Source: an optimization exercise on an open RTL-to-GDS flow (aim: small area). Production flows keep margins and buffers that such runs may drop. RTL that was checked went through simulation tests only; none was proved equivalent to the original. Some runs may be left out. An edit can pass the tests and still lose a function that they never use. For runs 2, 3, 5 and 6, only the layout was checked, not whether the RTL still works. No driver is modelled on the clock port, so clocking that relies on it looks cheaper here than on a real chip.

## design/flow/design.v

```verilog
module clock_divider(reset, clk, enable, clkdiv4);
  input reset, clk, enable;
  output clkdiv4;
  reg [1:0] cnt;
  assign clkdiv4 = (cnt==2'd3);
  always@ (posedge reset or posedge clk)
    if (reset) cnt <= 0;
    else if(enable) 
      if(clkdiv4) cnt <= 0; 
		else cnt <= cnt + 1;
endmodule
module TwentyFiveMHz(clk, reset, en_nxt);
	input clk, reset;
	output en_nxt;
	wire clk25MHz;
	clock_divider i1 (reset, clk, 1'b1, clk25MHz);
	assign en_nxt = clk25MHz;
endmodule
module HorizontalCnt(vga_clk, en, reset, HcntValue, VcntEnable);
	input vga_clk, en, reset;
	output reg [9:0] HcntValue;
	output reg VcntEnable;
	always @(posedge vga_clk or posedge reset) begin
		if (reset) begin
			HcntValue <= 0;
			VcntEnable <= 0;
		end
		else if (en) begin
			if(HcntValue < 800) begin
				HcntValue <= HcntValue + 1;
				VcntEnable <= 0;
			end
			else begin
				HcntValue <= 0;
				VcntEnable <=1;
			end
		end
	end
endmodule
module VerticalCnt(vga_clk, en, reset, VcntEnable, VcntValue);
	input vga_clk, en, reset, VcntEnable;
	output reg [8:0] VcntValue;
	always @(posedge vga_clk or posedge reset) begin
		if (reset) VcntValue <= 0;
		else if (en) begin
			if(VcntEnable == 1'b1)
				if(VcntValue < 449) VcntValue <= VcntValue + 1;
				else VcntValue <= 0;				
		end
	end
endmodule
module kbd_protocol (reset, clk, en, ps2clk, ps2data, scancode, enable);
  input        reset, clk, en, ps2clk, ps2data;
  output [7:0] scancode;
  output reg enable;
  reg    [7:0] scancode;
  reg    [7:0] ps2clksamples;  
  always @(posedge clk or posedge reset)
    if (reset) ps2clksamples <= 8'd0;
      else if (en) ps2clksamples <= {ps2clksamples[7:0], ps2clk};
  wire fall_edge;  
  assign fall_edge = (ps2clksamples[7:4] == 4'hF) & (ps2clksamples[3:0] == 4'h0);
  reg    [9:0] shift;    
  reg    [3:0] cnt;      
  reg          f0;       
  always @(posedge clk or posedge reset)
    begin
    if (reset) 
      begin
        enable   <= 1'd0;
        cnt      <= 4'd0;
        scancode <= 8'd0;
        shift    <= 10'd0;
        f0       <= 1'b0;
      end  
     else if (en)
      begin
       enable <= 1'd0;
       if (fall_edge)
         begin
           if (cnt == 4'd10)  
             begin
               cnt <= 0;
               if ((shift[0] == 0) && (ps2data == 1) && (^shift[9:1]==1))  
                 begin
                   if (f0)  
                     begin
                       scancode <= shift[8:1];
                       f0       <= 0;
                       enable    <= 1;
                     end
                    else if (shift[8:1] == 8'hF0) f0 <= 1'b1;
                 end  
             end
            else
             begin
               shift <= {ps2data, shift[9:1]};  
               cnt <= cnt+1;
             end
         end
      end
    end
endmodule
module vgasync(reset, clk25, en, HcntValue, VcntValue, hsync, vsync, r, g, b, scancode, enable);
input clk25, en, enable, reset;
input [7:0] scancode;
input [9:0] HcntValue;
input [8:0] VcntValue;
output hsync, vsync;
output [2:0] r, g, b;
wire [3:0] section;
reg [8:0] r_rgb1, r_rgb2, r_rgb3, r_rgb4, r_rgb5, r_rgb6;
reg [4:0] zone;
reg [2:0] red1, green1, blue1;
reg [2:0] red2, green2, blue2;
reg [2:0] red3, green3, blue3;
reg [2:0] red4, green4, blue4;
reg [2:0] red5, green5, blue5;
reg [2:0] red6, green6, blue6;
reg r_check1, g_check1, b_check1;
reg r_check2, g_check2, b_check2;
reg r_check3, g_check3, b_check3;
reg r_check4, g_check4, b_check4;
reg r_check5, g_check5, b_check5;
reg r_check6, g_check6, b_check6;
assign hsync = (HcntValue > (16 - 1) && HcntValue < (16 + 96 - 1)) ? 0:1;  
assign vsync = (VcntValue > (12 - 1) && VcntValue < (12 + 2 - 1)) ? 1:0;  
assign section =	 (HcntValue > (16 + 96 + 48) && HcntValue <= ((16 + 96 + 48) + 213) && VcntValue > (12 + 2 + 35) && VcntValue <= ((12 + 2 + 35) + 200)) ? 4'd1 :																	
					    (HcntValue > ((16 + 96 + 48) + 213) && HcntValue <= ((16 + 96 + 48) + 2 * 213) && VcntValue > (12 + 2 + 35) && VcntValue <= ((12 + 2 + 35) + 200)) ? 4'd2 : 
					    (HcntValue > ((16 + 96 + 48) + 2 * 213) && HcntValue <= ((16 + 96 + 48) + 3 * 213) && VcntValue > (12 + 2 + 35) && VcntValue <= ((12 + 2 + 35) + 200)) ? 4'd3 : 
					    (HcntValue > (16 + 96 + 48) && HcntValue <= ((16 + 96 + 48) + 213) && VcntValue > ((12 + 2 + 35) + 200) && VcntValue <= ((12 + 2 + 35) + 2 * 200)) ? 4'd4 : 
                	 (HcntValue > ((16 + 96 + 48) + 213) && HcntValue <= ((16 + 96 + 48) + 2 * 213) && VcntValue > ((12 + 2 + 35) + 200) && VcntValue <= ((12 + 2 + 35) + 2 * 200)) ? 4'd5 : 
					    (HcntValue > ((16 + 96 + 48) + 2 * 213) && HcntValue <= ((16 + 96 + 48) + 3 * 213) && VcntValue > ((12 + 2 + 35) + 200) && VcntValue <= ((12 + 2 + 35) + 2 * 200)) ? 4'd6 : 4'd0;
always @(posedge clk25 or posedge reset) 
begin
	if(reset)
		begin
			zone<=0;
			{red1, green1, blue1, r_check1, g_check1, b_check1, r_rgb1} <= 21'd0;
			{red2, green2, blue2, r_check2, g_check2, b_check2, r_rgb2} <= 21'd0;
			{red3, green3, blue3, r_check3, g_check3, b_check3, r_rgb3} <= 21'd0;
			{red4, green4, blue4, r_check4, g_check4, b_check4, r_rgb4} <= 21'd0;
			{red5, green5, blue5, r_check5, g_check5, b_check5, r_rgb5} <= 21'd0;
			{red6, green6, blue6, r_check6, g_check6, b_check6, r_rgb6} <= 21'd0;
		end
	else if(en && enable)
	begin
		zone <=(scancode == 8'h16) ? 4'd1 :  
				 (scancode == 8'h1E) ? 4'd2 :  
				 (scancode == 8'h26) ? 4'd3 :  
				 (scancode == 8'h25) ? 4'd4 :  
				 (scancode == 8'h2E) ? 4'd5 :  
				 (scancode == 8'h36) ? 4'd6 :  
				 (scancode == 8'h76) ? 4'd0 : zone; 
		if(zone==1)
			begin
			if (scancode==8'h2D) begin  
					if(!r_check1) begin
						red1 <= (red1 + 3'd1);
						if(red1 == 3'd6) r_check1 <= 1;
					end
					else if(r_check1) begin
						red1 <= (red1 - 3'd1);
						if(red1 == 3'd1) r_check1 <= 0;
					end				
            end
			else if (scancode == 8'h34) begin  
					if(!g_check1) begin
						green1 <= (green1 + 3'd1);
						if(green1 == 3'd6) g_check1 <= 1;
					end
					else if(g_check1) begin
						green1 <= (green1 - 3'd1);
						if(green1 == 3'd1) g_check1 <= 0;
					end
            end
			else if(scancode == 8'h32) begin  
					if(!b_check1) begin
						blue1 <= (blue1 + 3'd1);
						if(blue1 == 3'd6) b_check1 <= 1;
					end
					else if(b_check1) begin
						blue1 <= (blue1 - 3'd1);
						if(blue1 == 3'd1) b_check1 <= 0;
					end
        end
		  r_rgb1 <= {blue1, green1, red1};
			end
		if(zone==2)
			begin
			if (scancode == 8'h2D) begin  
					if(!r_check2) begin
						red2 <= (red2 + 3'd1);
						if(red2 == 3'd6) r_check2 <= 1;
					end
					else if(r_check2) begin
						red2 <= (red2 - 3'd1);
						if(red2 == 3'd1) r_check2 <= 0;
					end				
            end
			else if (scancode == 8'h34) begin  
					if(!g_check2) begin
						green2 <= (green2 + 3'd1);
						if(green2 == 3'd6) g_check2 <= 1;
					end
					else if(g_check2) begin
						green2 <= (green2 - 3'd1);
						if(green2 == 3'd1) g_check2 <= 0;
					end
            end
			else if(scancode == 8'h32) begin  
					if(!b_check2) begin
						blue2 <= (blue2 + 3'd1);
						if(blue2 == 3'd6) b_check2 <= 1;
					end
					else if(b_check2) begin
						blue2 <= (blue2 - 3'd1);
						if(blue2 == 3'd1) b_check2 <= 0;
					end
         end
		  r_rgb2 <= {blue2, green2, red2};
			end
		if(zone==3) 
			begin
			if (scancode == 8'h2D) begin  
					if(!r_check3) begin
						red3 <= (red3 + 3'd1);
						if(red3 == 3'd6) r_check3 <= 1;
					end
					else if(r_check3) begin
						red3 <= (red3 - 3'd1);
						if(red3 == 3'd1) r_check3 <= 0;
					end				
            end
			else if (scancode == 8'h34) begin  
					if(!g_check3) begin
						green3 <= (green3 + 3'd1);
						if(green3 == 3'd6) g_check3 <= 1;
					end
					else if(g_check3) begin
						green3 <= (green3 - 3'd1);
						if(green3 == 3'd1) g_check3 <= 0;
					end
            end
			else if(scancode == 8'h32) begin  
					if(!b_check3) begin
						blue3 <= (blue3 + 3'd1);
						if(blue3 == 3'd6) b_check3 <= 1;
					end
					else if(b_check3) begin
						blue3 <= (blue3 - 3'd1);
						if(blue3 == 3'd1) b_check3 <= 0;
					end
         end
		  r_rgb3 <= {blue3, green3, red3};
		  end
		if(zone==4) 
			begin
			if (scancode == 8'h2D) begin  
					if(!r_check4) begin
						red4 <= (red4 + 3'd1);
						if(red4 == 3'd6) r_check4 <= 1;
					end
					else if(r_check4) begin
						red4 <= (red4 - 3'd1);
						if(red4 == 3'd1) r_check4 <= 0;
					end				
            end
			else if (scancode == 8'h34) begin  
					if(!g_check4) begin
						green4 <= (green4 + 3'd1);
						if(green4 == 3'd6) g_check4 <= 1;
					end
					else if(g_check4) begin
						green4 <= (green4 - 3'd1);
						if(green4 == 3'd1) g_check4 <= 0;
					end
            end
			else if(scancode == 8'h32) begin  
					if(!b_check4) begin
						blue4 <= (blue4 + 3'd1);
						if(blue4 == 3'd6) b_check4 <= 1;
					end
					else if(b_check4) begin
						blue4 <= (blue4 - 3'd1);
						if(blue4 == 3'd1) b_check4 <= 0;
					end
         end
		  r_rgb4 <= {blue4, green4, red4};
			end
		if(zone==5) 
			begin
			if (scancode == 8'h2D) begin  
					if(!r_check5) begin
						red5 <= (red5 + 3'd1);
						if(red5 == 3'd6) r_check5 <= 1;
					end
					else if(r_check5) begin
						red5 <= (red5 - 3'd1);
						if(red5 == 3'd1) r_check5 <= 0;
					end				
            end
			else if (scancode == 8'h34) begin  
					if(!g_check5) begin
						green5 <= (green5 + 3'd1);
						if(green5 == 3'd6) g_check5 <= 1;
					end
					else if(g_check5) begin
						green5 <= (green5 - 3'd1);
						if(green5 == 3'd1) g_check5 <= 0;
					end
            end
			else if(scancode == 8'h32) begin  
					if(!b_check5) begin
						blue5 <= (blue5 + 3'd1);
						if(blue5 == 3'd6) b_check5 <= 1;
					end
					else if(b_check5) begin
						blue5 <= (blue5 - 3'd1);
						if(blue5 == 3'd1) b_check5 <= 0;
					end
         end
		  r_rgb5 <= {blue5, green5, red5};
			end
		if(zone==6) 
			begin
			if (scancode == 8'h2D) begin  
					if(!r_check6) begin
						red6 <= (red6 + 3'd1);
						if(red6 == 3'd6) r_check6 <= 1;
					end
					else if(r_check6) begin
						red6 <= (red6 - 3'd1);
						if(red6 == 3'd1) r_check6 <= 0;
					end				
            end
			else if (scancode == 8'h34) begin  
					if(!g_check6) begin
						green6 <= (green6 + 3'd1);
						if(green6 == 3'd6) g_check6 <= 1;
					end
					else if(g_check6) begin
						green6 <= (green6 - 3'd1);
						if(green6 == 3'd1) g_check6 <= 0;
					end
            end
			else if(scancode == 8'h32) begin  
					if(!b_check6) begin
						blue6 <= (blue6 + 3'd1);
						if(blue6 == 3'd6) b_check6 <= 1;
					end
					else if(b_check6) begin
						blue6 <= (blue6 - 3'd1);
						if(blue6 == 3'd1) b_check6 <= 0;
					end
         end
		  r_rgb6 <= {blue6, green6, red6};
			end
		if(zone == 0)  
			begin
				r_rgb1 <= 9'b000000000;
				r_rgb2 <= 9'b000000000;
				r_rgb3 <= 9'b000000000;
				r_rgb4 <= 9'b000000000;
				r_rgb5 <= 9'b000000000;
				r_rgb6 <= 9'b000000000;
			end
		end
end
assign {b, g, r} = (section == 4'd1) ? r_rgb1 :
						 (section == 4'd2) ? r_rgb2 :
						 (section == 4'd3) ? r_rgb3 :
						 (section == 4'd4) ? r_rgb4 :
						 (section == 4'd5) ? r_rgb5 :
						 (section == 4'd6) ? r_rgb6 : {3'h0, 3'h0, 3'h0};
endmodule
module top(reset, clk, ps2clk, ps2data, hsync, vsync, red, green, blue);
	input reset, clk;
	input ps2clk, ps2data;
	output hsync, vsync;
	output [2:0] red, green, blue;
	wire [9:0] Hcount;
	wire [8:0] Vcount;
	wire clk25;
	wire Venable;
	wire enable;
	wire [7:0]scancode;
	TwentyFiveMHz cl25(clk, reset, clk25);
	HorizontalCnt hcnt(clk, clk25, reset, Hcount, Venable);
	VerticalCnt vcnt(clk, clk25, reset, Venable, Vcount);
	kbd_protocol kbdp (reset, clk, clk25, ps2clk, ps2data, scancode, enable);
	vgasync vga(reset, clk, clk25, Hcount, Vcount, hsync, vsync, red, green, blue, scancode, enable);
endmodule
```

## design/flow/run.sh

```bash
#!/bin/bash
# synth_recipe.tcl (not shown) runs the flow's synth.tcl, then flattens the netlist and writes it again
# the make line also repeats each setting of config.mk as NAME=value (left out here)
make -C /OpenROAD-flow-scripts/flow DESIGN_CONFIG=/design/flow/config.mk WORK_HOME=/design/flow/orfs CLKGATE_MAP_FILE= SYNTH_SCRIPT=/design/flow/synth_recipe.tcl finish
```

## design/flow/config.mk

```make
export PLATFORM = sky130hd
export DESIGN_NAME = top
export DESIGN_NICKNAME = top
export VERILOG_FILES = /design/flow/design.v
export SDC_FILE = /design/flow/constraint.sdc
export NUM_CORES = 4
export LEC_CHECK = 0
export CAP_MARGIN = 20
export CORE_MARGIN = 2
export CORE_UTILIZATION = 40
export SLEW_MARGIN = 20
```

## design/flow/constraint.sdc

```tcl
create_clock -name core_clock -period 10.0 [get_ports {clk}]
set_input_delay 2.0000 -clock core_clock [delete_from_list [all_inputs] [get_ports {clk}]]
set_output_delay 2.0000 -clock core_clock [all_outputs]
set_load 0.01 [all_outputs]
```

Fig. 1: run 1, PDN straps and rails
Drawn at 3 px/um. Pins as bars on the die edge. Tap cells in grey.
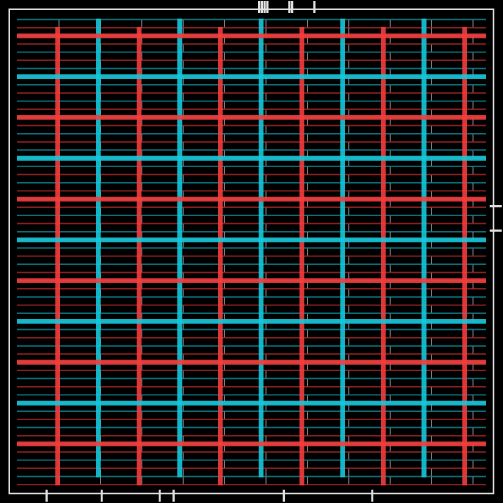
[cyan] VDD
[red] VSS
met4 straps: 11
tap cells: 324
signal pins: 15
met1 rails: 58
met5 straps: 11
Die H: 161 um
Core ar.: 0.0242 mm2

Fig. 2: run 1, placement by cell class
Drawn at 4 px/um.
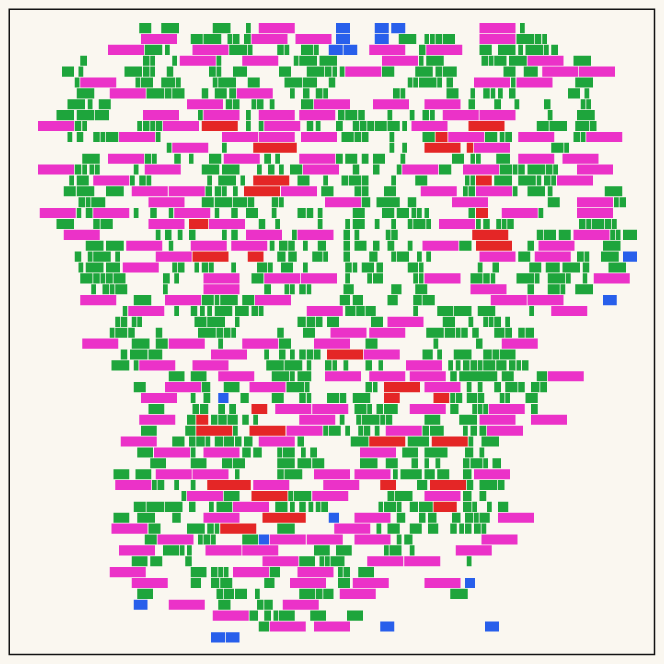
[blue] remaining buffers and delay cells | cells: 18 | share of their area: 1.6%
[magenta] registers | cells: 183 | share of their area: 44%
[red] clock drivers and dummy loads | cells: 32 | share of their area: 6.1%
[green] remaining logic cells | cells: 782 | share of their area: 49%

==> flow_summary.toml, run 1 <==
[setup_path]
slowest_delay_ns = 0.62
cp_slowest_cell = "clkdlybuf4s50_1"
worstPathArrival_ns = 3.81
crit_family = "compound AO/OA/AOI/OAI gates"
crit_type = "register to output pin"
critPathBufInv = 2
crit_path_start_kind = "register"
rrSetupSlack_ns = 7.36
path_cells = "inv_1 > ha_1 > o21bai_1 > a211oi_2 > a2111o_1 > or2_0 > o21ai_1 > a32oi_1 > clkdlybuf4s50_1"
critPathCaptureType = "output pin"
rr_worst_depth = 8
cp_max_fo = 19
r2r_start = "cl25.i1.cnt[0]"
reg2reg_to = "vga.g_check3"
cp_data_required_time_ns = 8.00

[detailed_routing]
vias_per_cell = 5.17
wl_per_cell_um = 15.2
drt_iter0_drc = 384
vias = 6932
drc_errors = 0
route.antenna.remaining_nets = 0
wl_mm = 20.3
first_pass_iters = 5

[synth]
synth_seq_area_share_pct = 46.5
synth_most_common_cell = "dfrtp_1"
synthCells = 1001
synth-xor-area-share_pct = 5.78
synthTopCellsByArea = "dfrtp_1 46%, ha_1 10%, nand2_1 6.1%"
ys_top_cells_by_count = "183 x dfrtp_1, 160 x nand2_1, 84 x o21ai_0"
synthArstFlopShare_pct = 100
synth.largest_area_cell = "dfrtp_1"
yosys_warnings = 5
synth.area.mux_share_pct = 4.92
synth_top_family_by_area = "simple AND/OR/NAND/NOR gates"
synth_ff_type = "dfrtp_1"
synth_top_area_share_pct = 46.5
synth_nets = 1087
synth_compound_area_share_pct = 14.3
syn-cell-area_mm2 = 0.00985
synth-seq-cells = 183
synth-simple-area-share_pct = 14.5
synth-adder-area-share_pct = 10.4
syn_avg_cell_area_um2 = 9.84
synth_edf_count = 0
synth_cell_types = 69

[final_layout]
layout.nonclk_buf_share_pct = 1.56
fillers = 2341
clock_buffers = 18
seq_cell_count = 183
buffers = 18
drive_above_1_share_pct = 7.59
syn_to_final_growth_pct = 10.7
multi_input_cells = 731
multi_input_area_share_pct = 45.0
final_nets = 1088
dominant_cells = "multi-input combinational cells"
finalNonFillerCells = 1340
diodes = 1
seq_share_pct = 42.0
n_all_inverters = 51
ff_latch_area_mm2 = 0.00458
clkCellAreaFrac_pct = 5.91
multi_input_area_mm2 = 0.00491

[sta]
setup_viol = 0
drv_slew = 0
timing.final.crit_share_pct = 58.1
min_period_ns = 5.81
rsz0062_at_grt = "false"
setup_slack_ns = 4.19
hold_viol = 0
slew_headroom_pct = 37.0
fmax_mhz = 172
finalSetupTns_ns = 0
final.setup_skew_ns = 0.0142
tightest_slew_ns = 0.944

[global_route]
antenna_found_initial = 1
gr-total-overflow = 0
grt_max_degree = 76
grt_pass1_wl_mm = 34.5
grt_pass1_vias = 6843
track_usage_pct = 16.6

[hold_path]
whs_path_depth = 1
min_from = "cl25.i1.cnt[0]"
hp-class = "register to register"
min_to = "cl25.i1.cnt[0]"

[clock_tree]
root_buffer = "clkbuf_16"
post_cts_resized = 0
cts_setup_buffers = 0
insertion_delay_ns = 0.44
cts_buffer_depth = 2
clock-sinks = 183
cts_buffers = 17
cts_tree = "yes"
clk_pin_slew_ns = 0.07
htreeDepth = 4
hold_buffers = 0

[placed_design]
dp.cells = 1307
hpwl_mm = 14.4
routabilityCongestion = 0.888
dp_slack_ns = 4.69
portBuffers = 14

[outcome]
status = "timing/DRC/antenna clean"

[floorplan]
nWellTaps = 324
dieArea_mm2 = 0.0259
fp-row-count = 57
start_util_pct = 40.6
io_pins = 15
die_w_um = 161

[job]
max_cap_violations = 0
Fig. 3: run 1, clock wires, drivers and flops
Drawn at 3 px/um.
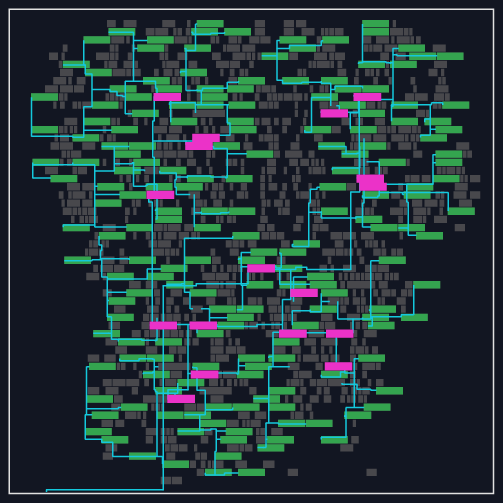
[green] flip-flops | count: 183
[cyan] clock wires | length: 2220 um
[magenta] clock-net drivers | count: 17
flops lie: spread over the die

Fig. 4: run 1, wiring by layer
Drawn at 2 px/um.
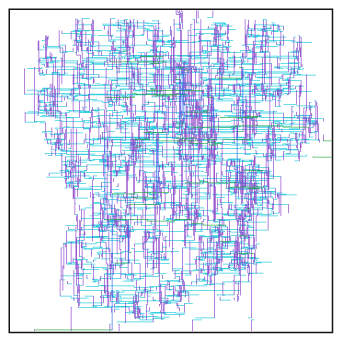
[purple] M2 | wire length: 9270 um
[blue] M4 | wire length: 338 um
[green] M3 | wire length: 607 um
[cyan] M1 | wire length: 10100 um

## run 1: placed cells by master (no fill, tap or decap), drive strengths merged, types with 3 or more instances in the layout
cell / instances
nand2: 160
nand2b: 5
a31o: 8
mux2: 27
clkdlybuf4s50: 14
buf: 4
o31ai: 7
nand4b: 3
nor2: 62
nand3b: 4
ha: 82
bufinv: 3
mux2i: 18
and3: 4
a32oi: 9
o21a: 10
a22o: 13
nand4: 8
nor2b: 12
nand3: 13
a21oi: 54
o22ai: 3
clkinv: 4
or4: 3
xor2: 41
o21ai: 100
nor3b: 3
clkbuf: 18
a211oi: 3
inv: 58
dfrtp: 183
xnor2: 24
nor3: 25
## run 1: registers in the layout (all words and copies together), names as in the netlist, 9 cells and up
| name | count |
|---|---|
| vga.r_rgb2 | 9 |
| vcnt.VcntValue | 9 |
| vga.r_rgb1 | 9 |
| kbdp.shift | 10 |
| hcnt.HcntValue | 10 |
| vga.r_rgb4 | 9 |
| vga.r_rgb5 | 9 |
| vga.r_rgb6 | 9 |
| vga.r_rgb3 | 9 |
## run 1: how the worst max path moves through the flow
stage | from | end | slack (ns) | depth (start not counted)
final | vcnt.VcntValue[1] | red[2] | 4.19 | 9
after global routing | vcnt.VcntValue[1] | red[2] | 3.87 | 9
after CTS | vcnt.VcntValue[1] | red[2] | 4.22 | 9
after detailed placement | vcnt.VcntValue[1] | red[2] | 4.69 | 9
after global placement | hcnt.HcntValue[6] | red[2] | 4.74 | 6
after floorplan | reset | cl25.i1.cnt[0] | 3.03 | 1
## run 1: stage by stage
step | cell area, um2 | utilization (%) | hold slack, ns
after floorplan | 9850 | - | 0.403
after global placement | 10300 | 42.3 | 0.415
after detailed placement | 10300 | 42.3 | 0.431
after CTS | 10900 | 45.0 | 0.444
after global routing | 10900 | 45.0 | 0.444
final | 10900 | 45.0 | 0.437
## run 1: metal layers
layer | global-route usage, % | vias up | routed length [um]
met5 | 0 | - | 0
met1 | 23.7 | 3361 | 10100
met3 | 2.38 | 24 | 607
li1 | - | 3445 | -
met4 | 6.29 | 0 | 337
met2 | 25.6 | 102 | 9270
Fig. 5: run 1, congestion heat map
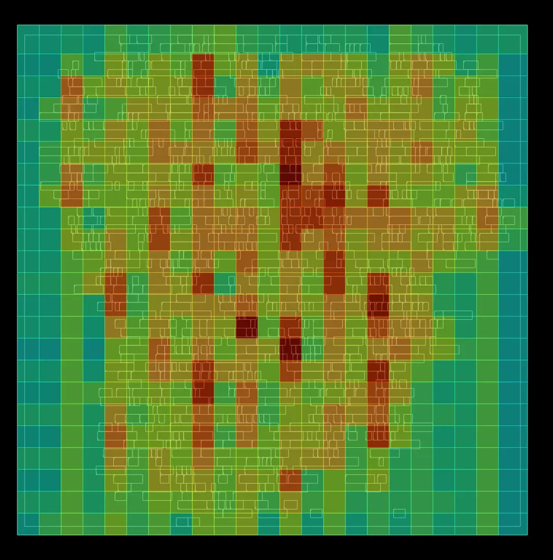

## Run 2: files that changed since run 1, shown whole
==> design/flow/design.v <==
module TwentyFiveMHz(clk, reset, en_nxt);
	input clk, reset;
	output en_nxt;
	reg [1:0] cnt;
	assign en_nxt = &cnt;
	always @(posedge clk or posedge reset)
		if (reset) cnt <= 2'd0;
		else cnt <= cnt + 2'd1;
endmodule
module HorizontalCnt(vga_clk, en, reset, HcntValue, VcntEnable);
	input vga_clk, en, reset;
	output reg [9:0] HcntValue;
	output reg VcntEnable;
	wire wrap = HcntValue[9] & HcntValue[8] & HcntValue[5];
	always @(posedge vga_clk or posedge reset) begin
		if (reset) begin
			HcntValue <= 10'd0;
			VcntEnable <= 1'b0;
		end
		else if (en) begin
			HcntValue <= wrap ? 10'd0 : HcntValue + 10'd1;
			VcntEnable <= wrap;
		end
	end
endmodule
module VerticalCnt(vga_clk, en, reset, VcntEnable, VcntValue);
	input vga_clk, en, reset, VcntEnable;
	output reg [8:0] VcntValue;
	wire wrap = VcntValue[8] & VcntValue[7] & VcntValue[6] & VcntValue[0];
	always @(posedge vga_clk or posedge reset) begin
		if (reset) VcntValue <= 9'd0;
		else if (en & VcntEnable) VcntValue <= wrap ? 9'd0 : VcntValue + 9'd1;
	end
endmodule
module kbd_protocol(reset, clk, en, ps2clk, ps2data, key, strobe);
	input reset, clk, en, ps2clk, ps2data;
	output [7:0] key;
	output reg strobe;
	reg [3:0] st;
	wire fall = st[3];
	always @(posedge clk or posedge reset)
		if (reset) st <= 4'd0;
		else if (en) begin
			case (st)
				4'd0, 4'd1, 4'd2, 4'd3: st <= ps2clk ? st + 4'd1 : 4'd0;
				4'd4:                   st <= ps2clk ? 4'd4 : 4'd5;
				4'd5, 4'd6, 4'd7:       st <= ps2clk ? 4'd1 : st + 4'd1;
				default:                st <= ps2clk ? 4'd1 : 4'd0;
			endcase
		end
	reg [3:0] cnt;       
	reg [8:0] sr;        
	reg par;             
	reg f0;              
	wire last = cnt[3] & cnt[1];                
	wire shift = ~(cnt[3] & (cnt[1] | cnt[0]));  
	assign key = sr[8:1];
	always @(posedge clk)
		if (en & fall) begin
			if (shift) sr <= {ps2data, sr[8:1]};
			par <= (cnt == 4'd0) ? ps2data : par ^ ps2data;
		end
	always @(posedge clk or posedge reset)
		if (reset) begin
			cnt <= 4'd0;
			f0 <= 1'b0;
			strobe <= 1'b0;
		end
		else if (en) begin
			strobe <= 1'b0;
			if (fall) begin
				if (last) begin
					cnt <= 4'd0;
					if (~sr[0] & ps2data & par) begin
						if (f0) begin
							strobe <= 1'b1;
							f0 <= 1'b0;
						end
						else if (sr[8:1] == 8'hF0) f0 <= 1'b1;
					end
				end
				else cnt <= cnt + 4'd1;
			end
		end
endmodule
module vgasync(reset, clk, en, HcntValue, VcntValue, hsync, vsync, r, g, b, key, strobe);
	input clk, en, strobe, reset;
	input [7:0] key;
	input [9:0] HcntValue;
	input [8:0] VcntValue;
	output hsync, vsync;
	output [2:0] r, g, b;
	function ge10(input [9:0] x, input [9:0] k);
		integer i;
		begin
			ge10 = 1'b1;
			for (i = 0; i < 10; i = i + 1)
				ge10 = k[i] ? (x[i] & ge10) : (x[i] | ge10);
		end
	endfunction
	wire [9:0] H = HcntValue;
	wire [8:0] V = VcntValue;
	assign hsync = ~(ge10(H, 10'd16) & ~ge10(H, 10'd111));
	assign vsync = (V == 9'd12);
	wire v50 = ge10({1'b0, V}, 10'd50);
	wire v250 = ge10({1'b0, V}, 10'd250);
	wire h161 = ge10(H, 10'd161);
	wire h374 = ge10(H, 10'd374);
	wire h587 = ge10(H, 10'd587);
	wire h800 = H[9] & H[8] & H[5];
	wire row1 = v50 & ~v250;
	wire row2 = v250;
	wire col1 = h161 & ~h374;
	wire col2 = h374 & ~h587;
	wire col3 = h587 & ~h800;
	reg [2:0] zone;
	wire kstb = en & strobe;
	always @(posedge clk or posedge reset)
		if (reset) zone <= 3'd0;
		else if (kstb)
			case (key)
				8'h16: zone <= 3'd1;
				8'h1E: zone <= 3'd2;
				8'h26: zone <= 3'd3;
				8'h25: zone <= 3'd4;
				8'h2E: zone <= 3'd5;
				8'h36: zone <= 3'd6;
				8'h76: zone <= 3'd0;
				default: ;
			endcase
	wire [1:0] cls = (key == 8'h2D) ? 2'd1 :
	                 (key == 8'h34) ? 2'd2 :
	                 (key == 8'h32) ? 2'd3 : 2'd0;
	wire blank = kstb & (zone == 3'd0);
	wire [12:0] shown [1:6];    
	genvar w;
	generate
		for (w = 1; w <= 6; w = w + 1) begin : win
			window wn(.clk(clk), .reset(reset), .we(kstb & (zone == w)),
			          .blank(blank), .cls(cls), .shown(shown[w]));
		end
	endgenerate
	function [2:0] level(input [3:0] c);
		reg [2:0] m;
		begin
			case (c[2:0])
				3'b000: m = 3'd0;
				3'b101: m = 3'd1;
				3'b011: m = 3'd2;
				3'b010: m = 3'd3;
				3'b110: m = 3'd4;
				3'b100: m = 3'd5;
				3'b111: m = 3'd6;
				default: m = 3'bxxx;
			endcase
			level = c[3] ? ~m : m;
		end
	endfunction
	wire [11:0] t1 = ({12{col1 & ~shown[1][12]}} & shown[1][11:0]) |
	                 ({12{col2 & ~shown[2][12]}} & shown[2][11:0]) |
	                 ({12{col3 & ~shown[3][12]}} & shown[3][11:0]);
	wire [11:0] t2 = ({12{col1 & ~shown[4][12]}} & shown[4][11:0]) |
	                 ({12{col2 & ~shown[5][12]}} & shown[5][11:0]) |
	                 ({12{col3 & ~shown[6][12]}} & shown[6][11:0]);
	wire [11:0] s = ({12{row1}} & t1) | ({12{row2}} & t2);
	assign r = level(s[3:0]);
	assign g = level(s[7:4]);
	assign b = level(s[11:8]);
endmodule
module window(clk, reset, we, blank, cls, shown);
	input clk, reset, we, blank;
	input [1:0] cls;
	output [12:0] shown;
	reg [2:0] sr, sg, sb;
	reg dr, dg, db;
	reg [1:0] tag;
	reg clr;
	wire er = we & ~tag[1] & tag[0];
	wire eg = we & tag[1] & ~tag[0];
	wire eb = we & tag[1] & tag[0];
	always @(posedge clk or posedge reset)
		if (reset) begin
			{sr, sg, sb, dr, dg, db, tag, clr} <= 15'd0;
		end
		else begin
			if (er) begin
				sr <= {~sr[0], sr[2] ^ sr[1], ~sr[1]};
				dr <= dr ^ (sr[2] & sr[1] & sr[0]);
			end
			if (eg) begin
				sg <= {~sg[0], sg[2] ^ sg[1], ~sg[1]};
				dg <= dg ^ (sg[2] & sg[1] & sg[0]);
			end
			if (eb) begin
				sb <= {~sb[0], sb[2] ^ sb[1], ~sb[1]};
				db <= db ^ (sb[2] & sb[1] & sb[0]);
			end
			if (we) tag <= cls;
			if (we) clr <= 1'b0;
			else if (blank) clr <= 1'b1;
		end
	assign shown = {clr, db, sb, dg, sg, dr, sr};
endmodule
module top(reset, clk, ps2clk, ps2data, hsync, vsync, red, green, blue);
	input reset, clk;
	input ps2clk, ps2data;
	output hsync, vsync;
	output [2:0] red, green, blue;
	wire tick;
	wire [9:0] Hcount;
	wire [8:0] Vcount;
	wire Venable;
	wire kstrobe;
	wire [7:0] key;
	TwentyFiveMHz cl25(clk, reset, tick);
	HorizontalCnt hcnt(clk, tick, reset, Hcount, Venable);
	VerticalCnt vcnt(clk, tick, reset, Venable, Vcount);
	kbd_protocol kbdp(reset, clk, tick, ps2clk, ps2data, key, kstrobe);
	vgasync vga(reset, clk, tick, Hcount, Vcount, hsync, vsync, red, green, blue, key, kstrobe);
endmodule
==> design/flow/config.mk <==
export PLATFORM = sky130hd
export DESIGN_NAME = top
export DESIGN_NICKNAME = top
export VERILOG_FILES = /design/flow/design.v
export SDC_FILE = /design/flow/constraint.sdc
export NUM_CORES = 4
export LEC_CHECK = 0
export CAP_MARGIN = 20
export CORE_MARGIN = 2
export CORE_UTILIZATION = 40
export CTS_BUF_LIST = sky130_fd_sc_hd__clkbuf_8
export CTS_CLUSTER_SIZE = 30
export SLEW_MARGIN = 20
Fig. 6: run 2, congestion heat map
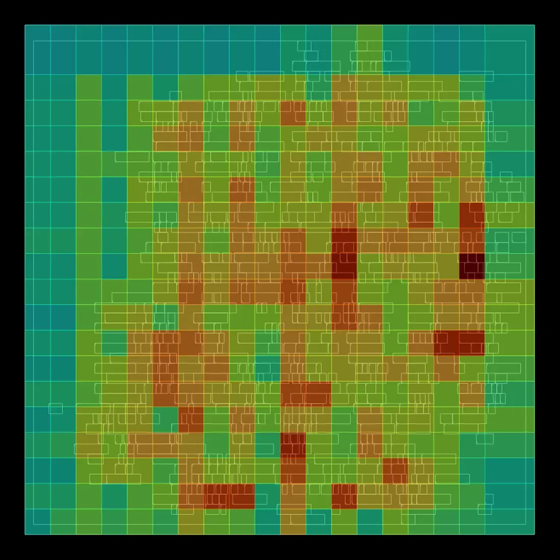
wire length per cell: 15.5 um
met3 Track Usage GR: 3.02%
Tot GR Track Use: 17.3%
Top Usage Layer GRT: met2
Final Util: 45.2%

==> run 2 against run 1 <==
  * Synthesized cell count is 29% lower
  * Non-clock buffer count is 2 higher
  * Core utilization is 0.23 points higher
  * Largest cell class unchanged
==> flow_summary.toml, run 2 <==
[synth]
synth_edf_count = 10
synth_most_common_cell = "dfrtp_1"
synth_seq_area_share_pct = 48.0
synthCells = 713
synth_ff_type = "dfrtp_1"
yosys_warnings = 6
synthTopCellsByArea = "dfrtp_1 44%, ha_1 5.4%, nand2_1 4.9%"
synth_top_area_share_pct = 43.8
ys_top_cells_by_count = "125 x dfrtp_1, 93 x nand2_1, 59 x nor2_1"
synth_nets = 748
synth_cell_types = 57
synthArstFlopShare_pct = 92.6
synth-seq-cells = 135
syn-cell-area_mm2 = 0.00714
syn_avg_cell_area_um2 = 10.0

[outcome]
status = "timing/DRC/antenna clean"

[detailed_routing]
route.antenna.remaining_nets = 0
first_pass_iters = 4
drt_iter0_drc = 316
drc_errors = 0
vias = 5350
vias_per_cell = 5.56

[clock_tree]
cts_setup_buffers = 0
htreeDepth = 4
cts_tree = "yes"
clk_pin_slew_ns = 0.07
cts_buffer_depth = 2
insertion_delay_ns = 0.44
root_buffer = "clkbuf_8"
post_cts_resized = 0

[final_layout]
drive_above_1_share_pct = 8.96
finalNonFillerCells = 962
layout.nonclk_buf_share_pct = 2.36
layout_commonest_cell = "dfrtp_1"
buffers = 20
multi_input_area_share_pct = 44.6
clock_buffers = 22
final_cell_mix = "125 x dfrtp_1, 93 x nand2_1, 59 x nor2_1, 56 x o21ai_0, 31 x ha_1"
syn_to_final_growth_pct = 9.90
multi_input_area_mm2 = 0.00350
diodes = 0
top_regs = "vga.win.wn.sb: 18 flops, vga.win.wn.sg: 18 flops, vga.win.wn.sr: 18 flops"
n_all_inverters = 24
clkCellAreaFrac_pct = 4.61
seq_share_pct = 43.7
multi_input_cells = 528
seq_cell_count = 135
ff_latch_area_mm2 = 0.00343
dominant_cells = "multi-input combinational cells"
final_nets = 761
fillers = 1616

[global_route]
antenna_found_initial = 0
grt_use_met1_pct = 22.4
grt_util_met2_pct = 28.3
grt_pass1_wl_mm = 25.5
grt_pass1_vias = 5289
grt_max_degree = 68

[placed_design]
portBuffers = 14
routabilityCongestion = 0.833
dp_slack_ns = 4.20
dp.cells = 932
hpwl_mm = 10.6

[sta]
timing.final.crit_share_pct = 62.6
finalSetupTns_ns = 0
slew_headroom_pct = 28.0
drv_slew = 0
setup_slack_ns = 3.74
tightest_slew_ns = 1.08
min_period_ns = 6.26
hold_viol = 0
hold_slack_ns = 0.428
setup_viol = 0

[floorplan]
io_pins = 15
fp-row-count = 48
die_h_um = 138
die_w_um = 138
nWellTaps = 225
core_area_mm2 = 0.0174
start_util_pct = 41.1

[setup_path]
crit_type = "register to output pin"
crit_path_start_kind = "register"
cp_data_required_time_ns = 8.00
cp_max_fo = 24
critPathCaptureType = "output pin"
worstPathArrival_ns = 4.26

[hold_path]
hp-class = "register to register"

[job]
max_cap_violations = 0
Fig. 7: run 2, wiring by layer
Drawn at 3 px/um.
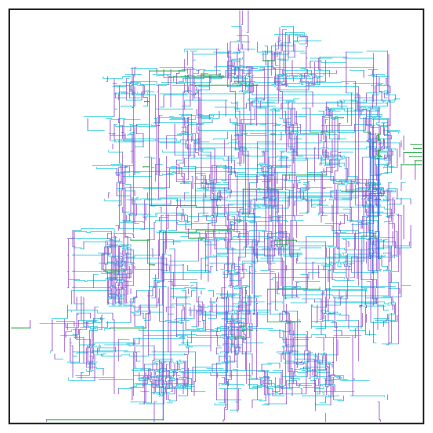
[cyan] M1 | wire length: 7160 um
[green] M3 | wire length: 391 um
[blue] M4 | wire length: 401 um
[purple] M2 | wire length: 6990 um

-- run 2: cell types whose count changed after synthesis, moves of 27 or more --
cell and change:
o21ai_0 -28, ha_1 -51, nand2_1 -67, inv_1 -27, dfrtp_1 -58, a21oi_1 -36
-- run 2: final timing paths --
| kind | slack, ns | start | to | depth (start not counted) |
|---|---|---|---|---|
| setup / recovery | 3.74 | hcnt.HcntValue[0] | red[0] | 11 |
| hold / removal | 0.43 | cl25.cnt[0] | cl25.cnt[0] | 1 |
| setup reg to reg | 7.23 | cl25.cnt[0] | vga.win[4].wn.sg[1] | 6 |
| hold reg to reg | 0.43 | cl25.cnt[0] | cl25.cnt[0] | 1 |
| max in group asynchronous | 6.62 | reset | vga.win[4].wn.clr | 3 |
| min in group asynchronous | 2.08 | reset | vga.win[5].wn.sr[0] | 2 |
-- run 2: stage by stage --
step	cell area, um2	util, %
floorplan	7140	-
global placement	7490	43.1
detailed placement	7490	43.1
CTS	7850	45.2
global route	7850	45.2
finish	7850	45.2
-- run 2: per-layer routing --
layer | part of all wire (%) | vias up
met4 | 2.7 | 0
li1 | - | 2606
met5 | 0 | -
met1 | 48 | 2621
met3 | 2.6 | 26
met2 | 47 | 97
-- run 2: critical path: stages (launching register included) --
cell,delay [ns]
dfrtp_1,0.40
ha_1,0.24
inv_1,0.06
ha_1,0.13
nor2b_1,0.04
o31ai_1,0.34
a32o_1,0.96
a32oi_1,0.28
o211a_1,0.31
nor4b_1,0.15
nor4_1,0.31
clkdlybuf4s50_1,0.60
-- run 2: kinds of logic after synthesis --
kind of cell / Yosys count / synth area share (%)
fa+ha+maj: 31 / 5.43
simple gates: 269 / 18.6
buf+inv: 50 / 3.00
flops: 135 / 48.0
xor+xnor: 36 / 4.42
compound gates: 165 / 16.3
mux: 27 / 4.22
Fig. 8: run 2, placement by cell class
Drawn at 4 px/um.
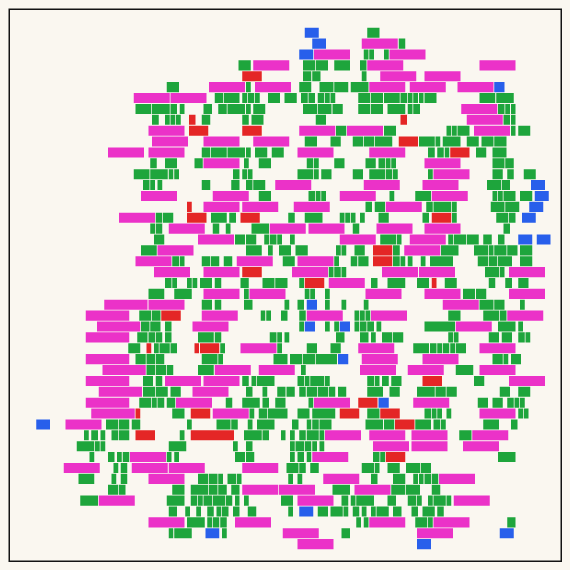

==> run 3: changes to the inputs <==
--- a/design/flow/config.mk
+++ b/design/flow/config.mk
@@ -8,6 +8,5 @@
 export CAP_MARGIN = 20
 export CORE_MARGIN = 2
 export CORE_UTILIZATION = 40
-export CTS_BUF_LIST = sky130_fd_sc_hd__clkbuf_8
-export CTS_CLUSTER_SIZE = 30
+export CTS_BUF_LIST = sky130_fd_sc_hd__clkbuf_4
 export SLEW_MARGIN = 20
Fig. 9: run 3, placement by cell class
Drawn at 4 px/um.
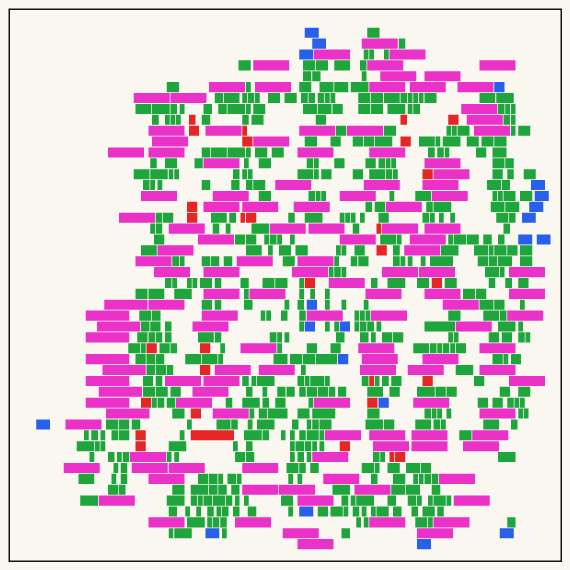
[blue] remaining buffers and delay cells | cells: 20 | share of their area: 2.5%
[magenta] registers | cells: 135 | share of their area: 46%
[green] remaining logic cells | cells: 552 | share of their area: 48%
[red] clock drivers and dummy loads | cells: 30 | share of their area: 3.0%
Final Util: 44.4%
Core ar.: 0.0174 mm2
Rows: 48
post-route cell area: 0.00771 mm2

Fig. 10: run 3, wiring by layer
Drawn at 3 px/um.
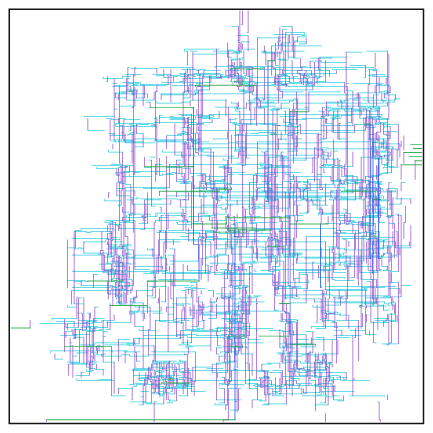
[cyan] M1 | wire length: 7110 um
[purple] M2 | wire length: 6880 um
[blue] M4 | wire length: 444 um
[green] M3 | wire length: 414 um

==> run 3 against run 2 <==
  * Die area stayed put
  * Critical path type unchanged
  * Worst hold slack better by 0.0063 ns
  * Highest routed layer unchanged
==> flow_summary.toml, run 3 <==
[setup_path]
cp_max_fo = 24
worstPathArrival_ns = 4.36
crit_path_start_kind = "register"
crit_type = "register to output pin"
rr_worst_depth = 7
cp_data_required_time_ns = 8.00
critPathCaptureType = "output pin"

[sta]
min_period_ns = 6.36
hold_slack_ns = 0.434
slew_headroom_pct = 27.3
setup_viol = 0
tightest_slew_ns = 1.09
finalSetupTns_ns = 0
hold_viol = 0
drv_slew = 0
rsz0062_at_grt = "false"
final.setup_skew_ns = 0.0172
fmax_mhz = 157
timing.final.crit_share_pct = 63.6
setup_slack_ns = 3.64

[detailed_routing]
first_pass_iters = 5
drt_iter0_drc = 269
wl_per_cell_um = 15.4
wl_mm = 14.8
vias_per_cell = 5.52
vias = 5318
route.antenna.remaining_nets = 0
drc_errors = 0

[clock_tree]
htreeDepth = 4
cts_buffer_depth = 2
insertion_delay_ns = 0.55
cts_buffers = 17
post_cts_resized = 0
root_buffer = "clkbuf_4"
hold_buffers = 0
clock-sinks = 135
clk_pin_slew_ns = 0.11
cts_tree = "yes"
cts_setup_buffers = 0

[job]
max_cap_violations = 0

[placed_design]
portBuffers = 14
dp.cells = 932
routabilityCongestion = 0.833
dp_slack_ns = 4.20
hpwl_mm = 10.6

[final_layout]
layout_commonest_cell = "dfrtp_1"
top_regs = "vga.win.wn.sb: 18 flops, vga.win.wn.sg: 18 flops, vga.win.wn.sr: 18 flops"
syn_to_final_growth_pct = 8.01
finalNonFillerCells = 963
drive_above_1_share_pct = 8.96
final_cell_mix = "125 x dfrtp_1, 93 x nand2_1, 59 x nor2_1, 56 x o21ai_0, 31 x ha_1"
final_nets = 761

[synth]
synth-simple-area-share_pct = 18.6
synth.largest_area_cell = "dfrtp_1"
synth_cell_types = 57
synth_most_common_cell = "dfrtp_1"
synthArstFlopShare_pct = 92.6
synth-xor-area-share_pct = 4.42
synth-seq-cells = 135
synth_edf_count = 10
ys_top_cells_by_count = "125 x dfrtp_1, 93 x nand2_1, 59 x nor2_1"
synthTopCellsByArea = "dfrtp_1 44%, ha_1 5.4%, nand2_1 4.9%"
synthCells = 713
synth_top_area_share_pct = 43.8
synth.area.mux_share_pct = 4.22
syn-cell-area_mm2 = 0.00714
synth_compound_area_share_pct = 16.3
synth_seq_area_share_pct = 48.0
synth_nets = 748
yosys_warnings = 6
synth-adder-area-share_pct = 5.43
syn_avg_cell_area_um2 = 10.0
synth_top_family_by_area = "simple AND/OR/NAND/NOR gates"
synth_ff_type = "dfrtp_1"

[floorplan]
die_w_um = 138
dieArea_mm2 = 0.0189
die_h_um = 138
start_util_pct = 41.1
io_pins = 15

[global_route]
gr-total-overflow = 0
antenna_found_initial = 1
track_usage_pct = 17.3
grt_pass1_wl_mm = 25.4
grt_max_degree = 68
grt_pass1_vias = 5239

[outcome]
status = "timing/DRC/antenna clean"

[hold_path]
whs_path_depth = 1
hp-class = "register to register"
## run 3: layer usage
layer  routed length [um]  vias to the layer above  track usage [%]
met5                    0                        -                0
met1                 7110                     2601             22.5
met4                  443                        0             8.25
met3                  413                       27             3.13
met2                 6880                       77             28.0
li1                     -                     2613                -
## run 3: area by class of cell
class | instances | area (um2)
fillers | 1645 | 9640
clock buffers | 22 | 165
inverters | 24 | 92.6
flip-flops and latches | 135 | 3430
clock inverters | 8 | 58.8
diodes | 1 | 2.50
multi-input cells | 528 | 3500
well taps | 225 | 282
repair buffers | 20 | 185
## run 3: worst max-delay path: stages, from the launching register on
cell             delay [ns]
dfrtp_1                0.41
ha_1                   0.24
inv_1                  0.06
ha_1                   0.13
nor2b_1                0.04
o31ai_1                0.33
a32o_1                 0.96
a32oi_1                0.27
o211a_1                0.31
nor4b_1                0.15
nor4_1                 0.31
clkdlybuf4s50_1        0.60
## run 3: metrics by stage
stage	cell area [um2]	util (%)
2_1_floorplan	7140	-
3_3_place_gp	7490	43.1
3_5_place_dp	7490	43.1
4_1_cts	7710	44.4
5_1_grt	7710	44.4
6_report	7710	44.4
## run 3: worst paths after layout
check	end	slack, ns	from
worst max-delay path	red[0]	3.64	hcnt.HcntValue[0]
worst min-delay path	cl25.cnt[0]	0.43	cl25.cnt[0]
worst max register to register	vga.win[4].wn.dg	7.24	cl25.cnt[0]
worst min register to register	cl25.cnt[0]	0.43	cl25.cnt[0]
max in group asynchronous	vga.win[1].wn.sg[0]	6.74	reset
min in group asynchronous	vga.win[5].wn.sr[0]	1.96	reset
## run 3: logic make-up after synthesis
| kind of cell | Yosys count |
|---|---|
| adder cells (fa/ha/maj) | 31 |
| AND/OR/NAND/NOR | 269 |
| AO/OA/AOI/OAI | 165 |
| XOR/XNOR | 36 |
| multiplexers | 27 |
| flip-flops | 135 |
| buffers and inverters | 50 |
Fig. 11: run 3, clock wires, drivers and flops
Drawn at 3 px/um.
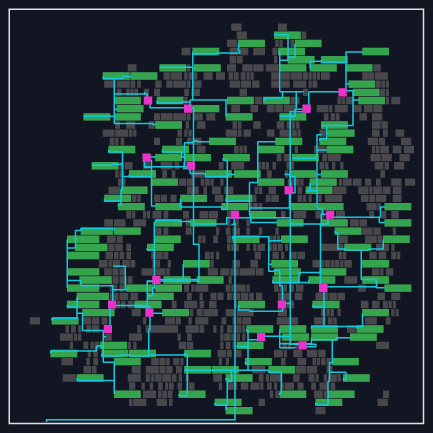

==> run 4: changes to the inputs <==
--- a/design/flow/design.v
+++ b/design/flow/design.v
@@ -145,24 +145,26 @@
 		begin
 			case (c[2:0])
 				3'b000: m = 3'd0;
-				3'b101: m = 3'd1;
+				3'b001: m = 3'd1;
 				3'b011: m = 3'd2;
-				3'b010: m = 3'd3;
-				3'b110: m = 3'd4;
-				3'b100: m = 3'd5;
-				3'b111: m = 3'd6;
+				3'b110: m = 3'd3;
+				3'b101: m = 3'd4;
+				3'b010: m = 3'd5;
+				3'b100: m = 3'd6;
 				default: m = 3'bxxx;
 			endcase
 			level = c[3] ? ~m : m;
 		end
 	endfunction
-	wire [11:0] t1 = ({12{col1 & ~shown[1][12]}} & shown[1][11:0]) |
-	                 ({12{col2 & ~shown[2][12]}} & shown[2][11:0]) |
-	                 ({12{col3 & ~shown[3][12]}} & shown[3][11:0]);
-	wire [11:0] t2 = ({12{col1 & ~shown[4][12]}} & shown[4][11:0]) |
-	                 ({12{col2 & ~shown[5][12]}} & shown[5][11:0]) |
-	                 ({12{col3 & ~shown[6][12]}} & shown[6][11:0]);
-	wire [11:0] s = ({12{row1}} & t1) | ({12{row2}} & t2);
+	wire [6:1] sel = {row2 & col3, row2 & col2, row2 & col1,
+	                  row1 & col3, row1 & col2, row1 & col1};
+	reg [11:0] s;
+	integer k;
+	always @* begin
+		s = 12'd0;
+		for (k = 1; k <= 6; k = k + 1)
+			s = s | ({12{sel[k] & ~shown[k][12]}} & shown[k][11:0]);
+	end
 	assign r = level(s[3:0]);
 	assign g = level(s[7:4]);
 	assign b = level(s[11:8]);
@@ -184,16 +186,16 @@
 		end
 		else begin
 			if (er) begin
-				sr <= {~sr[0], sr[2] ^ sr[1], ~sr[1]};
-				dr <= dr ^ (sr[2] & sr[1] & sr[0]);
+				sr <= {sr[1:0], ~(sr[2] ^ sr[1])};
+				dr <= dr ^ (sr[2] & ~sr[1] & ~sr[0]);
 			end
 			if (eg) begin
-				sg <= {~sg[0], sg[2] ^ sg[1], ~sg[1]};
-				dg <= dg ^ (sg[2] & sg[1] & sg[0]);
+				sg <= {sg[1:0], ~(sg[2] ^ sg[1])};
+				dg <= dg ^ (sg[2] & ~sg[1] & ~sg[0]);
 			end
 			if (eb) begin
-				sb <= {~sb[0], sb[2] ^ sb[1], ~sb[1]};
-				db <= db ^ (sb[2] & sb[1] & sb[0]);
+				sb <= {sb[1:0], ~(sb[2] ^ sb[1])};
+				db <= db ^ (sb[2] & ~sb[1] & ~sb[0]);
 			end
 			if (we) tag <= cls;
 			if (we) clr <= 1'b0;
--- a/design/flow/config.mk
+++ b/design/flow/config.mk
@@ -8,5 +8,4 @@
 export CAP_MARGIN = 20
 export CORE_MARGIN = 2
 export CORE_UTILIZATION = 40
-export CTS_BUF_LIST = sky130_fd_sc_hd__clkbuf_4
 export SLEW_MARGIN = 20
Fig. 12: run 4, clock wires, drivers and flops
Drawn at 3 px/um.
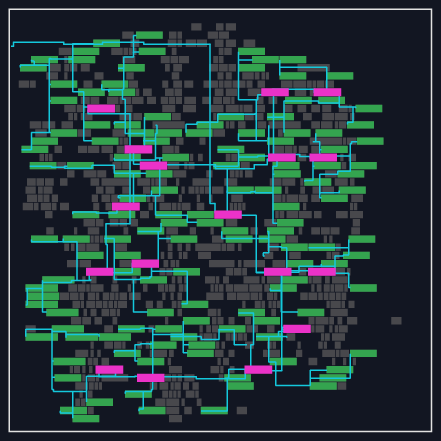
[cyan] clock wires | length: 1880 um
[magenta] clock-net drivers | count: 17
[green] flip-flops | count: 135
routed clock nets: 18
flops lie: spread over the die
Final Skew: 0.00946 ns
later-pin clock latency in the skew report: 0.42 ns

Fig. 13: run 4, congestion heat map
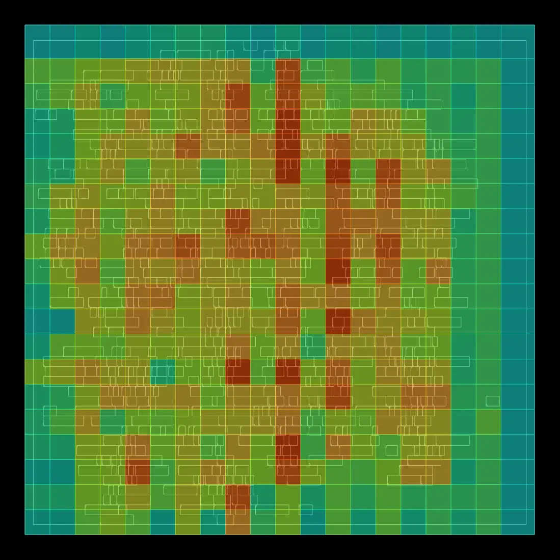
Tot GR Track Use: 16.7%
met1 GRT Util: 22.3%

==> run 4 against run 3 <==
  * Sequential cell count unchanged
  * Clock skew decreased by 0.0077 ns
  * Die area increased by 3.9%
  * Core utilization increased by 2.0 points
  * Worst hold slack got worse by 0.013 ns
  * Sequential share of layout area decreased by 3.7 points
  * Highest routed layer unchanged
  * Maximum frequency increased by 5.8%
  * Largest cell class unchanged
  * Still clean
  * Via count increased by 0.83%
  * Count of clock-buffer cells in the layout decreased by 4
==> flow_summary.toml, run 4 <==
[outcome]
status = "timing/DRC/antenna clean"

[final_layout]
multi_input_area_mm2 = 0.00371
multi_input_area_share_pct = 44.1
seq_share_pct = 40.8
fillers = 1593
layout.nonclk_buf_share_pct = 2.02
ff_latch_area_mm2 = 0.00343
fin_util_pct = 46.5
layout_commonest_cell = "dfrtp_1"
design_area_mm2 = 0.00840
seq_cell_count = 135
final_cell_mix = "125 x dfrtp_1, 61 x nand2_1, 50 x mux2_2, 43 x inv_1, 39 x o21ai_0"
clock_buffers = 18
dominant_cells = "multi-input combinational cells"
clkCellAreaFrac_pct = 7.67
top_regs = "vga.win.wn.sb: 18 flops, vga.win.wn.sg: 18 flops, vga.win.wn.sr: 18 flops"
multi_input_cells = 498
syn_to_final_growth_pct = 13.1
n_all_inverters = 44
buffers = 18
final_nets = 749
drive_above_1_share_pct = 14.9
diodes = 0

[global_route]
antenna_found_initial = 0
grt_max_degree = 69
grt_pass1_wl_mm = 26.2
grt_pass1_vias = 5249
gr-total-overflow = 0

[setup_path]
cp_data_required_time_ns = 8.00
rr_worst_depth = 6
crit_type = "register to output pin"
cp_max_fo = 17
worstPathArrival_ns = 4.01
r2r_start = "cl25.cnt[0]"
reg2reg_to = "vga.win[5].wn.sr[0]"
critPathLaunch = "vcnt.VcntValue[2]"
rrSetupSlack_ns = 7.09
crit_path_start_kind = "register"
crit_end = "red[1]"
critPathCaptureType = "output pin"

[placed_design]
routabilityCongestion = 0.818
portBuffers = 14
dpl-instance-area_mm2 = 0.00776
hpwl_mm = 11.3

[floorplan]
core_area_mm2 = 0.0181
nWellTaps = 229
start_util_pct = 41.1
die_w_um = 140
fp-row-count = 49
dieArea_mm2 = 0.0197
die_h_um = 140
io_pins = 15

[synth]
syn_avg_cell_area_um2 = 10.5
synthCells = 706
synth_cell_types = 66
synth_compound_area_share_pct = 14.1
ys_top_cells_by_count = "125 x dfrtp_1, 61 x nand2_1, 50 x mux2_2"
synthArstFlopShare_pct = 92.6
synth.area.mux_share_pct = 7.71
yosys_warnings = 6
synthTopCellsByArea = "dfrtp_1 42%, mux2_2 7.6%, ha_1 5.2%"
synth-xor-area-share_pct = 3.65
synth.largest_area_cell = "dfrtp_1"
synth_top_area_share_pct = 42.1
synth-seq-cells = 135
synth_top_family_by_area = "simple AND/OR/NAND/NOR gates"
synth_edf_count = 10
synth_ff_type = "dfrtp_1"
syn-cell-area_mm2 = 0.00743
synth_seq_area_share_pct = 46.1
synth-adder-area-share_pct = 5.22
synth_most_common_cell = "dfrtp_1"
synth_nets = 741
synth-simple-area-share_pct = 18.9

[detailed_routing]
drt_iter0_drc = 267
first_pass_iters = 4
vias_per_cell = 5.61
vias = 5362
drc_errors = 0
wl_per_cell_um = 16.5
route.antenna.remaining_nets = 0
wl_mm = 15.8

[sta]
setup_viol = 0
fmax_mhz = 166
slew_headroom_pct = 40.5
rsz0062_at_grt = "false"
hold_slack_ns = 0.421
drv_slew = 0
finalSetupTns_ns = 0
tightest_slew_ns = 0.893
timing.final.crit_share_pct = 60.1
hold_viol = 0
min_period_ns = 6.01

[clock_tree]
root_buffer = "clkbuf_16"
cts_setup_buffers = 0
cts_buffers = 17
cts_buffer_depth = 2
hold_buffers = 0
clock-sinks = 135
htreeDepth = 4
cts_tree = "yes"
clk_pin_slew_ns = 0.06
post_cts_resized = 0

[hold_path]
hp-class = "register to register"
min_from = "cl25.cnt[0]"

[job]
max_cap_violations = 0
==> run 4: cell types whose count changed in the layout (fill, tap and decap cells not counted), moves of 11 or more <==
cell and delta:
a32oi_1 -11, nor2b_1 -11, a22o_1 +12, nor2_1 -22, clkbuf_16 +18, inv_1 +20, o21ai_0 -17, mux2_2 +25
clkbuf_4 -22, nand2_1 -32
==> run 4: through the flow <==
| stage | cells | setup slack (ns) |
|---|---|---|
| floorplan | 706 | 4.67 |
| global placement | 924 | 4.57 |
| detailed placement | 924 | 4.44 |
| CTS | 956 | 3.97 |
| global route | 956 | 3.74 |
| finish | 956 | 3.99 |
==> run 4: cells by family after synthesis <==
logic type / after synthesis
adder cells (fa/ha/maj): 31
buffers and inverters: 73
flip-flops: 135
AO/OA/AOI/OAI: 141
XOR/XNOR: 31
multiplexers: 51
AND/OR/NAND/NOR: 244
==> run 4: worst min-delay path by stage <==
stage               cells past startpoint  slack (ns)     endpoint
floorplan                               1        0.40  cl25.cnt[0]
global placement                        1        0.41  cl25.cnt[0]
detailed placement                      1        0.42  cl25.cnt[0]
CTS                                     1        0.43  cl25.cnt[0]
global route                            1        0.44  cl25.cnt[0]
finish                                  1        0.42  cl25.cnt[0]
==> run 4: worst max-delay path, cell delays in order, from the launching register on <==
cell             delay, ns
dfrtp_1               0.47
o211a_1               0.28
a221oi_2              0.27
buf_4                 0.27
nor4b_4               0.70
a22o_1                0.28
a211oi_2              0.10
nor4b_1               0.20
nor4_1                0.40
clkdlybuf4s50_1       0.61
==> run 4: routing by layer <==
metal | share of wire (%) | wire length, um | global-route usage [%]
met4 | 1.1 | 169 | 5.10
met3 | 3.4 | 543 | 4.21
met5 | 0 | 0 | 0
met1 | 48 | 7620 | 22.3
met2 | 47 | 7460 | 26.9
Fig. 14: run 4, wiring by layer
Drawn at 3 px/um.
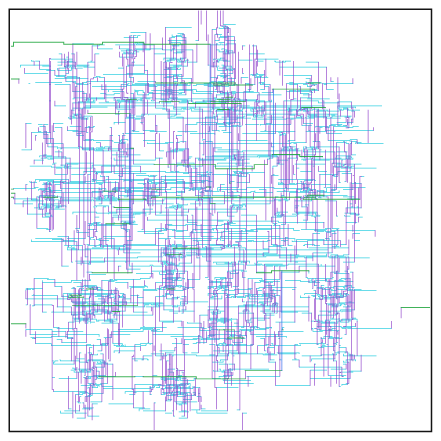

==> run 5: changes to the inputs <==
--- a/design/flow/design.v
+++ b/design/flow/design.v
@@ -145,26 +145,24 @@
 		begin
 			case (c[2:0])
 				3'b000: m = 3'd0;
-				3'b001: m = 3'd1;
+				3'b101: m = 3'd1;
 				3'b011: m = 3'd2;
-				3'b110: m = 3'd3;
-				3'b101: m = 3'd4;
-				3'b010: m = 3'd5;
-				3'b100: m = 3'd6;
+				3'b010: m = 3'd3;
+				3'b110: m = 3'd4;
+				3'b100: m = 3'd5;
+				3'b111: m = 3'd6;
 				default: m = 3'bxxx;
 			endcase
 			level = c[3] ? ~m : m;
 		end
 	endfunction
-	wire [6:1] sel = {row2 & col3, row2 & col2, row2 & col1,
-	                  row1 & col3, row1 & col2, row1 & col1};
-	reg [11:0] s;
-	integer k;
-	always @* begin
-		s = 12'd0;
-		for (k = 1; k <= 6; k = k + 1)
-			s = s | ({12{sel[k] & ~shown[k][12]}} & shown[k][11:0]);
-	end
+	wire [11:0] t1 = ({12{col1 & ~shown[1][12]}} & shown[1][11:0]) |
+	                 ({12{col2 & ~shown[2][12]}} & shown[2][11:0]) |
+	                 ({12{col3 & ~shown[3][12]}} & shown[3][11:0]);
+	wire [11:0] t2 = ({12{col1 & ~shown[4][12]}} & shown[4][11:0]) |
+	                 ({12{col2 & ~shown[5][12]}} & shown[5][11:0]) |
+	                 ({12{col3 & ~shown[6][12]}} & shown[6][11:0]);
+	wire [11:0] s = ({12{row1}} & t1) | ({12{row2}} & t2);
 	assign r = level(s[3:0]);
 	assign g = level(s[7:4]);
 	assign b = level(s[11:8]);
@@ -186,16 +184,16 @@
 		end
 		else begin
 			if (er) begin
-				sr <= {sr[1:0], ~(sr[2] ^ sr[1])};
-				dr <= dr ^ (sr[2] & ~sr[1] & ~sr[0]);
+				sr <= {~sr[0], sr[2] ^ sr[1], ~sr[1]};
+				dr <= dr ^ (sr[2] & sr[1] & sr[0]);
 			end
 			if (eg) begin
-				sg <= {sg[1:0], ~(sg[2] ^ sg[1])};
-				dg <= dg ^ (sg[2] & ~sg[1] & ~sg[0]);
+				sg <= {~sg[0], sg[2] ^ sg[1], ~sg[1]};
+				dg <= dg ^ (sg[2] & sg[1] & sg[0]);
 			end
 			if (eb) begin
-				sb <= {sb[1:0], ~(sb[2] ^ sb[1])};
-				db <= db ^ (sb[2] & ~sb[1] & ~sb[0]);
+				sb <= {~sb[0], sb[2] ^ sb[1], ~sb[1]};
+				db <= db ^ (sb[2] & sb[1] & sb[0]);
 			end
 			if (we) tag <= cls;
 			if (we) clr <= 1'b0;
==> design/flow/flow/run.sh (new file) <==
#!/bin/bash
# Own layout flow: the standard synthesis, then its combinational logic
# re-mapped by ABC for area (flip-flops kept as they are), then the standard
# layout steps with a clock tree built without dummy loads.
set -euo pipefail
W=$(pwd)
R=$W/orfs/results/$FLOW_PLATFORM/top/base
CTS="-sink_clustering_enable -repair_clock_nets -dont_use_dummy_load -buf_list sky130_fd_sc_hd__clkbuf_4"

bash standard.sh synth > $W/flow_synth.log 2>&1
cp $R/1_2_yosys.v $R/1_2_yosys_std.v
LIB=$FLOW_HOME/platforms/$FLOW_PLATFORM/lib/sky130_fd_sc_hd__tt_025C_1v80.lib \
IN=$R/1_2_yosys_std.v OUT=$R/1_2_yosys.v TOP=$FLOW_TOP \
  yosys -c $W/flow/remap.tcl > $W/flow_remap.log 2>&1
rm -f $R/1_synth.odb $R/1_synth.sdc
bash standard.sh "CTS_ARGS=$CTS" finish > $W/flow_finish.log 2>&1
==> design/flow/flow/remap.tcl (new file) <==
# Re-map the combinational logic of the standard synthesis netlist for area.
# Flip-flop cells stay black boxes, so every register keeps its name and cell.
yosys read_liberty -ignore_miss_func $::env(LIB)
yosys blackbox sky130_fd_sc_hd__df* sky130_fd_sc_hd__edf* sky130_fd_sc_hd__sdf* sky130_fd_sc_hd__dl*
yosys read_verilog $::env(IN)
yosys hierarchy -top $::env(TOP)
yosys flatten
yosys opt -purge
set dont_use {}
foreach c {probe_p_8 probec_p_8 lpflow_bleeder_1 lpflow_clkbufkapwr_1 lpflow_clkbufkapwr_16
  lpflow_clkbufkapwr_2 lpflow_clkbufkapwr_4 lpflow_clkbufkapwr_8 lpflow_clkinvkapwr_1
  lpflow_clkinvkapwr_16 lpflow_clkinvkapwr_2 lpflow_clkinvkapwr_4 lpflow_clkinvkapwr_8
  lpflow_decapkapwr_12 lpflow_decapkapwr_3 lpflow_decapkapwr_4 lpflow_decapkapwr_6
  lpflow_decapkapwr_8 lpflow_inputiso0n_1 lpflow_inputiso0p_1 lpflow_inputiso1n_1
  lpflow_inputiso1p_1 lpflow_inputisolatch_1 lpflow_isobufsrc_1 lpflow_isobufsrc_16
  lpflow_isobufsrc_2 lpflow_isobufsrc_4 lpflow_isobufsrc_8 lpflow_isobufsrckapwr_16
  lpflow_lsbuf_lh_hl_isowell_tap_1 lpflow_lsbuf_lh_hl_isowell_tap_2
  lpflow_lsbuf_lh_hl_isowell_tap_4 lpflow_lsbuf_lh_isowell_4 lpflow_lsbuf_lh_isowell_tap_1
  lpflow_lsbuf_lh_isowell_tap_2 lpflow_lsbuf_lh_isowell_tap_4} {
  lappend dont_use -dont_use sky130_fd_sc_hd__$c
}
yosys abc -liberty $::env(LIB) {*}$dont_use -script "+&get -n; &st; &dc2; &syn2; &dch -f; &nf -R 1000 -p; &put"
yosys opt_clean -purge
yosys blackbox =sky130_fd_sc_hd__*
yosys stat -liberty $::env(LIB)
yosys write_verilog -noattr -nohex -nodec $::env(OUT)
==> design/flow/standard.sh (new file) <==
#!/bin/bash
# synth_recipe.tcl (not shown) runs the flow's synth.tcl, then flattens the netlist and writes it again
# the make line also repeats each setting of config.mk as NAME=value (left out here)
make -C /OpenROAD-flow-scripts/flow DESIGN_CONFIG=/design/flow/config.mk WORK_HOME=/design/flow/orfs CLKGATE_MAP_FILE= SYNTH_SCRIPT=/design/flow/synth_recipe.tcl "${@:-finish}"
removed: design/flow/run.sh
Fig. 15: run 5, wiring by layer
Drawn at 3 px/um.
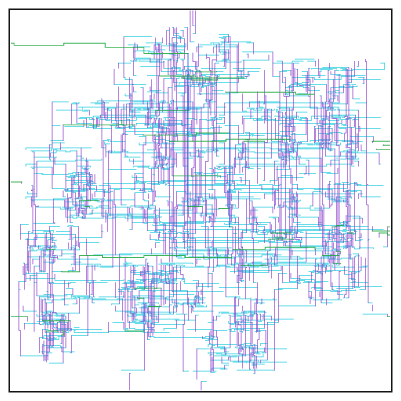
[purple] M2 | wire length: 6020 um
[cyan] M1 | wire length: 6110 um
[green] M3 | wire length: 490 um
[blue] M4 | wire length: 107 um

Fig. 16: run 5, PDN straps and rails
Drawn at 4 px/um. Pins as bars on the die edge. Tap cells in grey.
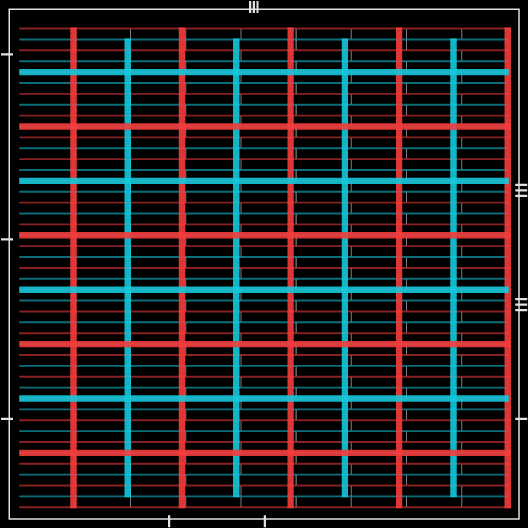
[cyan] VDD
[red] VSS
met5 straps: 8
met1 rails: 45
signal pins: 15
rows: 44
met4 straps: 9
Core ar.: 0.0146 mm2
Die H: 127 um
Die Wd: 127 um

==> run 5 against run 4 <==
  * Count of clock-buffer cells in the layout is 1 lower
  * First-iteration DRC count grew 76%
  * Critical endpoint is now blue[2]
  * Via count is 14% lower
  * Sequential cell count unchanged
  * Worst setup slack worse by 0.22 ns
==> flow_summary.toml, run 5 <==
[setup_path]
rr_worst_depth = 8
crit_type = "register to output pin"
critPathCaptureType = "output pin"
cp_max_fo = 12
worstPathArrival_ns = 4.24
cp_data_required_time_ns = 8.00
crit_path_start_kind = "register"

[clock_tree]
hold_buffers = 0
root_buffer = "clkbuf_4"
clk_pin_slew_ns = 0.08
cts_setup_buffers = 0
post_cts_resized = 0
cts_tree = "yes"
cts_buffer_depth = 2
htreeDepth = 4
cts_buffers = 17
insertion_delay_ns = 0.53
clock-sinks = 135

[hold_path]
hp-class = "register to register"
whs_path_depth = 1

[final_layout]
fin_util_pct = 45.0
top_regs = "vga.win.wn.sb: 18 flops, vga.win.wn.sg: 18 flops, vga.win.wn.sr: 18 flops"
layout_commonest_cell = "dfrtp_1"
finalNonFillerCells = 828
syn_to_final_growth_pct = 8.93
final_nets = 649
fillers = 1404
drive_above_1_share_pct = 3.58
final_cell_mix = "125 x dfrtp_1, 108 x nor2_1, 74 x a21oi_1, 65 x nand2_1, 41 x xnor2_1"

[sta]
hold_viol = 0
tightest_slew_ns = 1.06
setup_viol = 0
final.setup_skew_ns = 0.0496
drv_slew = 0
timing.final.crit_share_pct = 62.4
fmax_mhz = 160
min_period_ns = 6.24
rsz0062_at_grt = "false"
hold_slack_ns = 0.471
slew_headroom_pct = 29.1
finalSetupTns_ns = 0

[global_route]
track_usage_pct = 16.8
gr-total-overflow = 0
grt_pass1_wl_mm = 21.5
grt_max_degree = 84
grt_pass1_vias = 4310
antenna_found_initial = 1

[synth]
syn-cell-area_mm2 = 0.00606
synth_nets = 613
synthCells = 609
yosys_warnings = 6
syn_avg_cell_area_um2 = 9.94

[floorplan]
start_util_pct = 41.4
io_pins = 15
dieArea_mm2 = 0.0161
fp-row-count = 44

[detailed_routing]
vias = 4598
wl_per_cell_um = 15.4
route.antenna.remaining_nets = 0
wl_mm = 12.7
drt_iter0_drc = 470
drc_errors = 0
first_pass_iters = 5
vias_per_cell = 5.55

[placed_design]
hpwl_mm = 8.74
routabilityCongestion = 0.786
portBuffers = 14
dp.cells = 810

[outcome]
status = "timing/DRC/antenna clean"

[job]
max_cap_violations = 0
-- run 5: final timing paths --
kind	from	end	slack (ns)
setup / recovery	hcnt.HcntValue[4]	blue[2]	3.76
hold / removal	vga.win[4].wn.db	vga.win[4].wn.db	0.47
setup reg to reg	cl25.cnt[0]	vga.win[2].wn.dr	6.68
hold reg to reg	vga.win[4].wn.db	vga.win[4].wn.db	0.47
max in group asynchronous	reset	vga.win[2].wn.sb[1]	6.98
min in group asynchronous	reset	vga.win[3].wn.dr	1.86
-- run 5: metrics by stage --
| stage | area [um2] | setup WS, ns |
|---|---|---|
| 6_report | 6600 | 3.76 |
| 5_1_grt | 6600 | 3.37 |
| 4_1_cts | 6580 | 3.76 |
| 3_5_place_dp | 6460 | 4.34 |
| 3_3_place_gp | 6460 | 4.46 |
| 2_1_floorplan | 6060 | 5.29 |
-- run 5: metal layers --
layer  vias to the layer above  routed length, um  share of wire [%]  GRT usage (%)
met5                         -                  0                  0              0
met4                         0                106               0.83           4.33
met3                         8                489                3.8           4.69
met2                        82               6020                 47           26.5
met1                      2233               6110                 48           23.0
li1                       2275                  -                  -              -
-- run 5: area by class of cell --
class,count,area [um2],area share (%)
Antenna cell,1,2.50,0.0379
Tap cell,184,230,3.49
Timing Repair Buffer,17,166,2.52
Multi-Input combinational cell,467,2610,39.6
Sequential cell,135,3430,52.0
Inverter,7,28.8,0.436
Clock buffer,17,128,1.93
-- run 5: worst max-delay path, stage by stage, from the launching register on --
cell	delay [ns]
dfrtp_1	0.47
or4_1	0.55
o21a_1	0.18
o21a_1	0.15
o21ai_0	0.27
nor2_1	0.31
a222oi_1	0.49
o21ai_0	0.14
a21oi_1	0.23
nor2b_1	0.09
nor2_1	0.14
xor2_1	0.16
clkdlybuf4s50_1	0.55
Fig. 17: run 5, clock wires, drivers and flops
Drawn at 4 px/um.
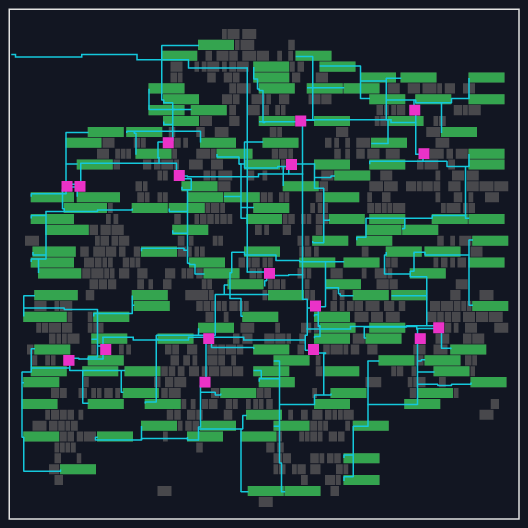

==> run 6: changes to the inputs <==
--- a/design/flow/config.mk
+++ b/design/flow/config.mk
@@ -7,5 +7,5 @@
 export LEC_CHECK = 0
 export CAP_MARGIN = 20
 export CORE_MARGIN = 2
-export CORE_UTILIZATION = 40
+export CORE_UTILIZATION = 65
 export SLEW_MARGIN = 20
Fig. 18: run 6, clock wires, drivers and flops
Drawn at 4 px/um.
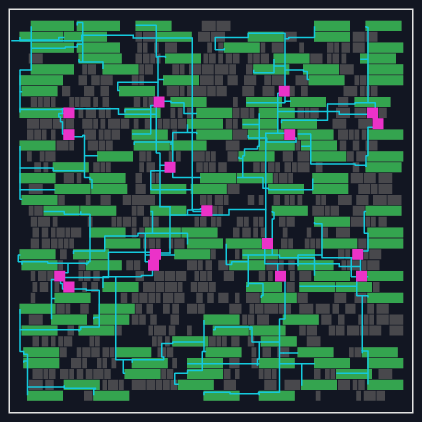
[green] flip-flops | count: 135
[magenta] clock-net drivers | count: 17
[cyan] clock wires | length: 1460 um
routed clock nets: 18
flops lie: spread over the die
Final Skew: 0.0367 ns

==> run 6 against run 5 <==
  * Non-clock buffer count grew 1
  * Still clean on timing, DRC and antenna
  * Critical path type unchanged
  * Critical path depth is the same
  * Synthesized cell count is the same
  * Area after synthesis is the same
==> flow_summary.toml, run 6 <==
[final_layout]
diodes = 0
layout_commonest_cell = "dfrtp_1"
syn_to_final_growth_pct = 7.42
finalNonFillerCells = 755
final_cell_mix = "125 x dfrtp_1, 108 x nor2_1, 74 x a21oi_1, 65 x nand2_1, 41 x xnor2_1"
top_regs = "vga.win.wn.sb: 18 flops, vga.win.wn.sg: 18 flops, vga.win.wn.sr: 18 flops"
final_nets = 650
drive_above_1_share_pct = 3.57

[sta]
hold_viol = 0
rsz0062_at_grt = "false"
slew_headroom_pct = 32.1
drv_slew = 0
hold_slack_ns = 0.477
timing.final.crit_share_pct = 61.5
fmax_mhz = 163
setup_viol = 0
finalSetupTns_ns = 0
min_period_ns = 6.15
tightest_slew_ns = 1.01

[setup_path]
crit_type = "register to output pin"
critPathCaptureType = "output pin"
cp_data_required_time_ns = 8.00
critPathBufInv = 1
cp_slowest_cell = "clkdlybuf4s50_1"
path_cells = "or4_1 > o21a_1 > o21a_1 > o21ai_0 > nor2_1 > a22oi_1 > o21ai_0 > a221oi_1 > a21oi_1 > a21oi_1 > xnor2_1 > clkdlybuf4s50_1"
crit_path_start_kind = "register"
cp_max_fo = 12
slowest_delay_ns = 0.56
worstPathArrival_ns = 4.15
crit_family = "compound AO/OA/AOI/OAI gates"

[detailed_routing]
wl_per_cell_um = 16.5
first_pass_iters = 6
wl_mm = 12.5
drt_iter0_drc = 341
vias_per_cell = 6.10
route.antenna.remaining_nets = 0
vias = 4607
drc_errors = 0

[clock_tree]
clock-sinks = 135
cts_setup_buffers = 0
cts_tree = "yes"
post_cts_resized = 0
htreeDepth = 4
cts_buffer_depth = 2
root_buffer = "clkbuf_4"
clk_pin_slew_ns = 0.10
cts_buffers = 17
hold_buffers = 0
insertion_delay_ns = 0.51

[global_route]
grt_pass1_wl_mm = 21.0
gr-total-overflow = 0
antenna_found_initial = 0
grt_pass1_vias = 4427
grt_max_degree = 87
track_usage_pct = 26.9

[floorplan]
core_area_mm2 = 0.00915
dieArea_mm2 = 0.0101
die_h_um = 101
io_pins = 15
fp-row-count = 35
die_w_um = 101
start_util_pct = 66.2

[placed_design]
portBuffers = 14
routabilityCongestion = 0.808
hpwl_mm = 8.77
dp.cells = 738

[hold_path]
hp-class = "register to register"

[job]
max_cap_violations = 0

[synth]
yosys_warnings = 6
syn-cell-area_mm2 = 0.00606
synthCells = 609
synth_nets = 613
syn_avg_cell_area_um2 = 9.94

[outcome]
status = "timing/DRC/antenna clean"
Fig. 19: run 6, congestion heat map
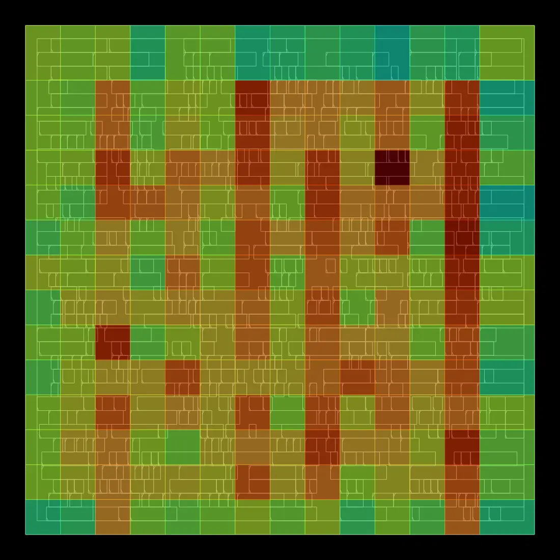
met2 usage: 44.2%
met3 Track Usage GR: 5.83%

## run 6: layer usage
layer  share of wire, %  wire length (um)  vias up  global-route usage, %
li1                   -                 -     2270                      -
met1                 45              5630     2210                   36.2
met2                 49              6120      117                   44.2
met3                5.0               630       10                   5.83
met4               0.83               103        0                   8.64
met5                  0                 0        -                      0
## run 6: path summary, 6_finish.rpt
path / to / depth (start not counted) / slack [ns] / from
max reg2reg: vga.win[2].wn.dr / 8 / 6.77 / cl25.cnt[0]
max: red[0] / 12 / 3.85 / hcnt.HcntValue[4]
min in group asynchronous: vcnt.VcntValue[6] / 2 / 1.89 / reset
min reg2reg: vga.win[4].wn.dg / 1 / 0.48 / vga.win[4].wn.dg
max in group asynchronous: vga.win[4].wn.dg / 3 / 6.97 / reset
min: vga.win[4].wn.dg / 1 / 0.48 / vga.win[4].wn.dg
## run 6: layout make-up
type                       instances  area, um2
tap                              111        139
inverter                           7       28.8
timing repair buffer              18        174
multi-input combinational        467       2610
clock buffer                      17        128
sequential                       135       3430
fill                             705       2650
## run 6: metrics by stage
step / instance area, um2 / util, % / setup WS [ns]
2_1_floorplan: 6060 / - / 5.29
3_3_place_gp: 6370 / 69.6 / 4.59
3_5_place_dp: 6370 / 69.6 / 4.40
4_1_cts: 6490 / 71.0 / 3.82
5_1_grt: 6500 / 71.1 / 3.40
6_report: 6500 / 71.1 / 3.85
Fig. 20: run 6, PDN straps and rails
Drawn at 4 px/um. Pins as bars on the die edge. Tap cells in grey.
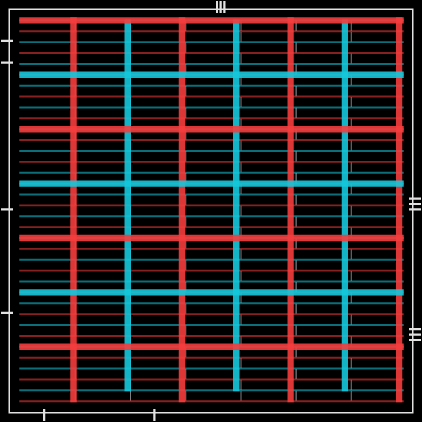

==> run 7: changes to the inputs <==
--- a/design/flow/design.v
+++ b/design/flow/design.v
@@ -113,31 +113,34 @@
 	wire col1 = h161 & ~h374;
 	wire col2 = h374 & ~h587;
 	wire col3 = h587 & ~h800;
+	wire kstb = en & strobe;
+	wire [3:0] hi = key[7:4], lo = key[3:0];
+	wire h1 = hi == 4'h1, h2 = hi == 4'h2, h3 = hi == 4'h3, h7 = hi == 4'h7;
+	wire l6 = lo == 4'h6, le = lo == 4'hE, l5 = lo == 4'h5;
+	wire m1 = h1 & l6, m2 = h1 & le, m3 = h2 & l6, m4 = h2 & l5;
+	wire m5 = h2 & le, m6 = h3 & l6, m0 = h7 & l6;
+	wire zk = m0 | m1 | m2 | m3 | m4 | m5 | m6;
+	wire kr = h2 & (lo == 4'hD), kg = h3 & (lo == 4'h4), kb = h3 & (lo == 4'h2);
 	reg [2:0] zone;
-	wire kstb = en & strobe;
-	always @(posedge clk or posedge reset)
-		if (reset) zone <= 3'd0;
-		else if (kstb)
-			case (key)
-				8'h16: zone <= 3'd1;
-				8'h1E: zone <= 3'd2;
-				8'h26: zone <= 3'd3;
-				8'h25: zone <= 3'd4;
-				8'h2E: zone <= 3'd5;
-				8'h36: zone <= 3'd6;
-				8'h76: zone <= 3'd0;
-				default: ;
-			endcase
-	wire [1:0] cls = (key == 8'h2D) ? 2'd1 :
-	                 (key == 8'h34) ? 2'd2 :
-	                 (key == 8'h32) ? 2'd3 : 2'd0;
-	wire blank = kstb & (zone == 3'd0);
+	reg [1:0] tag;
+	wire z0 = (zone == 3'd0);
+	always @(posedge clk or posedge reset)
+		if (reset) begin
+			zone <= 3'd0;
+			tag <= 2'd0;
+		end
+		else if (kstb) begin
+			if (zk) zone <= {m4 | m5 | m6, m2 | m3 | m6, m1 | m3 | m5};
+			tag <= z0 ? 2'd0 : {kg | kb, kr | kb};
+		end
+	wire blank = kstb & z0;
+	wire [3:1] step = {3{kstb}} & {tag == 2'd3, tag == 2'd2, tag == 2'd1};
 	wire [12:0] shown [1:6];    
 	genvar w;
 	generate
 		for (w = 1; w <= 6; w = w + 1) begin : win
 			window wn(.clk(clk), .reset(reset), .we(kstb & (zone == w)),
-			          .blank(blank), .cls(cls), .shown(shown[w]));
+			          .blank(blank), .step(step), .shown(shown[w]));
 		end
 	endgenerate
 	function [2:0] level(input [3:0] c);
@@ -167,20 +170,19 @@
 	assign g = level(s[7:4]);
 	assign b = level(s[11:8]);
 endmodule
-module window(clk, reset, we, blank, cls, shown);
+module window(clk, reset, we, blank, step, shown);
 	input clk, reset, we, blank;
-	input [1:0] cls;
+	input [3:1] step;
 	output [12:0] shown;
 	reg [2:0] sr, sg, sb;
 	reg dr, dg, db;
-	reg [1:0] tag;
 	reg clr;
-	wire er = we & ~tag[1] & tag[0];
-	wire eg = we & tag[1] & ~tag[0];
-	wire eb = we & tag[1] & tag[0];
-	always @(posedge clk or posedge reset)
-		if (reset) begin
-			{sr, sg, sb, dr, dg, db, tag, clr} <= 15'd0;
+	wire er = we & step[1];
+	wire eg = we & step[2];
+	wire eb = we & step[3];
+	always @(posedge clk or posedge reset)
+		if (reset) begin
+			{sr, sg, sb, dr, dg, db, clr} <= 13'd0;
 		end
 		else begin
 			if (er) begin
@@ -195,7 +197,6 @@
 				sb <= {~sb[0], sb[2] ^ sb[1], ~sb[1]};
 				db <= db ^ (sb[2] & sb[1] & sb[0]);
 			end
-			if (we) tag <= cls;
 			if (we) clr <= 1'b0;
 			else if (blank) clr <= 1'b1;
 		end
--- a/design/flow/config.mk
+++ b/design/flow/config.mk
@@ -7,5 +7,5 @@
 export LEC_CHECK = 0
 export CAP_MARGIN = 20
 export CORE_MARGIN = 2
-export CORE_UTILIZATION = 65
+export CORE_UTILIZATION = 40
 export SLEW_MARGIN = 20
Fig. 21: run 7, PDN straps and rails
Drawn at 4 px/um. Pins as bars on the die edge. Tap cells in grey.
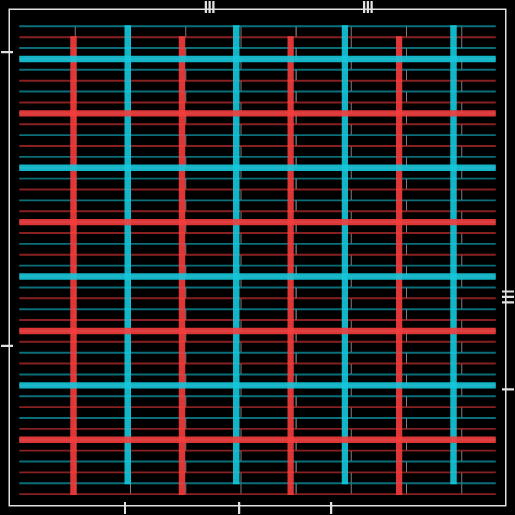
[cyan] VDD
[red] VSS
met5 straps: 8
signal pins: 15
Die H: 124 um
Die Wd: 124 um

==> run 7 against run 6 <==
  * Still clean on timing, DRC and antenna
  * Global-route usage is 9.6 points lower
  * First-iteration DRC count is 13% higher
  * Register-to-register slack better by 0.81 ns
  * Die area is 52% higher
  * Critical path depth is 1 lower
  * Critical path type unchanged
==> flow_summary.toml, run 7 <==
[outcome]
status = "timing/DRC/antenna clean"

[synth]
yosys_warnings = 6
syn-cell-area_mm2 = 0.00574
syn_avg_cell_area_um2 = 10.2
synth_nets = 566
synthCells = 562

[clock_tree]
cts_buffers = 17
post_cts_resized = 0
cts_setup_buffers = 0
insertion_delay_ns = 0.54
clk_pin_slew_ns = 0.09
clock-sinks = 125
cts_tree = "yes"
hold_buffers = 0
cts_buffer_depth = 2
root_buffer = "clkbuf_4"
htreeDepth = 4

[setup_path]
crit_type = "register to output pin"
cp_max_fo = 12
crit_path_start_kind = "register"
worstPathArrival_ns = 4.10
slowest_delay_ns = 0.72
cp_slowest_cell = "nor2_1"
critPathCaptureType = "output pin"
critPathBufInv = 1
path_cells = "a211oi_1 > nand2_1 > a211o_1 > a21o_1 > nor2_1 > a222oi_1 > o22ai_1 > nand3_1 > o21ai_0 > xnor2_1 > clkdlybuf4s50_1"
cp_data_required_time_ns = 8.00
crit_family = "compound AO/OA/AOI/OAI gates"

[final_layout]
final_cell_mix = "115 x dfrtp_1, 81 x nor2_1, 62 x a21oi_1, 52 x nand2_1, 47 x xnor2_1"
diodes = 0
layout_commonest_cell = "dfrtp_1"
top_regs = "vga.win.wn.sb: 18 flops, vga.win.wn.sg: 18 flops, vga.win.wn.sr: 18 flops"
final_nets = 601
finalNonFillerCells = 775
drive_above_1_share_pct = 3.70
syn_to_final_growth_pct = 9.31

[floorplan]
core_area_mm2 = 0.0139
start_util_pct = 41.2
dieArea_mm2 = 0.0153
io_pins = 15
fp-row-count = 43

[detailed_routing]
wl_mm = 12.1
wl_per_cell_um = 15.6
route.antenna.remaining_nets = 0
vias = 4319
vias_per_cell = 5.57
first_pass_iters = 9
drc_errors = 0
drt_iter0_drc = 385

[placed_design]
hpwl_mm = 8.45
routabilityCongestion = 0.828
portBuffers = 14
dp.cells = 758

[job]
max_cap_violations = 0

[sta]
drv_slew = 0
tightest_slew_ns = 0.999
finalSetupTns_ns = 0
min_period_ns = 6.10
timing.final.crit_share_pct = 61.0
setup_viol = 0
hold_viol = 0
slew_headroom_pct = 33.2
rsz0062_at_grt = "false"
fmax_mhz = 164
final.setup_skew_ns = 0.0451

[global_route]
antenna_found_initial = 0
grt_pass1_vias = 4127
track_usage_pct = 17.3
gr-total-overflow = 0
grt_max_degree = 81
grt_pass1_wl_mm = 20.3

[hold_path]
hp-class = "register to register"
Fig. 22: run 7, placement by cell class
Drawn at 6 px/um.
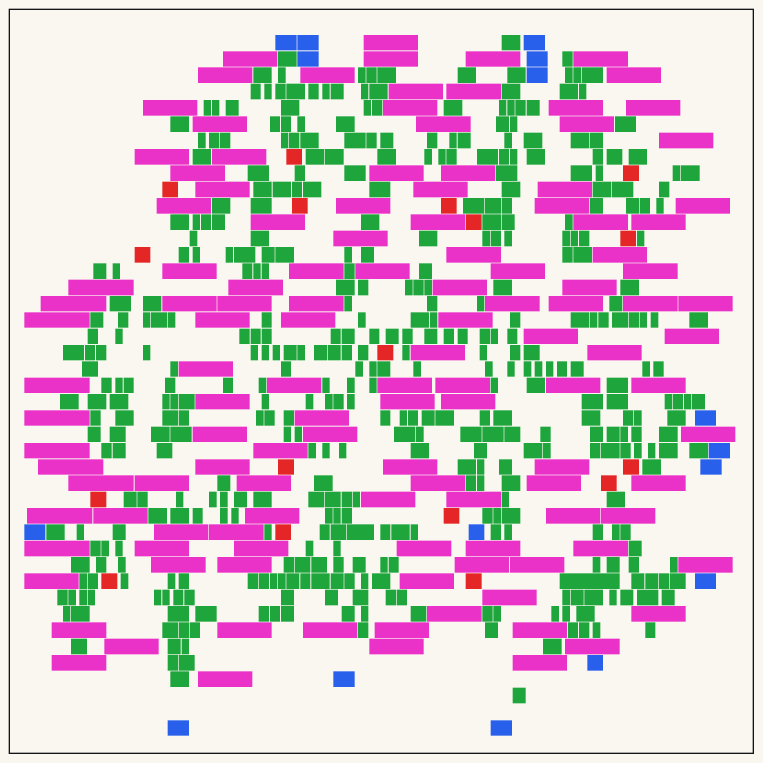
[green] remaining logic cells | cells: 437 | share of their area: 43%
[blue] remaining buffers and delay cells | cells: 16 | share of their area: 2.6%
[red] clock-net drivers | cells: 17 | share of their area: 2.1%
[magenta] registers | cells: 125 | share of their area: 53%

==> run 7: cell type report <==
type / instances / area [um2]
clock buffer: 17 / 128
fill: 1315 / 7660
multi-input combinational: 428 / 2550
inverter: 9 / 36.3
tap: 180 / 225
sequential: 125 / 3180
timing repair buffer: 16 / 155
==> run 7: path summary, 6_finish.rpt <==
path | startpoint | endpoint | slack, ns | depth (start not counted)
max in group asynchronous | reset | vga.win[6].wn.dr | 6.76 | 3
worst max-delay path | hcnt.HcntValue[5] | blue[0] | 3.90 | 11
worst max register to register | cl25.cnt[1] | kbdp.sr[4] | 7.58 | 5
worst min register to register | vga.win[4].wn.dr | vga.win[4].wn.dr | 0.48 | 1
min in group asynchronous | reset | vga.win[1].wn.sb[2] | 1.85 | 2
worst min-delay path | vga.win[4].wn.dr | vga.win[4].wn.dr | 0.48 | 1
==> run 7: per-layer routing <==
metal	part of all wire (%)	global-route usage [%]	up-vias	wire [um]
met5	0	0	-	0
met4	1.5	6.89	0	184
met3	3.8	4.53	15	456
met2	46	26.1	56	5520
met1	49	23.8	2106	5910
li1	-	-	2142	-
==> run 7: through the flow <==
stage               hold WS [ns]  utilization [%]  setup slack, ns  area [um2]
global placement           0.458             44.0             4.50        6130
floorplan                  0.442                -             5.44        5740
global route               0.493             45.0             3.63        6270
detailed placement         0.464             44.1             4.45        6140
finish                     0.476             45.0             3.90        6270
CTS                        0.479             45.0             3.84        6270
==> run 7: worst register-to-register path: stages, from the launching register on <==
cell and delay, ns:
dfrtp_1 0.39, and2_0 0.57, nand2_1 0.21, clkinv_1 0.14
nand2_1 0.07, a21oi_1 0.64
Fig. 23: run 7, wiring by layer
Drawn at 3 px/um.
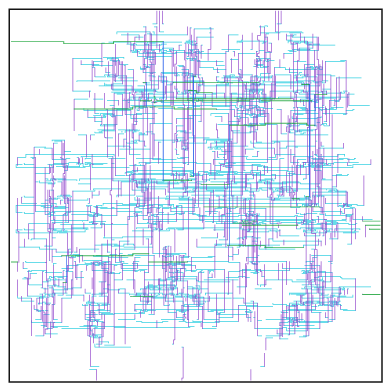

==> run 8: changes to the inputs <==
--- a/design/flow/design.v
+++ b/design/flow/design.v
@@ -6,6 +6,13 @@
 	always @(posedge clk or posedge reset)
 		if (reset) cnt <= 2'd0;
 		else cnt <= cnt + 2'd1;
+endmodule
+module ClearPending(clk, reset, pend);
+	input clk, reset;
+	output reg pend;
+	always @(posedge clk or posedge reset)
+		if (reset) pend <= 1'b1;
+		else pend <= 1'b0;
 endmodule
 module HorizontalCnt(vga_clk, en, reset, HcntValue, VcntEnable);
 	input vga_clk, en, reset;
@@ -32,14 +39,14 @@
 		else if (en & VcntEnable) VcntValue <= wrap ? 9'd0 : VcntValue + 9'd1;
 	end
 endmodule
-module kbd_protocol(reset, clk, en, ps2clk, ps2data, key, strobe);
-	input reset, clk, en, ps2clk, ps2data;
+module kbd_protocol(clr, clk, en, ps2clk, ps2data, key, strobe);
+	input clr, clk, en, ps2clk, ps2data;
 	output [7:0] key;
 	output reg strobe;
 	reg [3:0] st;
 	wire fall = st[3];
-	always @(posedge clk or posedge reset)
-		if (reset) st <= 4'd0;
+	always @(posedge clk)
+		if (clr) st <= 4'd0;
 		else if (en) begin
 			case (st)
 				4'd0, 4'd1, 4'd2, 4'd3: st <= ps2clk ? st + 4'd1 : 4'd0;
@@ -60,8 +67,8 @@
 			if (shift) sr <= {ps2data, sr[8:1]};
 			par <= (cnt == 4'd0) ? ps2data : par ^ ps2data;
 		end
-	always @(posedge clk or posedge reset)
-		if (reset) begin
+	always @(posedge clk)
+		if (clr) begin
 			cnt <= 4'd0;
 			f0 <= 1'b0;
 			strobe <= 1'b0;
@@ -83,8 +90,8 @@
 			end
 		end
 endmodule
-module vgasync(reset, clk, en, HcntValue, VcntValue, hsync, vsync, r, g, b, key, strobe);
-	input clk, en, strobe, reset;
+module vgasync(clr, clk, en, HcntValue, VcntValue, hsync, vsync, r, g, b, key, strobe);
+	input clk, en, strobe, clr;
 	input [7:0] key;
 	input [9:0] HcntValue;
 	input [8:0] VcntValue;
@@ -124,8 +131,8 @@
 	reg [2:0] zone;
 	reg [1:0] tag;
 	wire z0 = (zone == 3'd0);
-	always @(posedge clk or posedge reset)
-		if (reset) begin
+	always @(posedge clk)
+		if (clr) begin
 			zone <= 3'd0;
 			tag <= 2'd0;
 		end
@@ -139,7 +146,7 @@
 	genvar w;
 	generate
 		for (w = 1; w <= 6; w = w + 1) begin : win
-			window wn(.clk(clk), .reset(reset), .we(kstb & (zone == w)),
+			window wn(.clk(clk), .clr(clr), .we(kstb & (zone == w)),
 			          .blank(blank), .step(step), .shown(shown[w]));
 		end
 	endgenerate
@@ -170,19 +177,19 @@
 	assign g = level(s[7:4]);
 	assign b = level(s[11:8]);
 endmodule
-module window(clk, reset, we, blank, step, shown);
-	input clk, reset, we, blank;
+module window(clk, clr, we, blank, step, shown);
+	input clk, clr, we, blank;
 	input [3:1] step;
 	output [12:0] shown;
 	reg [2:0] sr, sg, sb;
 	reg dr, dg, db;
-	reg clr;
+	reg blk;
 	wire er = we & step[1];
 	wire eg = we & step[2];
 	wire eb = we & step[3];
-	always @(posedge clk or posedge reset)
-		if (reset) begin
-			{sr, sg, sb, dr, dg, db, clr} <= 13'd0;
+	always @(posedge clk)
+		if (clr) begin
+			{sr, sg, sb, dr, dg, db, blk} <= 13'd0;
 		end
 		else begin
 			if (er) begin
@@ -197,10 +204,10 @@
 				sb <= {~sb[0], sb[2] ^ sb[1], ~sb[1]};
 				db <= db ^ (sb[2] & sb[1] & sb[0]);
 			end
-			if (we) clr <= 1'b0;
-			else if (blank) clr <= 1'b1;
-		end
-	assign shown = {clr, db, sb, dg, sg, dr, sr};
+			if (we) blk <= 1'b0;
+			else if (blank) blk <= 1'b1;
+		end
+	assign shown = {blk, db, sb, dg, sg, dr, sr};
 endmodule
 module top(reset, clk, ps2clk, ps2data, hsync, vsync, red, green, blue);
 	input reset, clk;
@@ -213,9 +220,11 @@
 	wire Venable;
 	wire kstrobe;
 	wire [7:0] key;
+	wire pend;
 	TwentyFiveMHz cl25(clk, reset, tick);
+	ClearPending clr(clk, reset, pend);
 	HorizontalCnt hcnt(clk, tick, reset, Hcount, Venable);
 	VerticalCnt vcnt(clk, tick, reset, Venable, Vcount);
-	kbd_protocol kbdp(reset, clk, tick, ps2clk, ps2data, key, kstrobe);
-	vgasync vga(reset, clk, tick, Hcount, Vcount, hsync, vsync, red, green, blue, key, kstrobe);
-endmodule
+	kbd_protocol kbdp(pend, clk, tick, ps2clk, ps2data, key, kstrobe);
+	vgasync vga(pend, clk, tick, Hcount, Vcount, hsync, vsync, red, green, blue, key, kstrobe);
+endmodule
--- a/design/flow/flow/run.sh
+++ b/design/flow/flow/run.sh
@@ -1,7 +1,8 @@
 #!/bin/bash
 # Own layout flow: the standard synthesis, then its combinational logic
 # re-mapped by ABC for area (flip-flops kept as they are), then the standard
-# layout steps with a clock tree built without dummy loads.
+# layout steps with a clock tree built without dummy loads and the port
+# buffers swapped to the smallest buffer.
 set -euo pipefail
 W=$(pwd)
 R=$W/orfs/results/$FLOW_PLATFORM/top/base
@@ -13,4 +14,4 @@
 IN=$R/1_2_yosys_std.v OUT=$R/1_2_yosys.v TOP=$FLOW_TOP \
   yosys -c $W/flow/remap.tcl > $W/flow_remap.log 2>&1
 rm -f $R/1_synth.odb $R/1_synth.sdc
-bash standard.sh "CTS_ARGS=$CTS" finish > $W/flow_finish.log 2>&1
+bash standard.sh "CTS_ARGS=$CTS" "PRE_CTS_TCL=$W/flow/portbuf.tcl" finish > $W/flow_finish.log 2>&1
==> design/flow/flow/portbuf.tcl (new file) <==
# Run before CTS: the port buffers that placement inserted become the
# smallest buffer (every port keeps its buffer).
foreach inst [[ord::get_db_block] getInsts] {
  if {[[$inst getMaster] getName] eq "sky130_fd_sc_hd__clkdlybuf4s50_1"} {
    replace_cell [$inst getName] sky130_fd_sc_hd__buf_1
  }
}
--- a/design/flow/flow/remap.tcl
+++ b/design/flow/flow/remap.tcl
@@ -19,8 +19,12 @@
   lpflow_lsbuf_lh_isowell_tap_2 lpflow_lsbuf_lh_isowell_tap_4} {
   lappend dont_use -dont_use sky130_fd_sc_hd__$c
 }
-yosys abc -liberty $::env(LIB) {*}$dont_use -script "+&get -n; &st; &dc2; &syn2; &dch -f; &nf -R 1000 -p; &put"
+yosys abc -liberty $::env(LIB) {*}$dont_use -script "+&get -n; &st; &syn3; &dc2; &dch -f; &nf -R 1000 -p; &put"
+yosys splitnets
 yosys opt_clean -purge
+# constants from tie cells and pass-through wires buffered, as the standard synthesis does
+yosys hilomap -singleton -hicell sky130_fd_sc_hd__conb_1 HI -locell sky130_fd_sc_hd__conb_1 LO
+yosys insbuf -buf sky130_fd_sc_hd__buf_4 A X
 yosys blackbox =sky130_fd_sc_hd__*
 yosys stat -liberty $::env(LIB)
 yosys write_verilog -noattr -nohex -nodec $::env(OUT)
Fig. 24: run 8, wiring by layer
Drawn at 3 px/um.
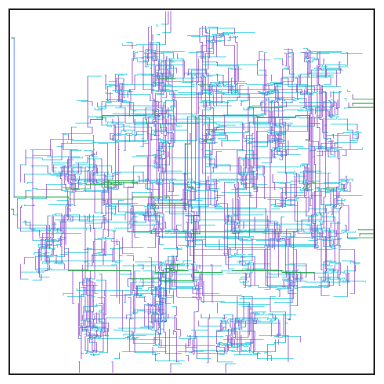
[cyan] M1 | wire length: 6020 um
[purple] M2 | wire length: 5750 um
[green] M3 | wire length: 465 um
[blue] M4 | wire length: 191 um
wire length per cell: 14.9 um
total length of routed wires: 12.4 mm
via count: 4782

Fig. 25: run 8, placement by cell class
Drawn at 6 px/um.
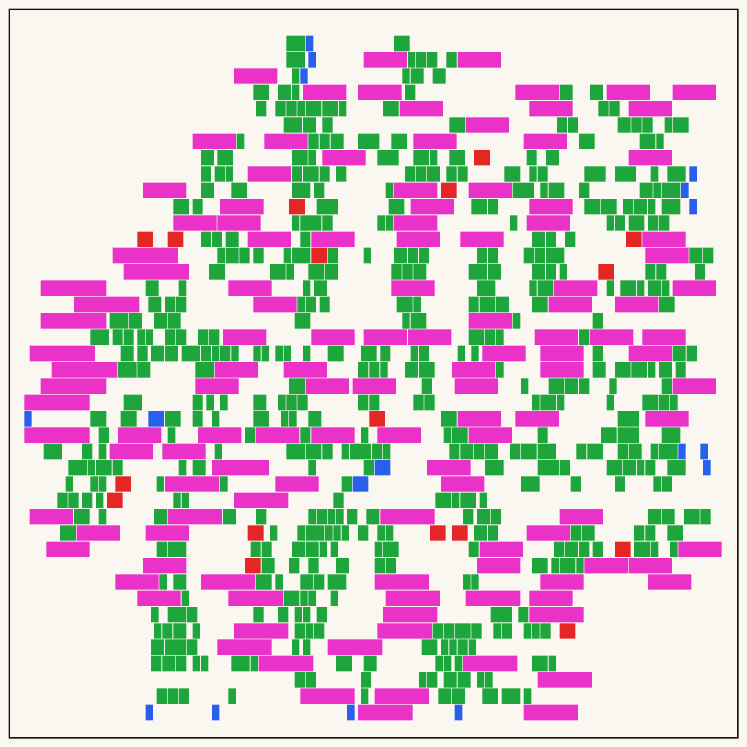
[blue] remaining buffers and delay cells | cells: 17 | share of their area: 1.3%
[green] remaining logic cells | cells: 495 | share of their area: 48%
[red] clock-net drivers | cells: 17 | share of their area: 2.2%
[magenta] registers | cells: 126 | share of their area: 48%
post-route cell area: 0.00592 mm2
fraction of area in registers: 46.2%
Core ar.: 0.0133 mm2
Rows: 42
Final Util: 44.4%

==> run 8 against run 7 <==
  * Worst setup slack better by 0.53 ns
  * Worst hold slack worse by 0.0050 ns
  * Wire length up 3.0%
  * Cell count up 7.4%
  * Die area down 4.1%
==> flow_summary.toml, run 8 <==
[final_layout]
ff_latch_area_mm2 = 0.00274
drive_above_1_share_pct = 3.36
final_cell_mix = "104 x nor2_1, 93 x dfxtp_1, 80 x a21oi_1, 54 x nor3_1, 44 x a211oi_1"
fillers = 1333
top_regs = "vga.win.wn.sb: 18 flops, vga.win.wn.sg: 18 flops, vga.win.wn.sr: 18 flops"
finalNonFillerCells = 832
multi_input_area_mm2 = 0.00274
layout_commonest_cell = "nor2_1"
syn_to_final_growth_pct = 7.84
final_nets = 661

[setup_path]
slowest_delay_ns = 0.82
cp_data_required_time_ns = 8.00
worstPathArrival_ns = 3.56
crit_path_start_kind = "register"
cp_slowest_cell = "nor2_1"
path_cells = "and3_1 > nand2_1 > o21ai_0 > nor2_1 > a41oi_1 > nor2_1 > a22o_1 > a21oi_1 > o21a_1 > nand2b_1 > a21oi_1 > xnor2_1 > buf_1"
critPathBufInv = 1
critPathCaptureType = "output pin"
crit_family = "simple AND/OR/NAND/NOR gates"
crit_type = "register to output pin"
cp_max_fo = 12

[sta]
slew_headroom_pct = 31.0
rsz0062_at_grt = "false"
fmax_mhz = 180
hold_viol = 0
timing.final.crit_share_pct = 55.6
drv_slew = 0
final.setup_skew_ns = 0.0294
min_period_ns = 5.56
tightest_slew_ns = 1.03
setup_viol = 0
finalSetupTns_ns = 0

[global_route]
track_usage_pct = 17.9
grt_pass1_vias = 4388
grt_pass1_wl_mm = 20.9
gr-total-overflow = 0
grt_max_degree = 72
antenna_found_initial = 1

[clock_tree]
hold_buffers = 0
cts_buffers = 17
cts_setup_buffers = 0
post_cts_resized = 0
clk_pin_slew_ns = 0.09
clock-sinks = 126
cts_tree = "yes"
insertion_delay_ns = 0.52

[detailed_routing]
drt_iter0_drc = 411
vias_per_cell = 5.75
route.antenna.remaining_nets = 0
drc_errors = 0
first_pass_iters = 5

[floorplan]
dieArea_mm2 = 0.0147
io_pins = 15
start_util_pct = 41.1
die_w_um = 121
die_h_um = 121

[synth]
syn_avg_cell_area_um2 = 8.84
syn-cell-area_mm2 = 0.00549
synthCells = 621
yosys_warnings = 7
synth_nets = 625

[hold_path]
hp-class = "register to register"

[outcome]
status = "timing/DRC/antenna clean"

[placed_design]
dp.cells = 814
hpwl_mm = 8.48
routabilityCongestion = 0.812
dpl-instance-area_mm2 = 0.00588
portBuffers = 14

[job]
max_cap_violations = 0
==> run 8: metal layers <==
metal  global-route usage [%]  up-vias  part of all wire, %
li1                         -     2429                    -
met1                     23.4     2243                   48
met2                     28.8       93                   46
met3                     4.65       17                  3.7
met4                     5.89        0                  1.5
met5                        0        -                    0
==> run 8: worst paths after layout <==
| check | start | to | slack (ns) | depth (start not counted) |
|---|---|---|---|---|
| max | hcnt.HcntValue[5] | blue[0] | 4.44 | 13 |
| min | vga.win[4].wn.blk | vga.win[4].wn.blk | 0.47 | 2 |
| max reg2reg | cl25.cnt[0] | vga.win[1].wn.dg | 7.26 | 8 |
| min reg2reg | vga.win[4].wn.blk | vga.win[4].wn.blk | 0.47 | 2 |
| max in group asynchronous | reset | hcnt.HcntValue[6] | 8.10 | 2 |
| min in group asynchronous | reset | hcnt.HcntValue[0] | 1.51 | 2 |
==> run 8: per-stage QoR <==
stage          setup WS, ns  util [%]  hold slack (ns)
6_report               4.44      44.4            0.471
5_1_grt                4.12      44.4            0.509
4_1_cts                4.42      44.3            0.472
3_5_place_dp           4.64      44.0            0.458
3_3_place_gp           4.68      44.0            0.449
2_1_floorplan          5.48         -            0.437
==> run 8: final cells by class <==
class / count / share of cell area (%)
Sequential cell: 126 / 46.2
Inverter: 5 / 0.317
Antenna cell: 1 / 0.0423
Timing Repair Buffer: 17 / 1.27
Tap cell: 176 / 3.72
Clock buffer: 17 / 2.16
Multi-Input combinational cell: 490 / 46.2
==> run 8: worst register-to-register path, cell delays in order (launching register included) <==
cell     delay [ns]
dfrtp_1        0.43
and2_0         0.50
nand2_1        0.23
nor2_1         0.17
nand2_1        0.25
nor3_1         0.53
and3_1         0.27
and3_1         0.16
nor3_1         0.04
Fig. 26: run 8, PDN straps and rails
Drawn at 4 px/um. Pins as bars on the die edge. Tap cells in grey.
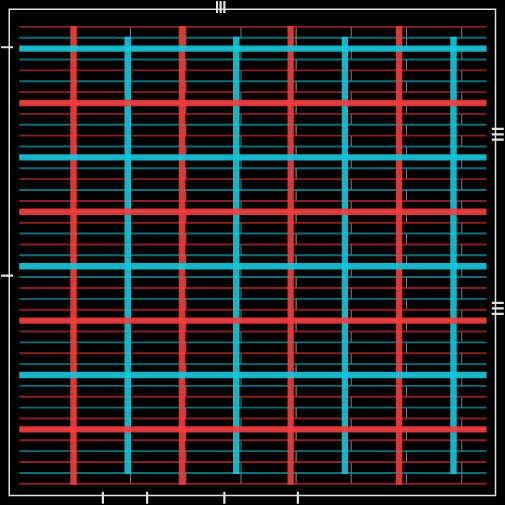

==> run 9: changes to the inputs <==
--- a/design/flow/design.v
+++ b/design/flow/design.v
@@ -14,13 +14,13 @@
 		if (reset) pend <= 1'b1;
 		else pend <= 1'b0;
 endmodule
-module HorizontalCnt(vga_clk, en, reset, HcntValue, VcntEnable);
-	input vga_clk, en, reset;
+module HorizontalCnt(vga_clk, en, clr, HcntValue, VcntEnable);
+	input vga_clk, en, clr;
 	output reg [9:0] HcntValue;
 	output reg VcntEnable;
 	wire wrap = HcntValue[9] & HcntValue[8] & HcntValue[5];
-	always @(posedge vga_clk or posedge reset) begin
-		if (reset) begin
+	always @(posedge vga_clk) begin
+		if (clr) begin
 			HcntValue <= 10'd0;
 			VcntEnable <= 1'b0;
 		end
@@ -30,12 +30,12 @@
 		end
 	end
 endmodule
-module VerticalCnt(vga_clk, en, reset, VcntEnable, VcntValue);
-	input vga_clk, en, reset, VcntEnable;
+module VerticalCnt(vga_clk, en, clr, VcntEnable, VcntValue);
+	input vga_clk, en, clr, VcntEnable;
 	output reg [8:0] VcntValue;
 	wire wrap = VcntValue[8] & VcntValue[7] & VcntValue[6] & VcntValue[0];
-	always @(posedge vga_clk or posedge reset) begin
-		if (reset) VcntValue <= 9'd0;
+	always @(posedge vga_clk) begin
+		if (clr) VcntValue <= 9'd0;
 		else if (en & VcntEnable) VcntValue <= wrap ? 9'd0 : VcntValue + 9'd1;
 	end
 endmodule
@@ -107,16 +107,16 @@
 	endfunction
 	wire [9:0] H = HcntValue;
 	wire [8:0] V = VcntValue;
-	assign hsync = ~(ge10(H, 10'd16) & ~ge10(H, 10'd111));
-	assign vsync = (V == 9'd12);
+	assign hsync = clr | ~(ge10(H, 10'd16) & ~ge10(H, 10'd111));
+	assign vsync = ~clr & (V == 9'd12);
 	wire v50 = ge10({1'b0, V}, 10'd50);
 	wire v250 = ge10({1'b0, V}, 10'd250);
 	wire h161 = ge10(H, 10'd161);
 	wire h374 = ge10(H, 10'd374);
 	wire h587 = ge10(H, 10'd587);
 	wire h800 = H[9] & H[8] & H[5];
-	wire row1 = v50 & ~v250;
-	wire row2 = v250;
+	wire row1 = ~clr & v50 & ~v250;
+	wire row2 = ~clr & v250;
 	wire col1 = h161 & ~h374;
 	wire col2 = h374 & ~h587;
 	wire col3 = h587 & ~h800;
@@ -223,8 +223,8 @@
 	wire pend;
 	TwentyFiveMHz cl25(clk, reset, tick);
 	ClearPending clr(clk, reset, pend);
-	HorizontalCnt hcnt(clk, tick, reset, Hcount, Venable);
-	VerticalCnt vcnt(clk, tick, reset, Venable, Vcount);
+	HorizontalCnt hcnt(clk, tick, pend, Hcount, Venable);
+	VerticalCnt vcnt(clk, tick, pend, Venable, Vcount);
 	kbd_protocol kbdp(pend, clk, tick, ps2clk, ps2data, key, kstrobe);
 	vgasync vga(pend, clk, tick, Hcount, Vcount, hsync, vsync, red, green, blue, key, kstrobe);
 endmodule
==> design/flow/config.mk (replaced) <==
export PLATFORM = sky130hd
export DESIGN_NAME = top
export DESIGN_NICKNAME = top
export VERILOG_FILES = /design/flow/design.v
export SDC_FILE = /design/flow/constraint.sdc
export NUM_CORES = 4
export LEC_CHECK = 0
export CAP_MARGIN = 0
export CORE_MARGIN = 2
export CORE_UTILIZATION = 40
export SLEW_MARGIN = 0
Fig. 27: run 9, PDN straps and rails
Drawn at 4 px/um. Pins as bars on the die edge. Tap cells in grey.
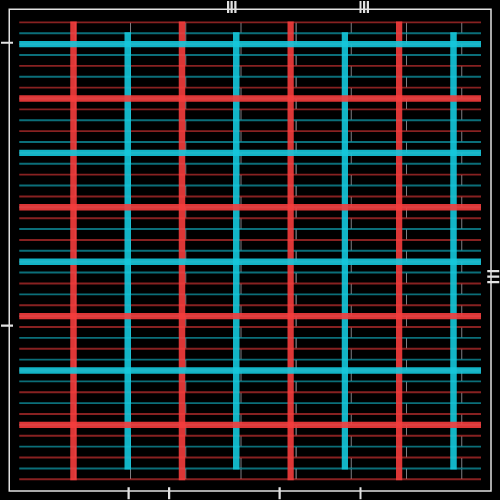
[red] VSS
[cyan] VDD
met1 rails: 43
tap cells: 176
met4 straps: 8

==> run 9 against run 8 <==
  * Worst hold slack worse by 0.012 ns
  * Non-clock buffer count is 2 lower
  * Via count is 0.13% higher
  * First-iteration DRC count is 15% higher
  * Sequential share of layout area is 0.73 points lower
  * Largest cell class is now multi-input combinational cells
  * Highest routed layer unchanged
==> flow_summary.toml, run 9 <==
[outcome]
status = "timing/DRC/antenna clean"

[sta]
min_period_ns = 5.80
final.setup_skew_ns = 0.0257
slew_headroom_pct = 32.7
setup_slack_ns = 4.20
drv_slew = 0
finalSetupTns_ns = 0
hold_viol = 0
rsz0062_at_grt = "false"
fmax_mhz = 172
setup_viol = 0
tightest_slew_ns = 1.01

[final_layout]
ff_latch_area_mm2 = 0.00264
final_nets = 644
syn_to_final_growth_pct = 7.62
final_cell_mix = "113 x dfxtp_1, 97 x nor2_1, 68 x a21oi_1, 63 x nor3_1, 40 x and3_1"
fillers = 1276
design_area_mm2 = 0.00580
drive_above_1_share_pct = 2.98
top_regs = "vga.win.wn.sb: 18 flops, vga.win.wn.sg: 18 flops, vga.win.wn.sr: 18 flops"
multi_input_area_mm2 = 0.00273
layout_commonest_cell = "dfxtp_1"

[floorplan]
core_area_mm2 = 0.0132
fp-row-count = 42
start_util_pct = 40.8
io_pins = 15
dieArea_mm2 = 0.0144
die_w_um = 120

[global_route]
grt_pass1_wl_mm = 20.9
grt_max_degree = 100
gr-total-overflow = 0
antenna_found_initial = 1
grt_pass1_vias = 4376

[clock_tree]
clock-sinks = 126
cts_setup_buffers = 0
clk_pin_slew_ns = 0.10
cts_buffers = 17
hold_buffers = 0
insertion_delay_ns = 0.54
cts_tree = "yes"
post_cts_resized = 0

[synth]
syn-cell-area_mm2 = 0.00539
synthCells = 606
yosys_warnings = 7
synth_nets = 610
syn_avg_cell_area_um2 = 8.89

[setup_path]
cp_data_required_time_ns = 8.00
slowest_delay_ns = 0.75
cpMostUsedCell = "nor2_1"
path_cells = "nor2_1 > nor2_1 > o31a_1 > o31a_1 > or2_0 > nor2_1 > a22o_1 > a21oi_1 > o22ai_1 > o21ai_0 > o21ai_0 > xor2_1 > buf_1"
cp_max_fo = 12
crit_type = "register to output pin"
worstPathArrival_ns = 3.80
critPathCaptureType = "output pin"
crit_path_start_kind = "register"

[placed_design]
dpl-instance-area_mm2 = 0.00575
portBuffers = 14
hpwl_mm = 8.39
routabilityCongestion = 0.836
dp_slack_ns = 4.43

[detailed_routing]
first_pass_iters = 8
vias_per_cell = 5.87
drt_iter0_drc = 472
route.antenna.remaining_nets = 0
drc_errors = 0

[job]
max_cap_violations = 0

[hold_path]
hp-class = "register to register"
Fig. 28: run 9, wiring by layer
Drawn at 3 px/um.
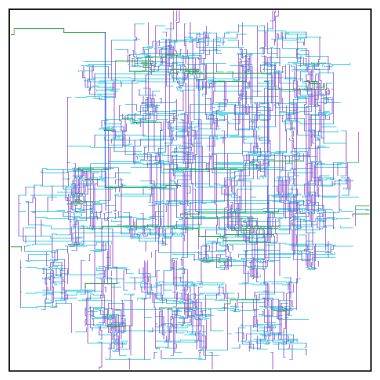
[green] M3 | wire length: 546 um
[purple] M2 | wire length: 5960 um
[cyan] M1 | wire length: 5900 um
[blue] M4 | wire length: 180 um
Tot GR Track Use: 18.3%
wire length per cell: 15.4 um
via count: 4788
total length of routed wires: 12.6 mm

run 9: cell type report:
class	instances	area share, %
Sequential cell	126	45.5
Tap cell	176	3.80
Inverter	5	0.324
Timing Repair Buffer	15	1.04
Multi-Input combinational cell	475	47.1
Antenna cell	1	0.0432
Clock buffer	17	2.20
run 9: layer usage:
layer  routed length [um]  GRT usage [%]  vias up  share of wire [%]
li1                     -              -     2391                  -
met1                 5900           23.6     2280                 47
met4                  179           8.01        0                1.4
met3                  545           4.28       10                4.3
met5                    0              0        -                  0
met2                 5960           29.2      107                 47
run 9: critical path, delay by kind of cell (launching register included):
family | cells | cell delay (ns)
xor+xnor | 1 | 0.18
buf+inv | 1 | 0.16
simple gates | 4 | 1.24
flops | 1 | 0.38
compound gates | 7 | 1.28
run 9: final timing paths:
path / from / to / slack, ns / cells past startpoint
setup / recovery: hcnt.HcntValue[1] / blue[0] / 4.20 / 13
hold / removal: vga.win[4].wn.blk / vga.win[4].wn.blk / 0.46 / 2
setup reg to reg: cl25.cnt[0] / vga.win[4].wn.dg / 6.93 / 7
hold reg to reg: vga.win[4].wn.blk / vga.win[4].wn.blk / 0.46 / 2
max in group asynchronous: reset / clr.pend / 8.51 / 2
min in group asynchronous: reset / cl25.cnt[0] / 1.28 / 2
run 9: metrics by stage:
step	util [%]	hold slack (ns)	instances
2_1_floorplan	-	0.437	606
3_3_place_gp	43.6	0.445	797
3_5_place_dp	43.6	0.449	797
4_1_cts	43.9	0.462	814
5_1_grt	43.9	0.502	815
6_report	43.9	0.459	815

==> screenshots <==
Congestion heat map.
Plate I
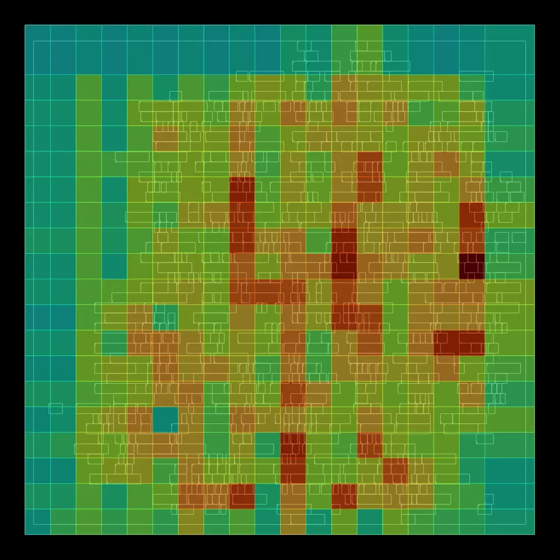
Plate II
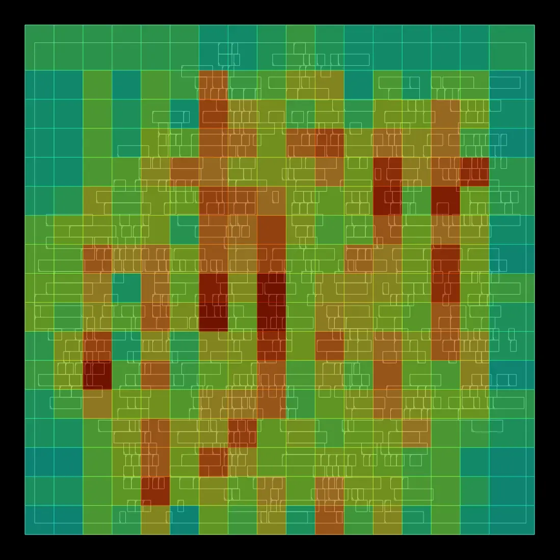
Plate III
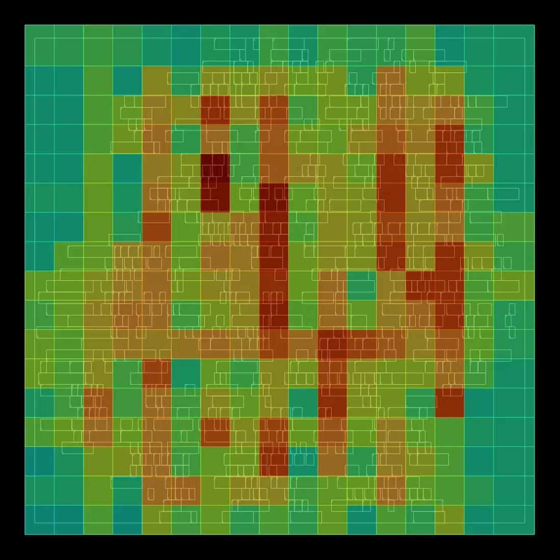
Plate IV
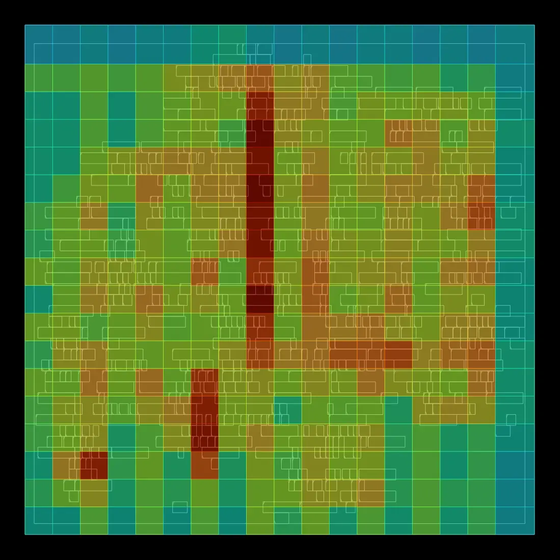
For run 9, see Plate III.
For run 3, see Plate I.
For run 8, see Plate II.
For run 5, see Plate IV.

port drivers added, routing unchanged:
Ports are ideal in the flow. The routed layouts listed here were re-timed in OpenROAD.
Step 1 assumes that a clkbuf_16 drives the clock port and a buf_2 every other input.
Step 2 moves the port delays by t, midway between the first and last clock arrival at a register: inputs arrive t later, outputs are due t later. That takes back most of the time a late clock gives input paths.
Slacks: ideal / step 1 / step 2; pairs: ideal / step 1.
run | t, ns | setup slack, ns | clock arrival spread, ns | worst data-port slew with drivers (ns)
run 1 | 0.474 | 4.194 / 4.150 / 4.624 | 0.016 / 0.016 | 0.03
run 2 | 0.473 | 3.743 / 3.704 / 4.177 | 0.010 / 0.011 | 0.03
run 3 | 0.577 | 3.637 / 3.599 / 4.176 | 0.018 / 0.017 | 0.03
run 4 | 0.464 | 3.986 / 3.942 / 4.406 | 0.014 / 0.014 | 0.03
run 5 | 0.541 | 3.761 / 3.722 / 4.264 | 0.049 / 0.049 | 0.03
run 6 | 0.520 | 3.853 / 3.820 / 4.340 | 0.043 / 0.043 | 0.03
run 7 | 0.550 | 3.905 / 3.872 / 4.422 | 0.045 / 0.045 | 0.03
run 8 | 0.536 | 4.439 / 4.406 / 4.941 | 0.033 / 0.033 | 0.03
run 9 | 0.567 | 4.203 / 4.165 / 4.732 | 0.027 / 0.026 | 0.03
After both steps setup and hold are still met in every run listed.
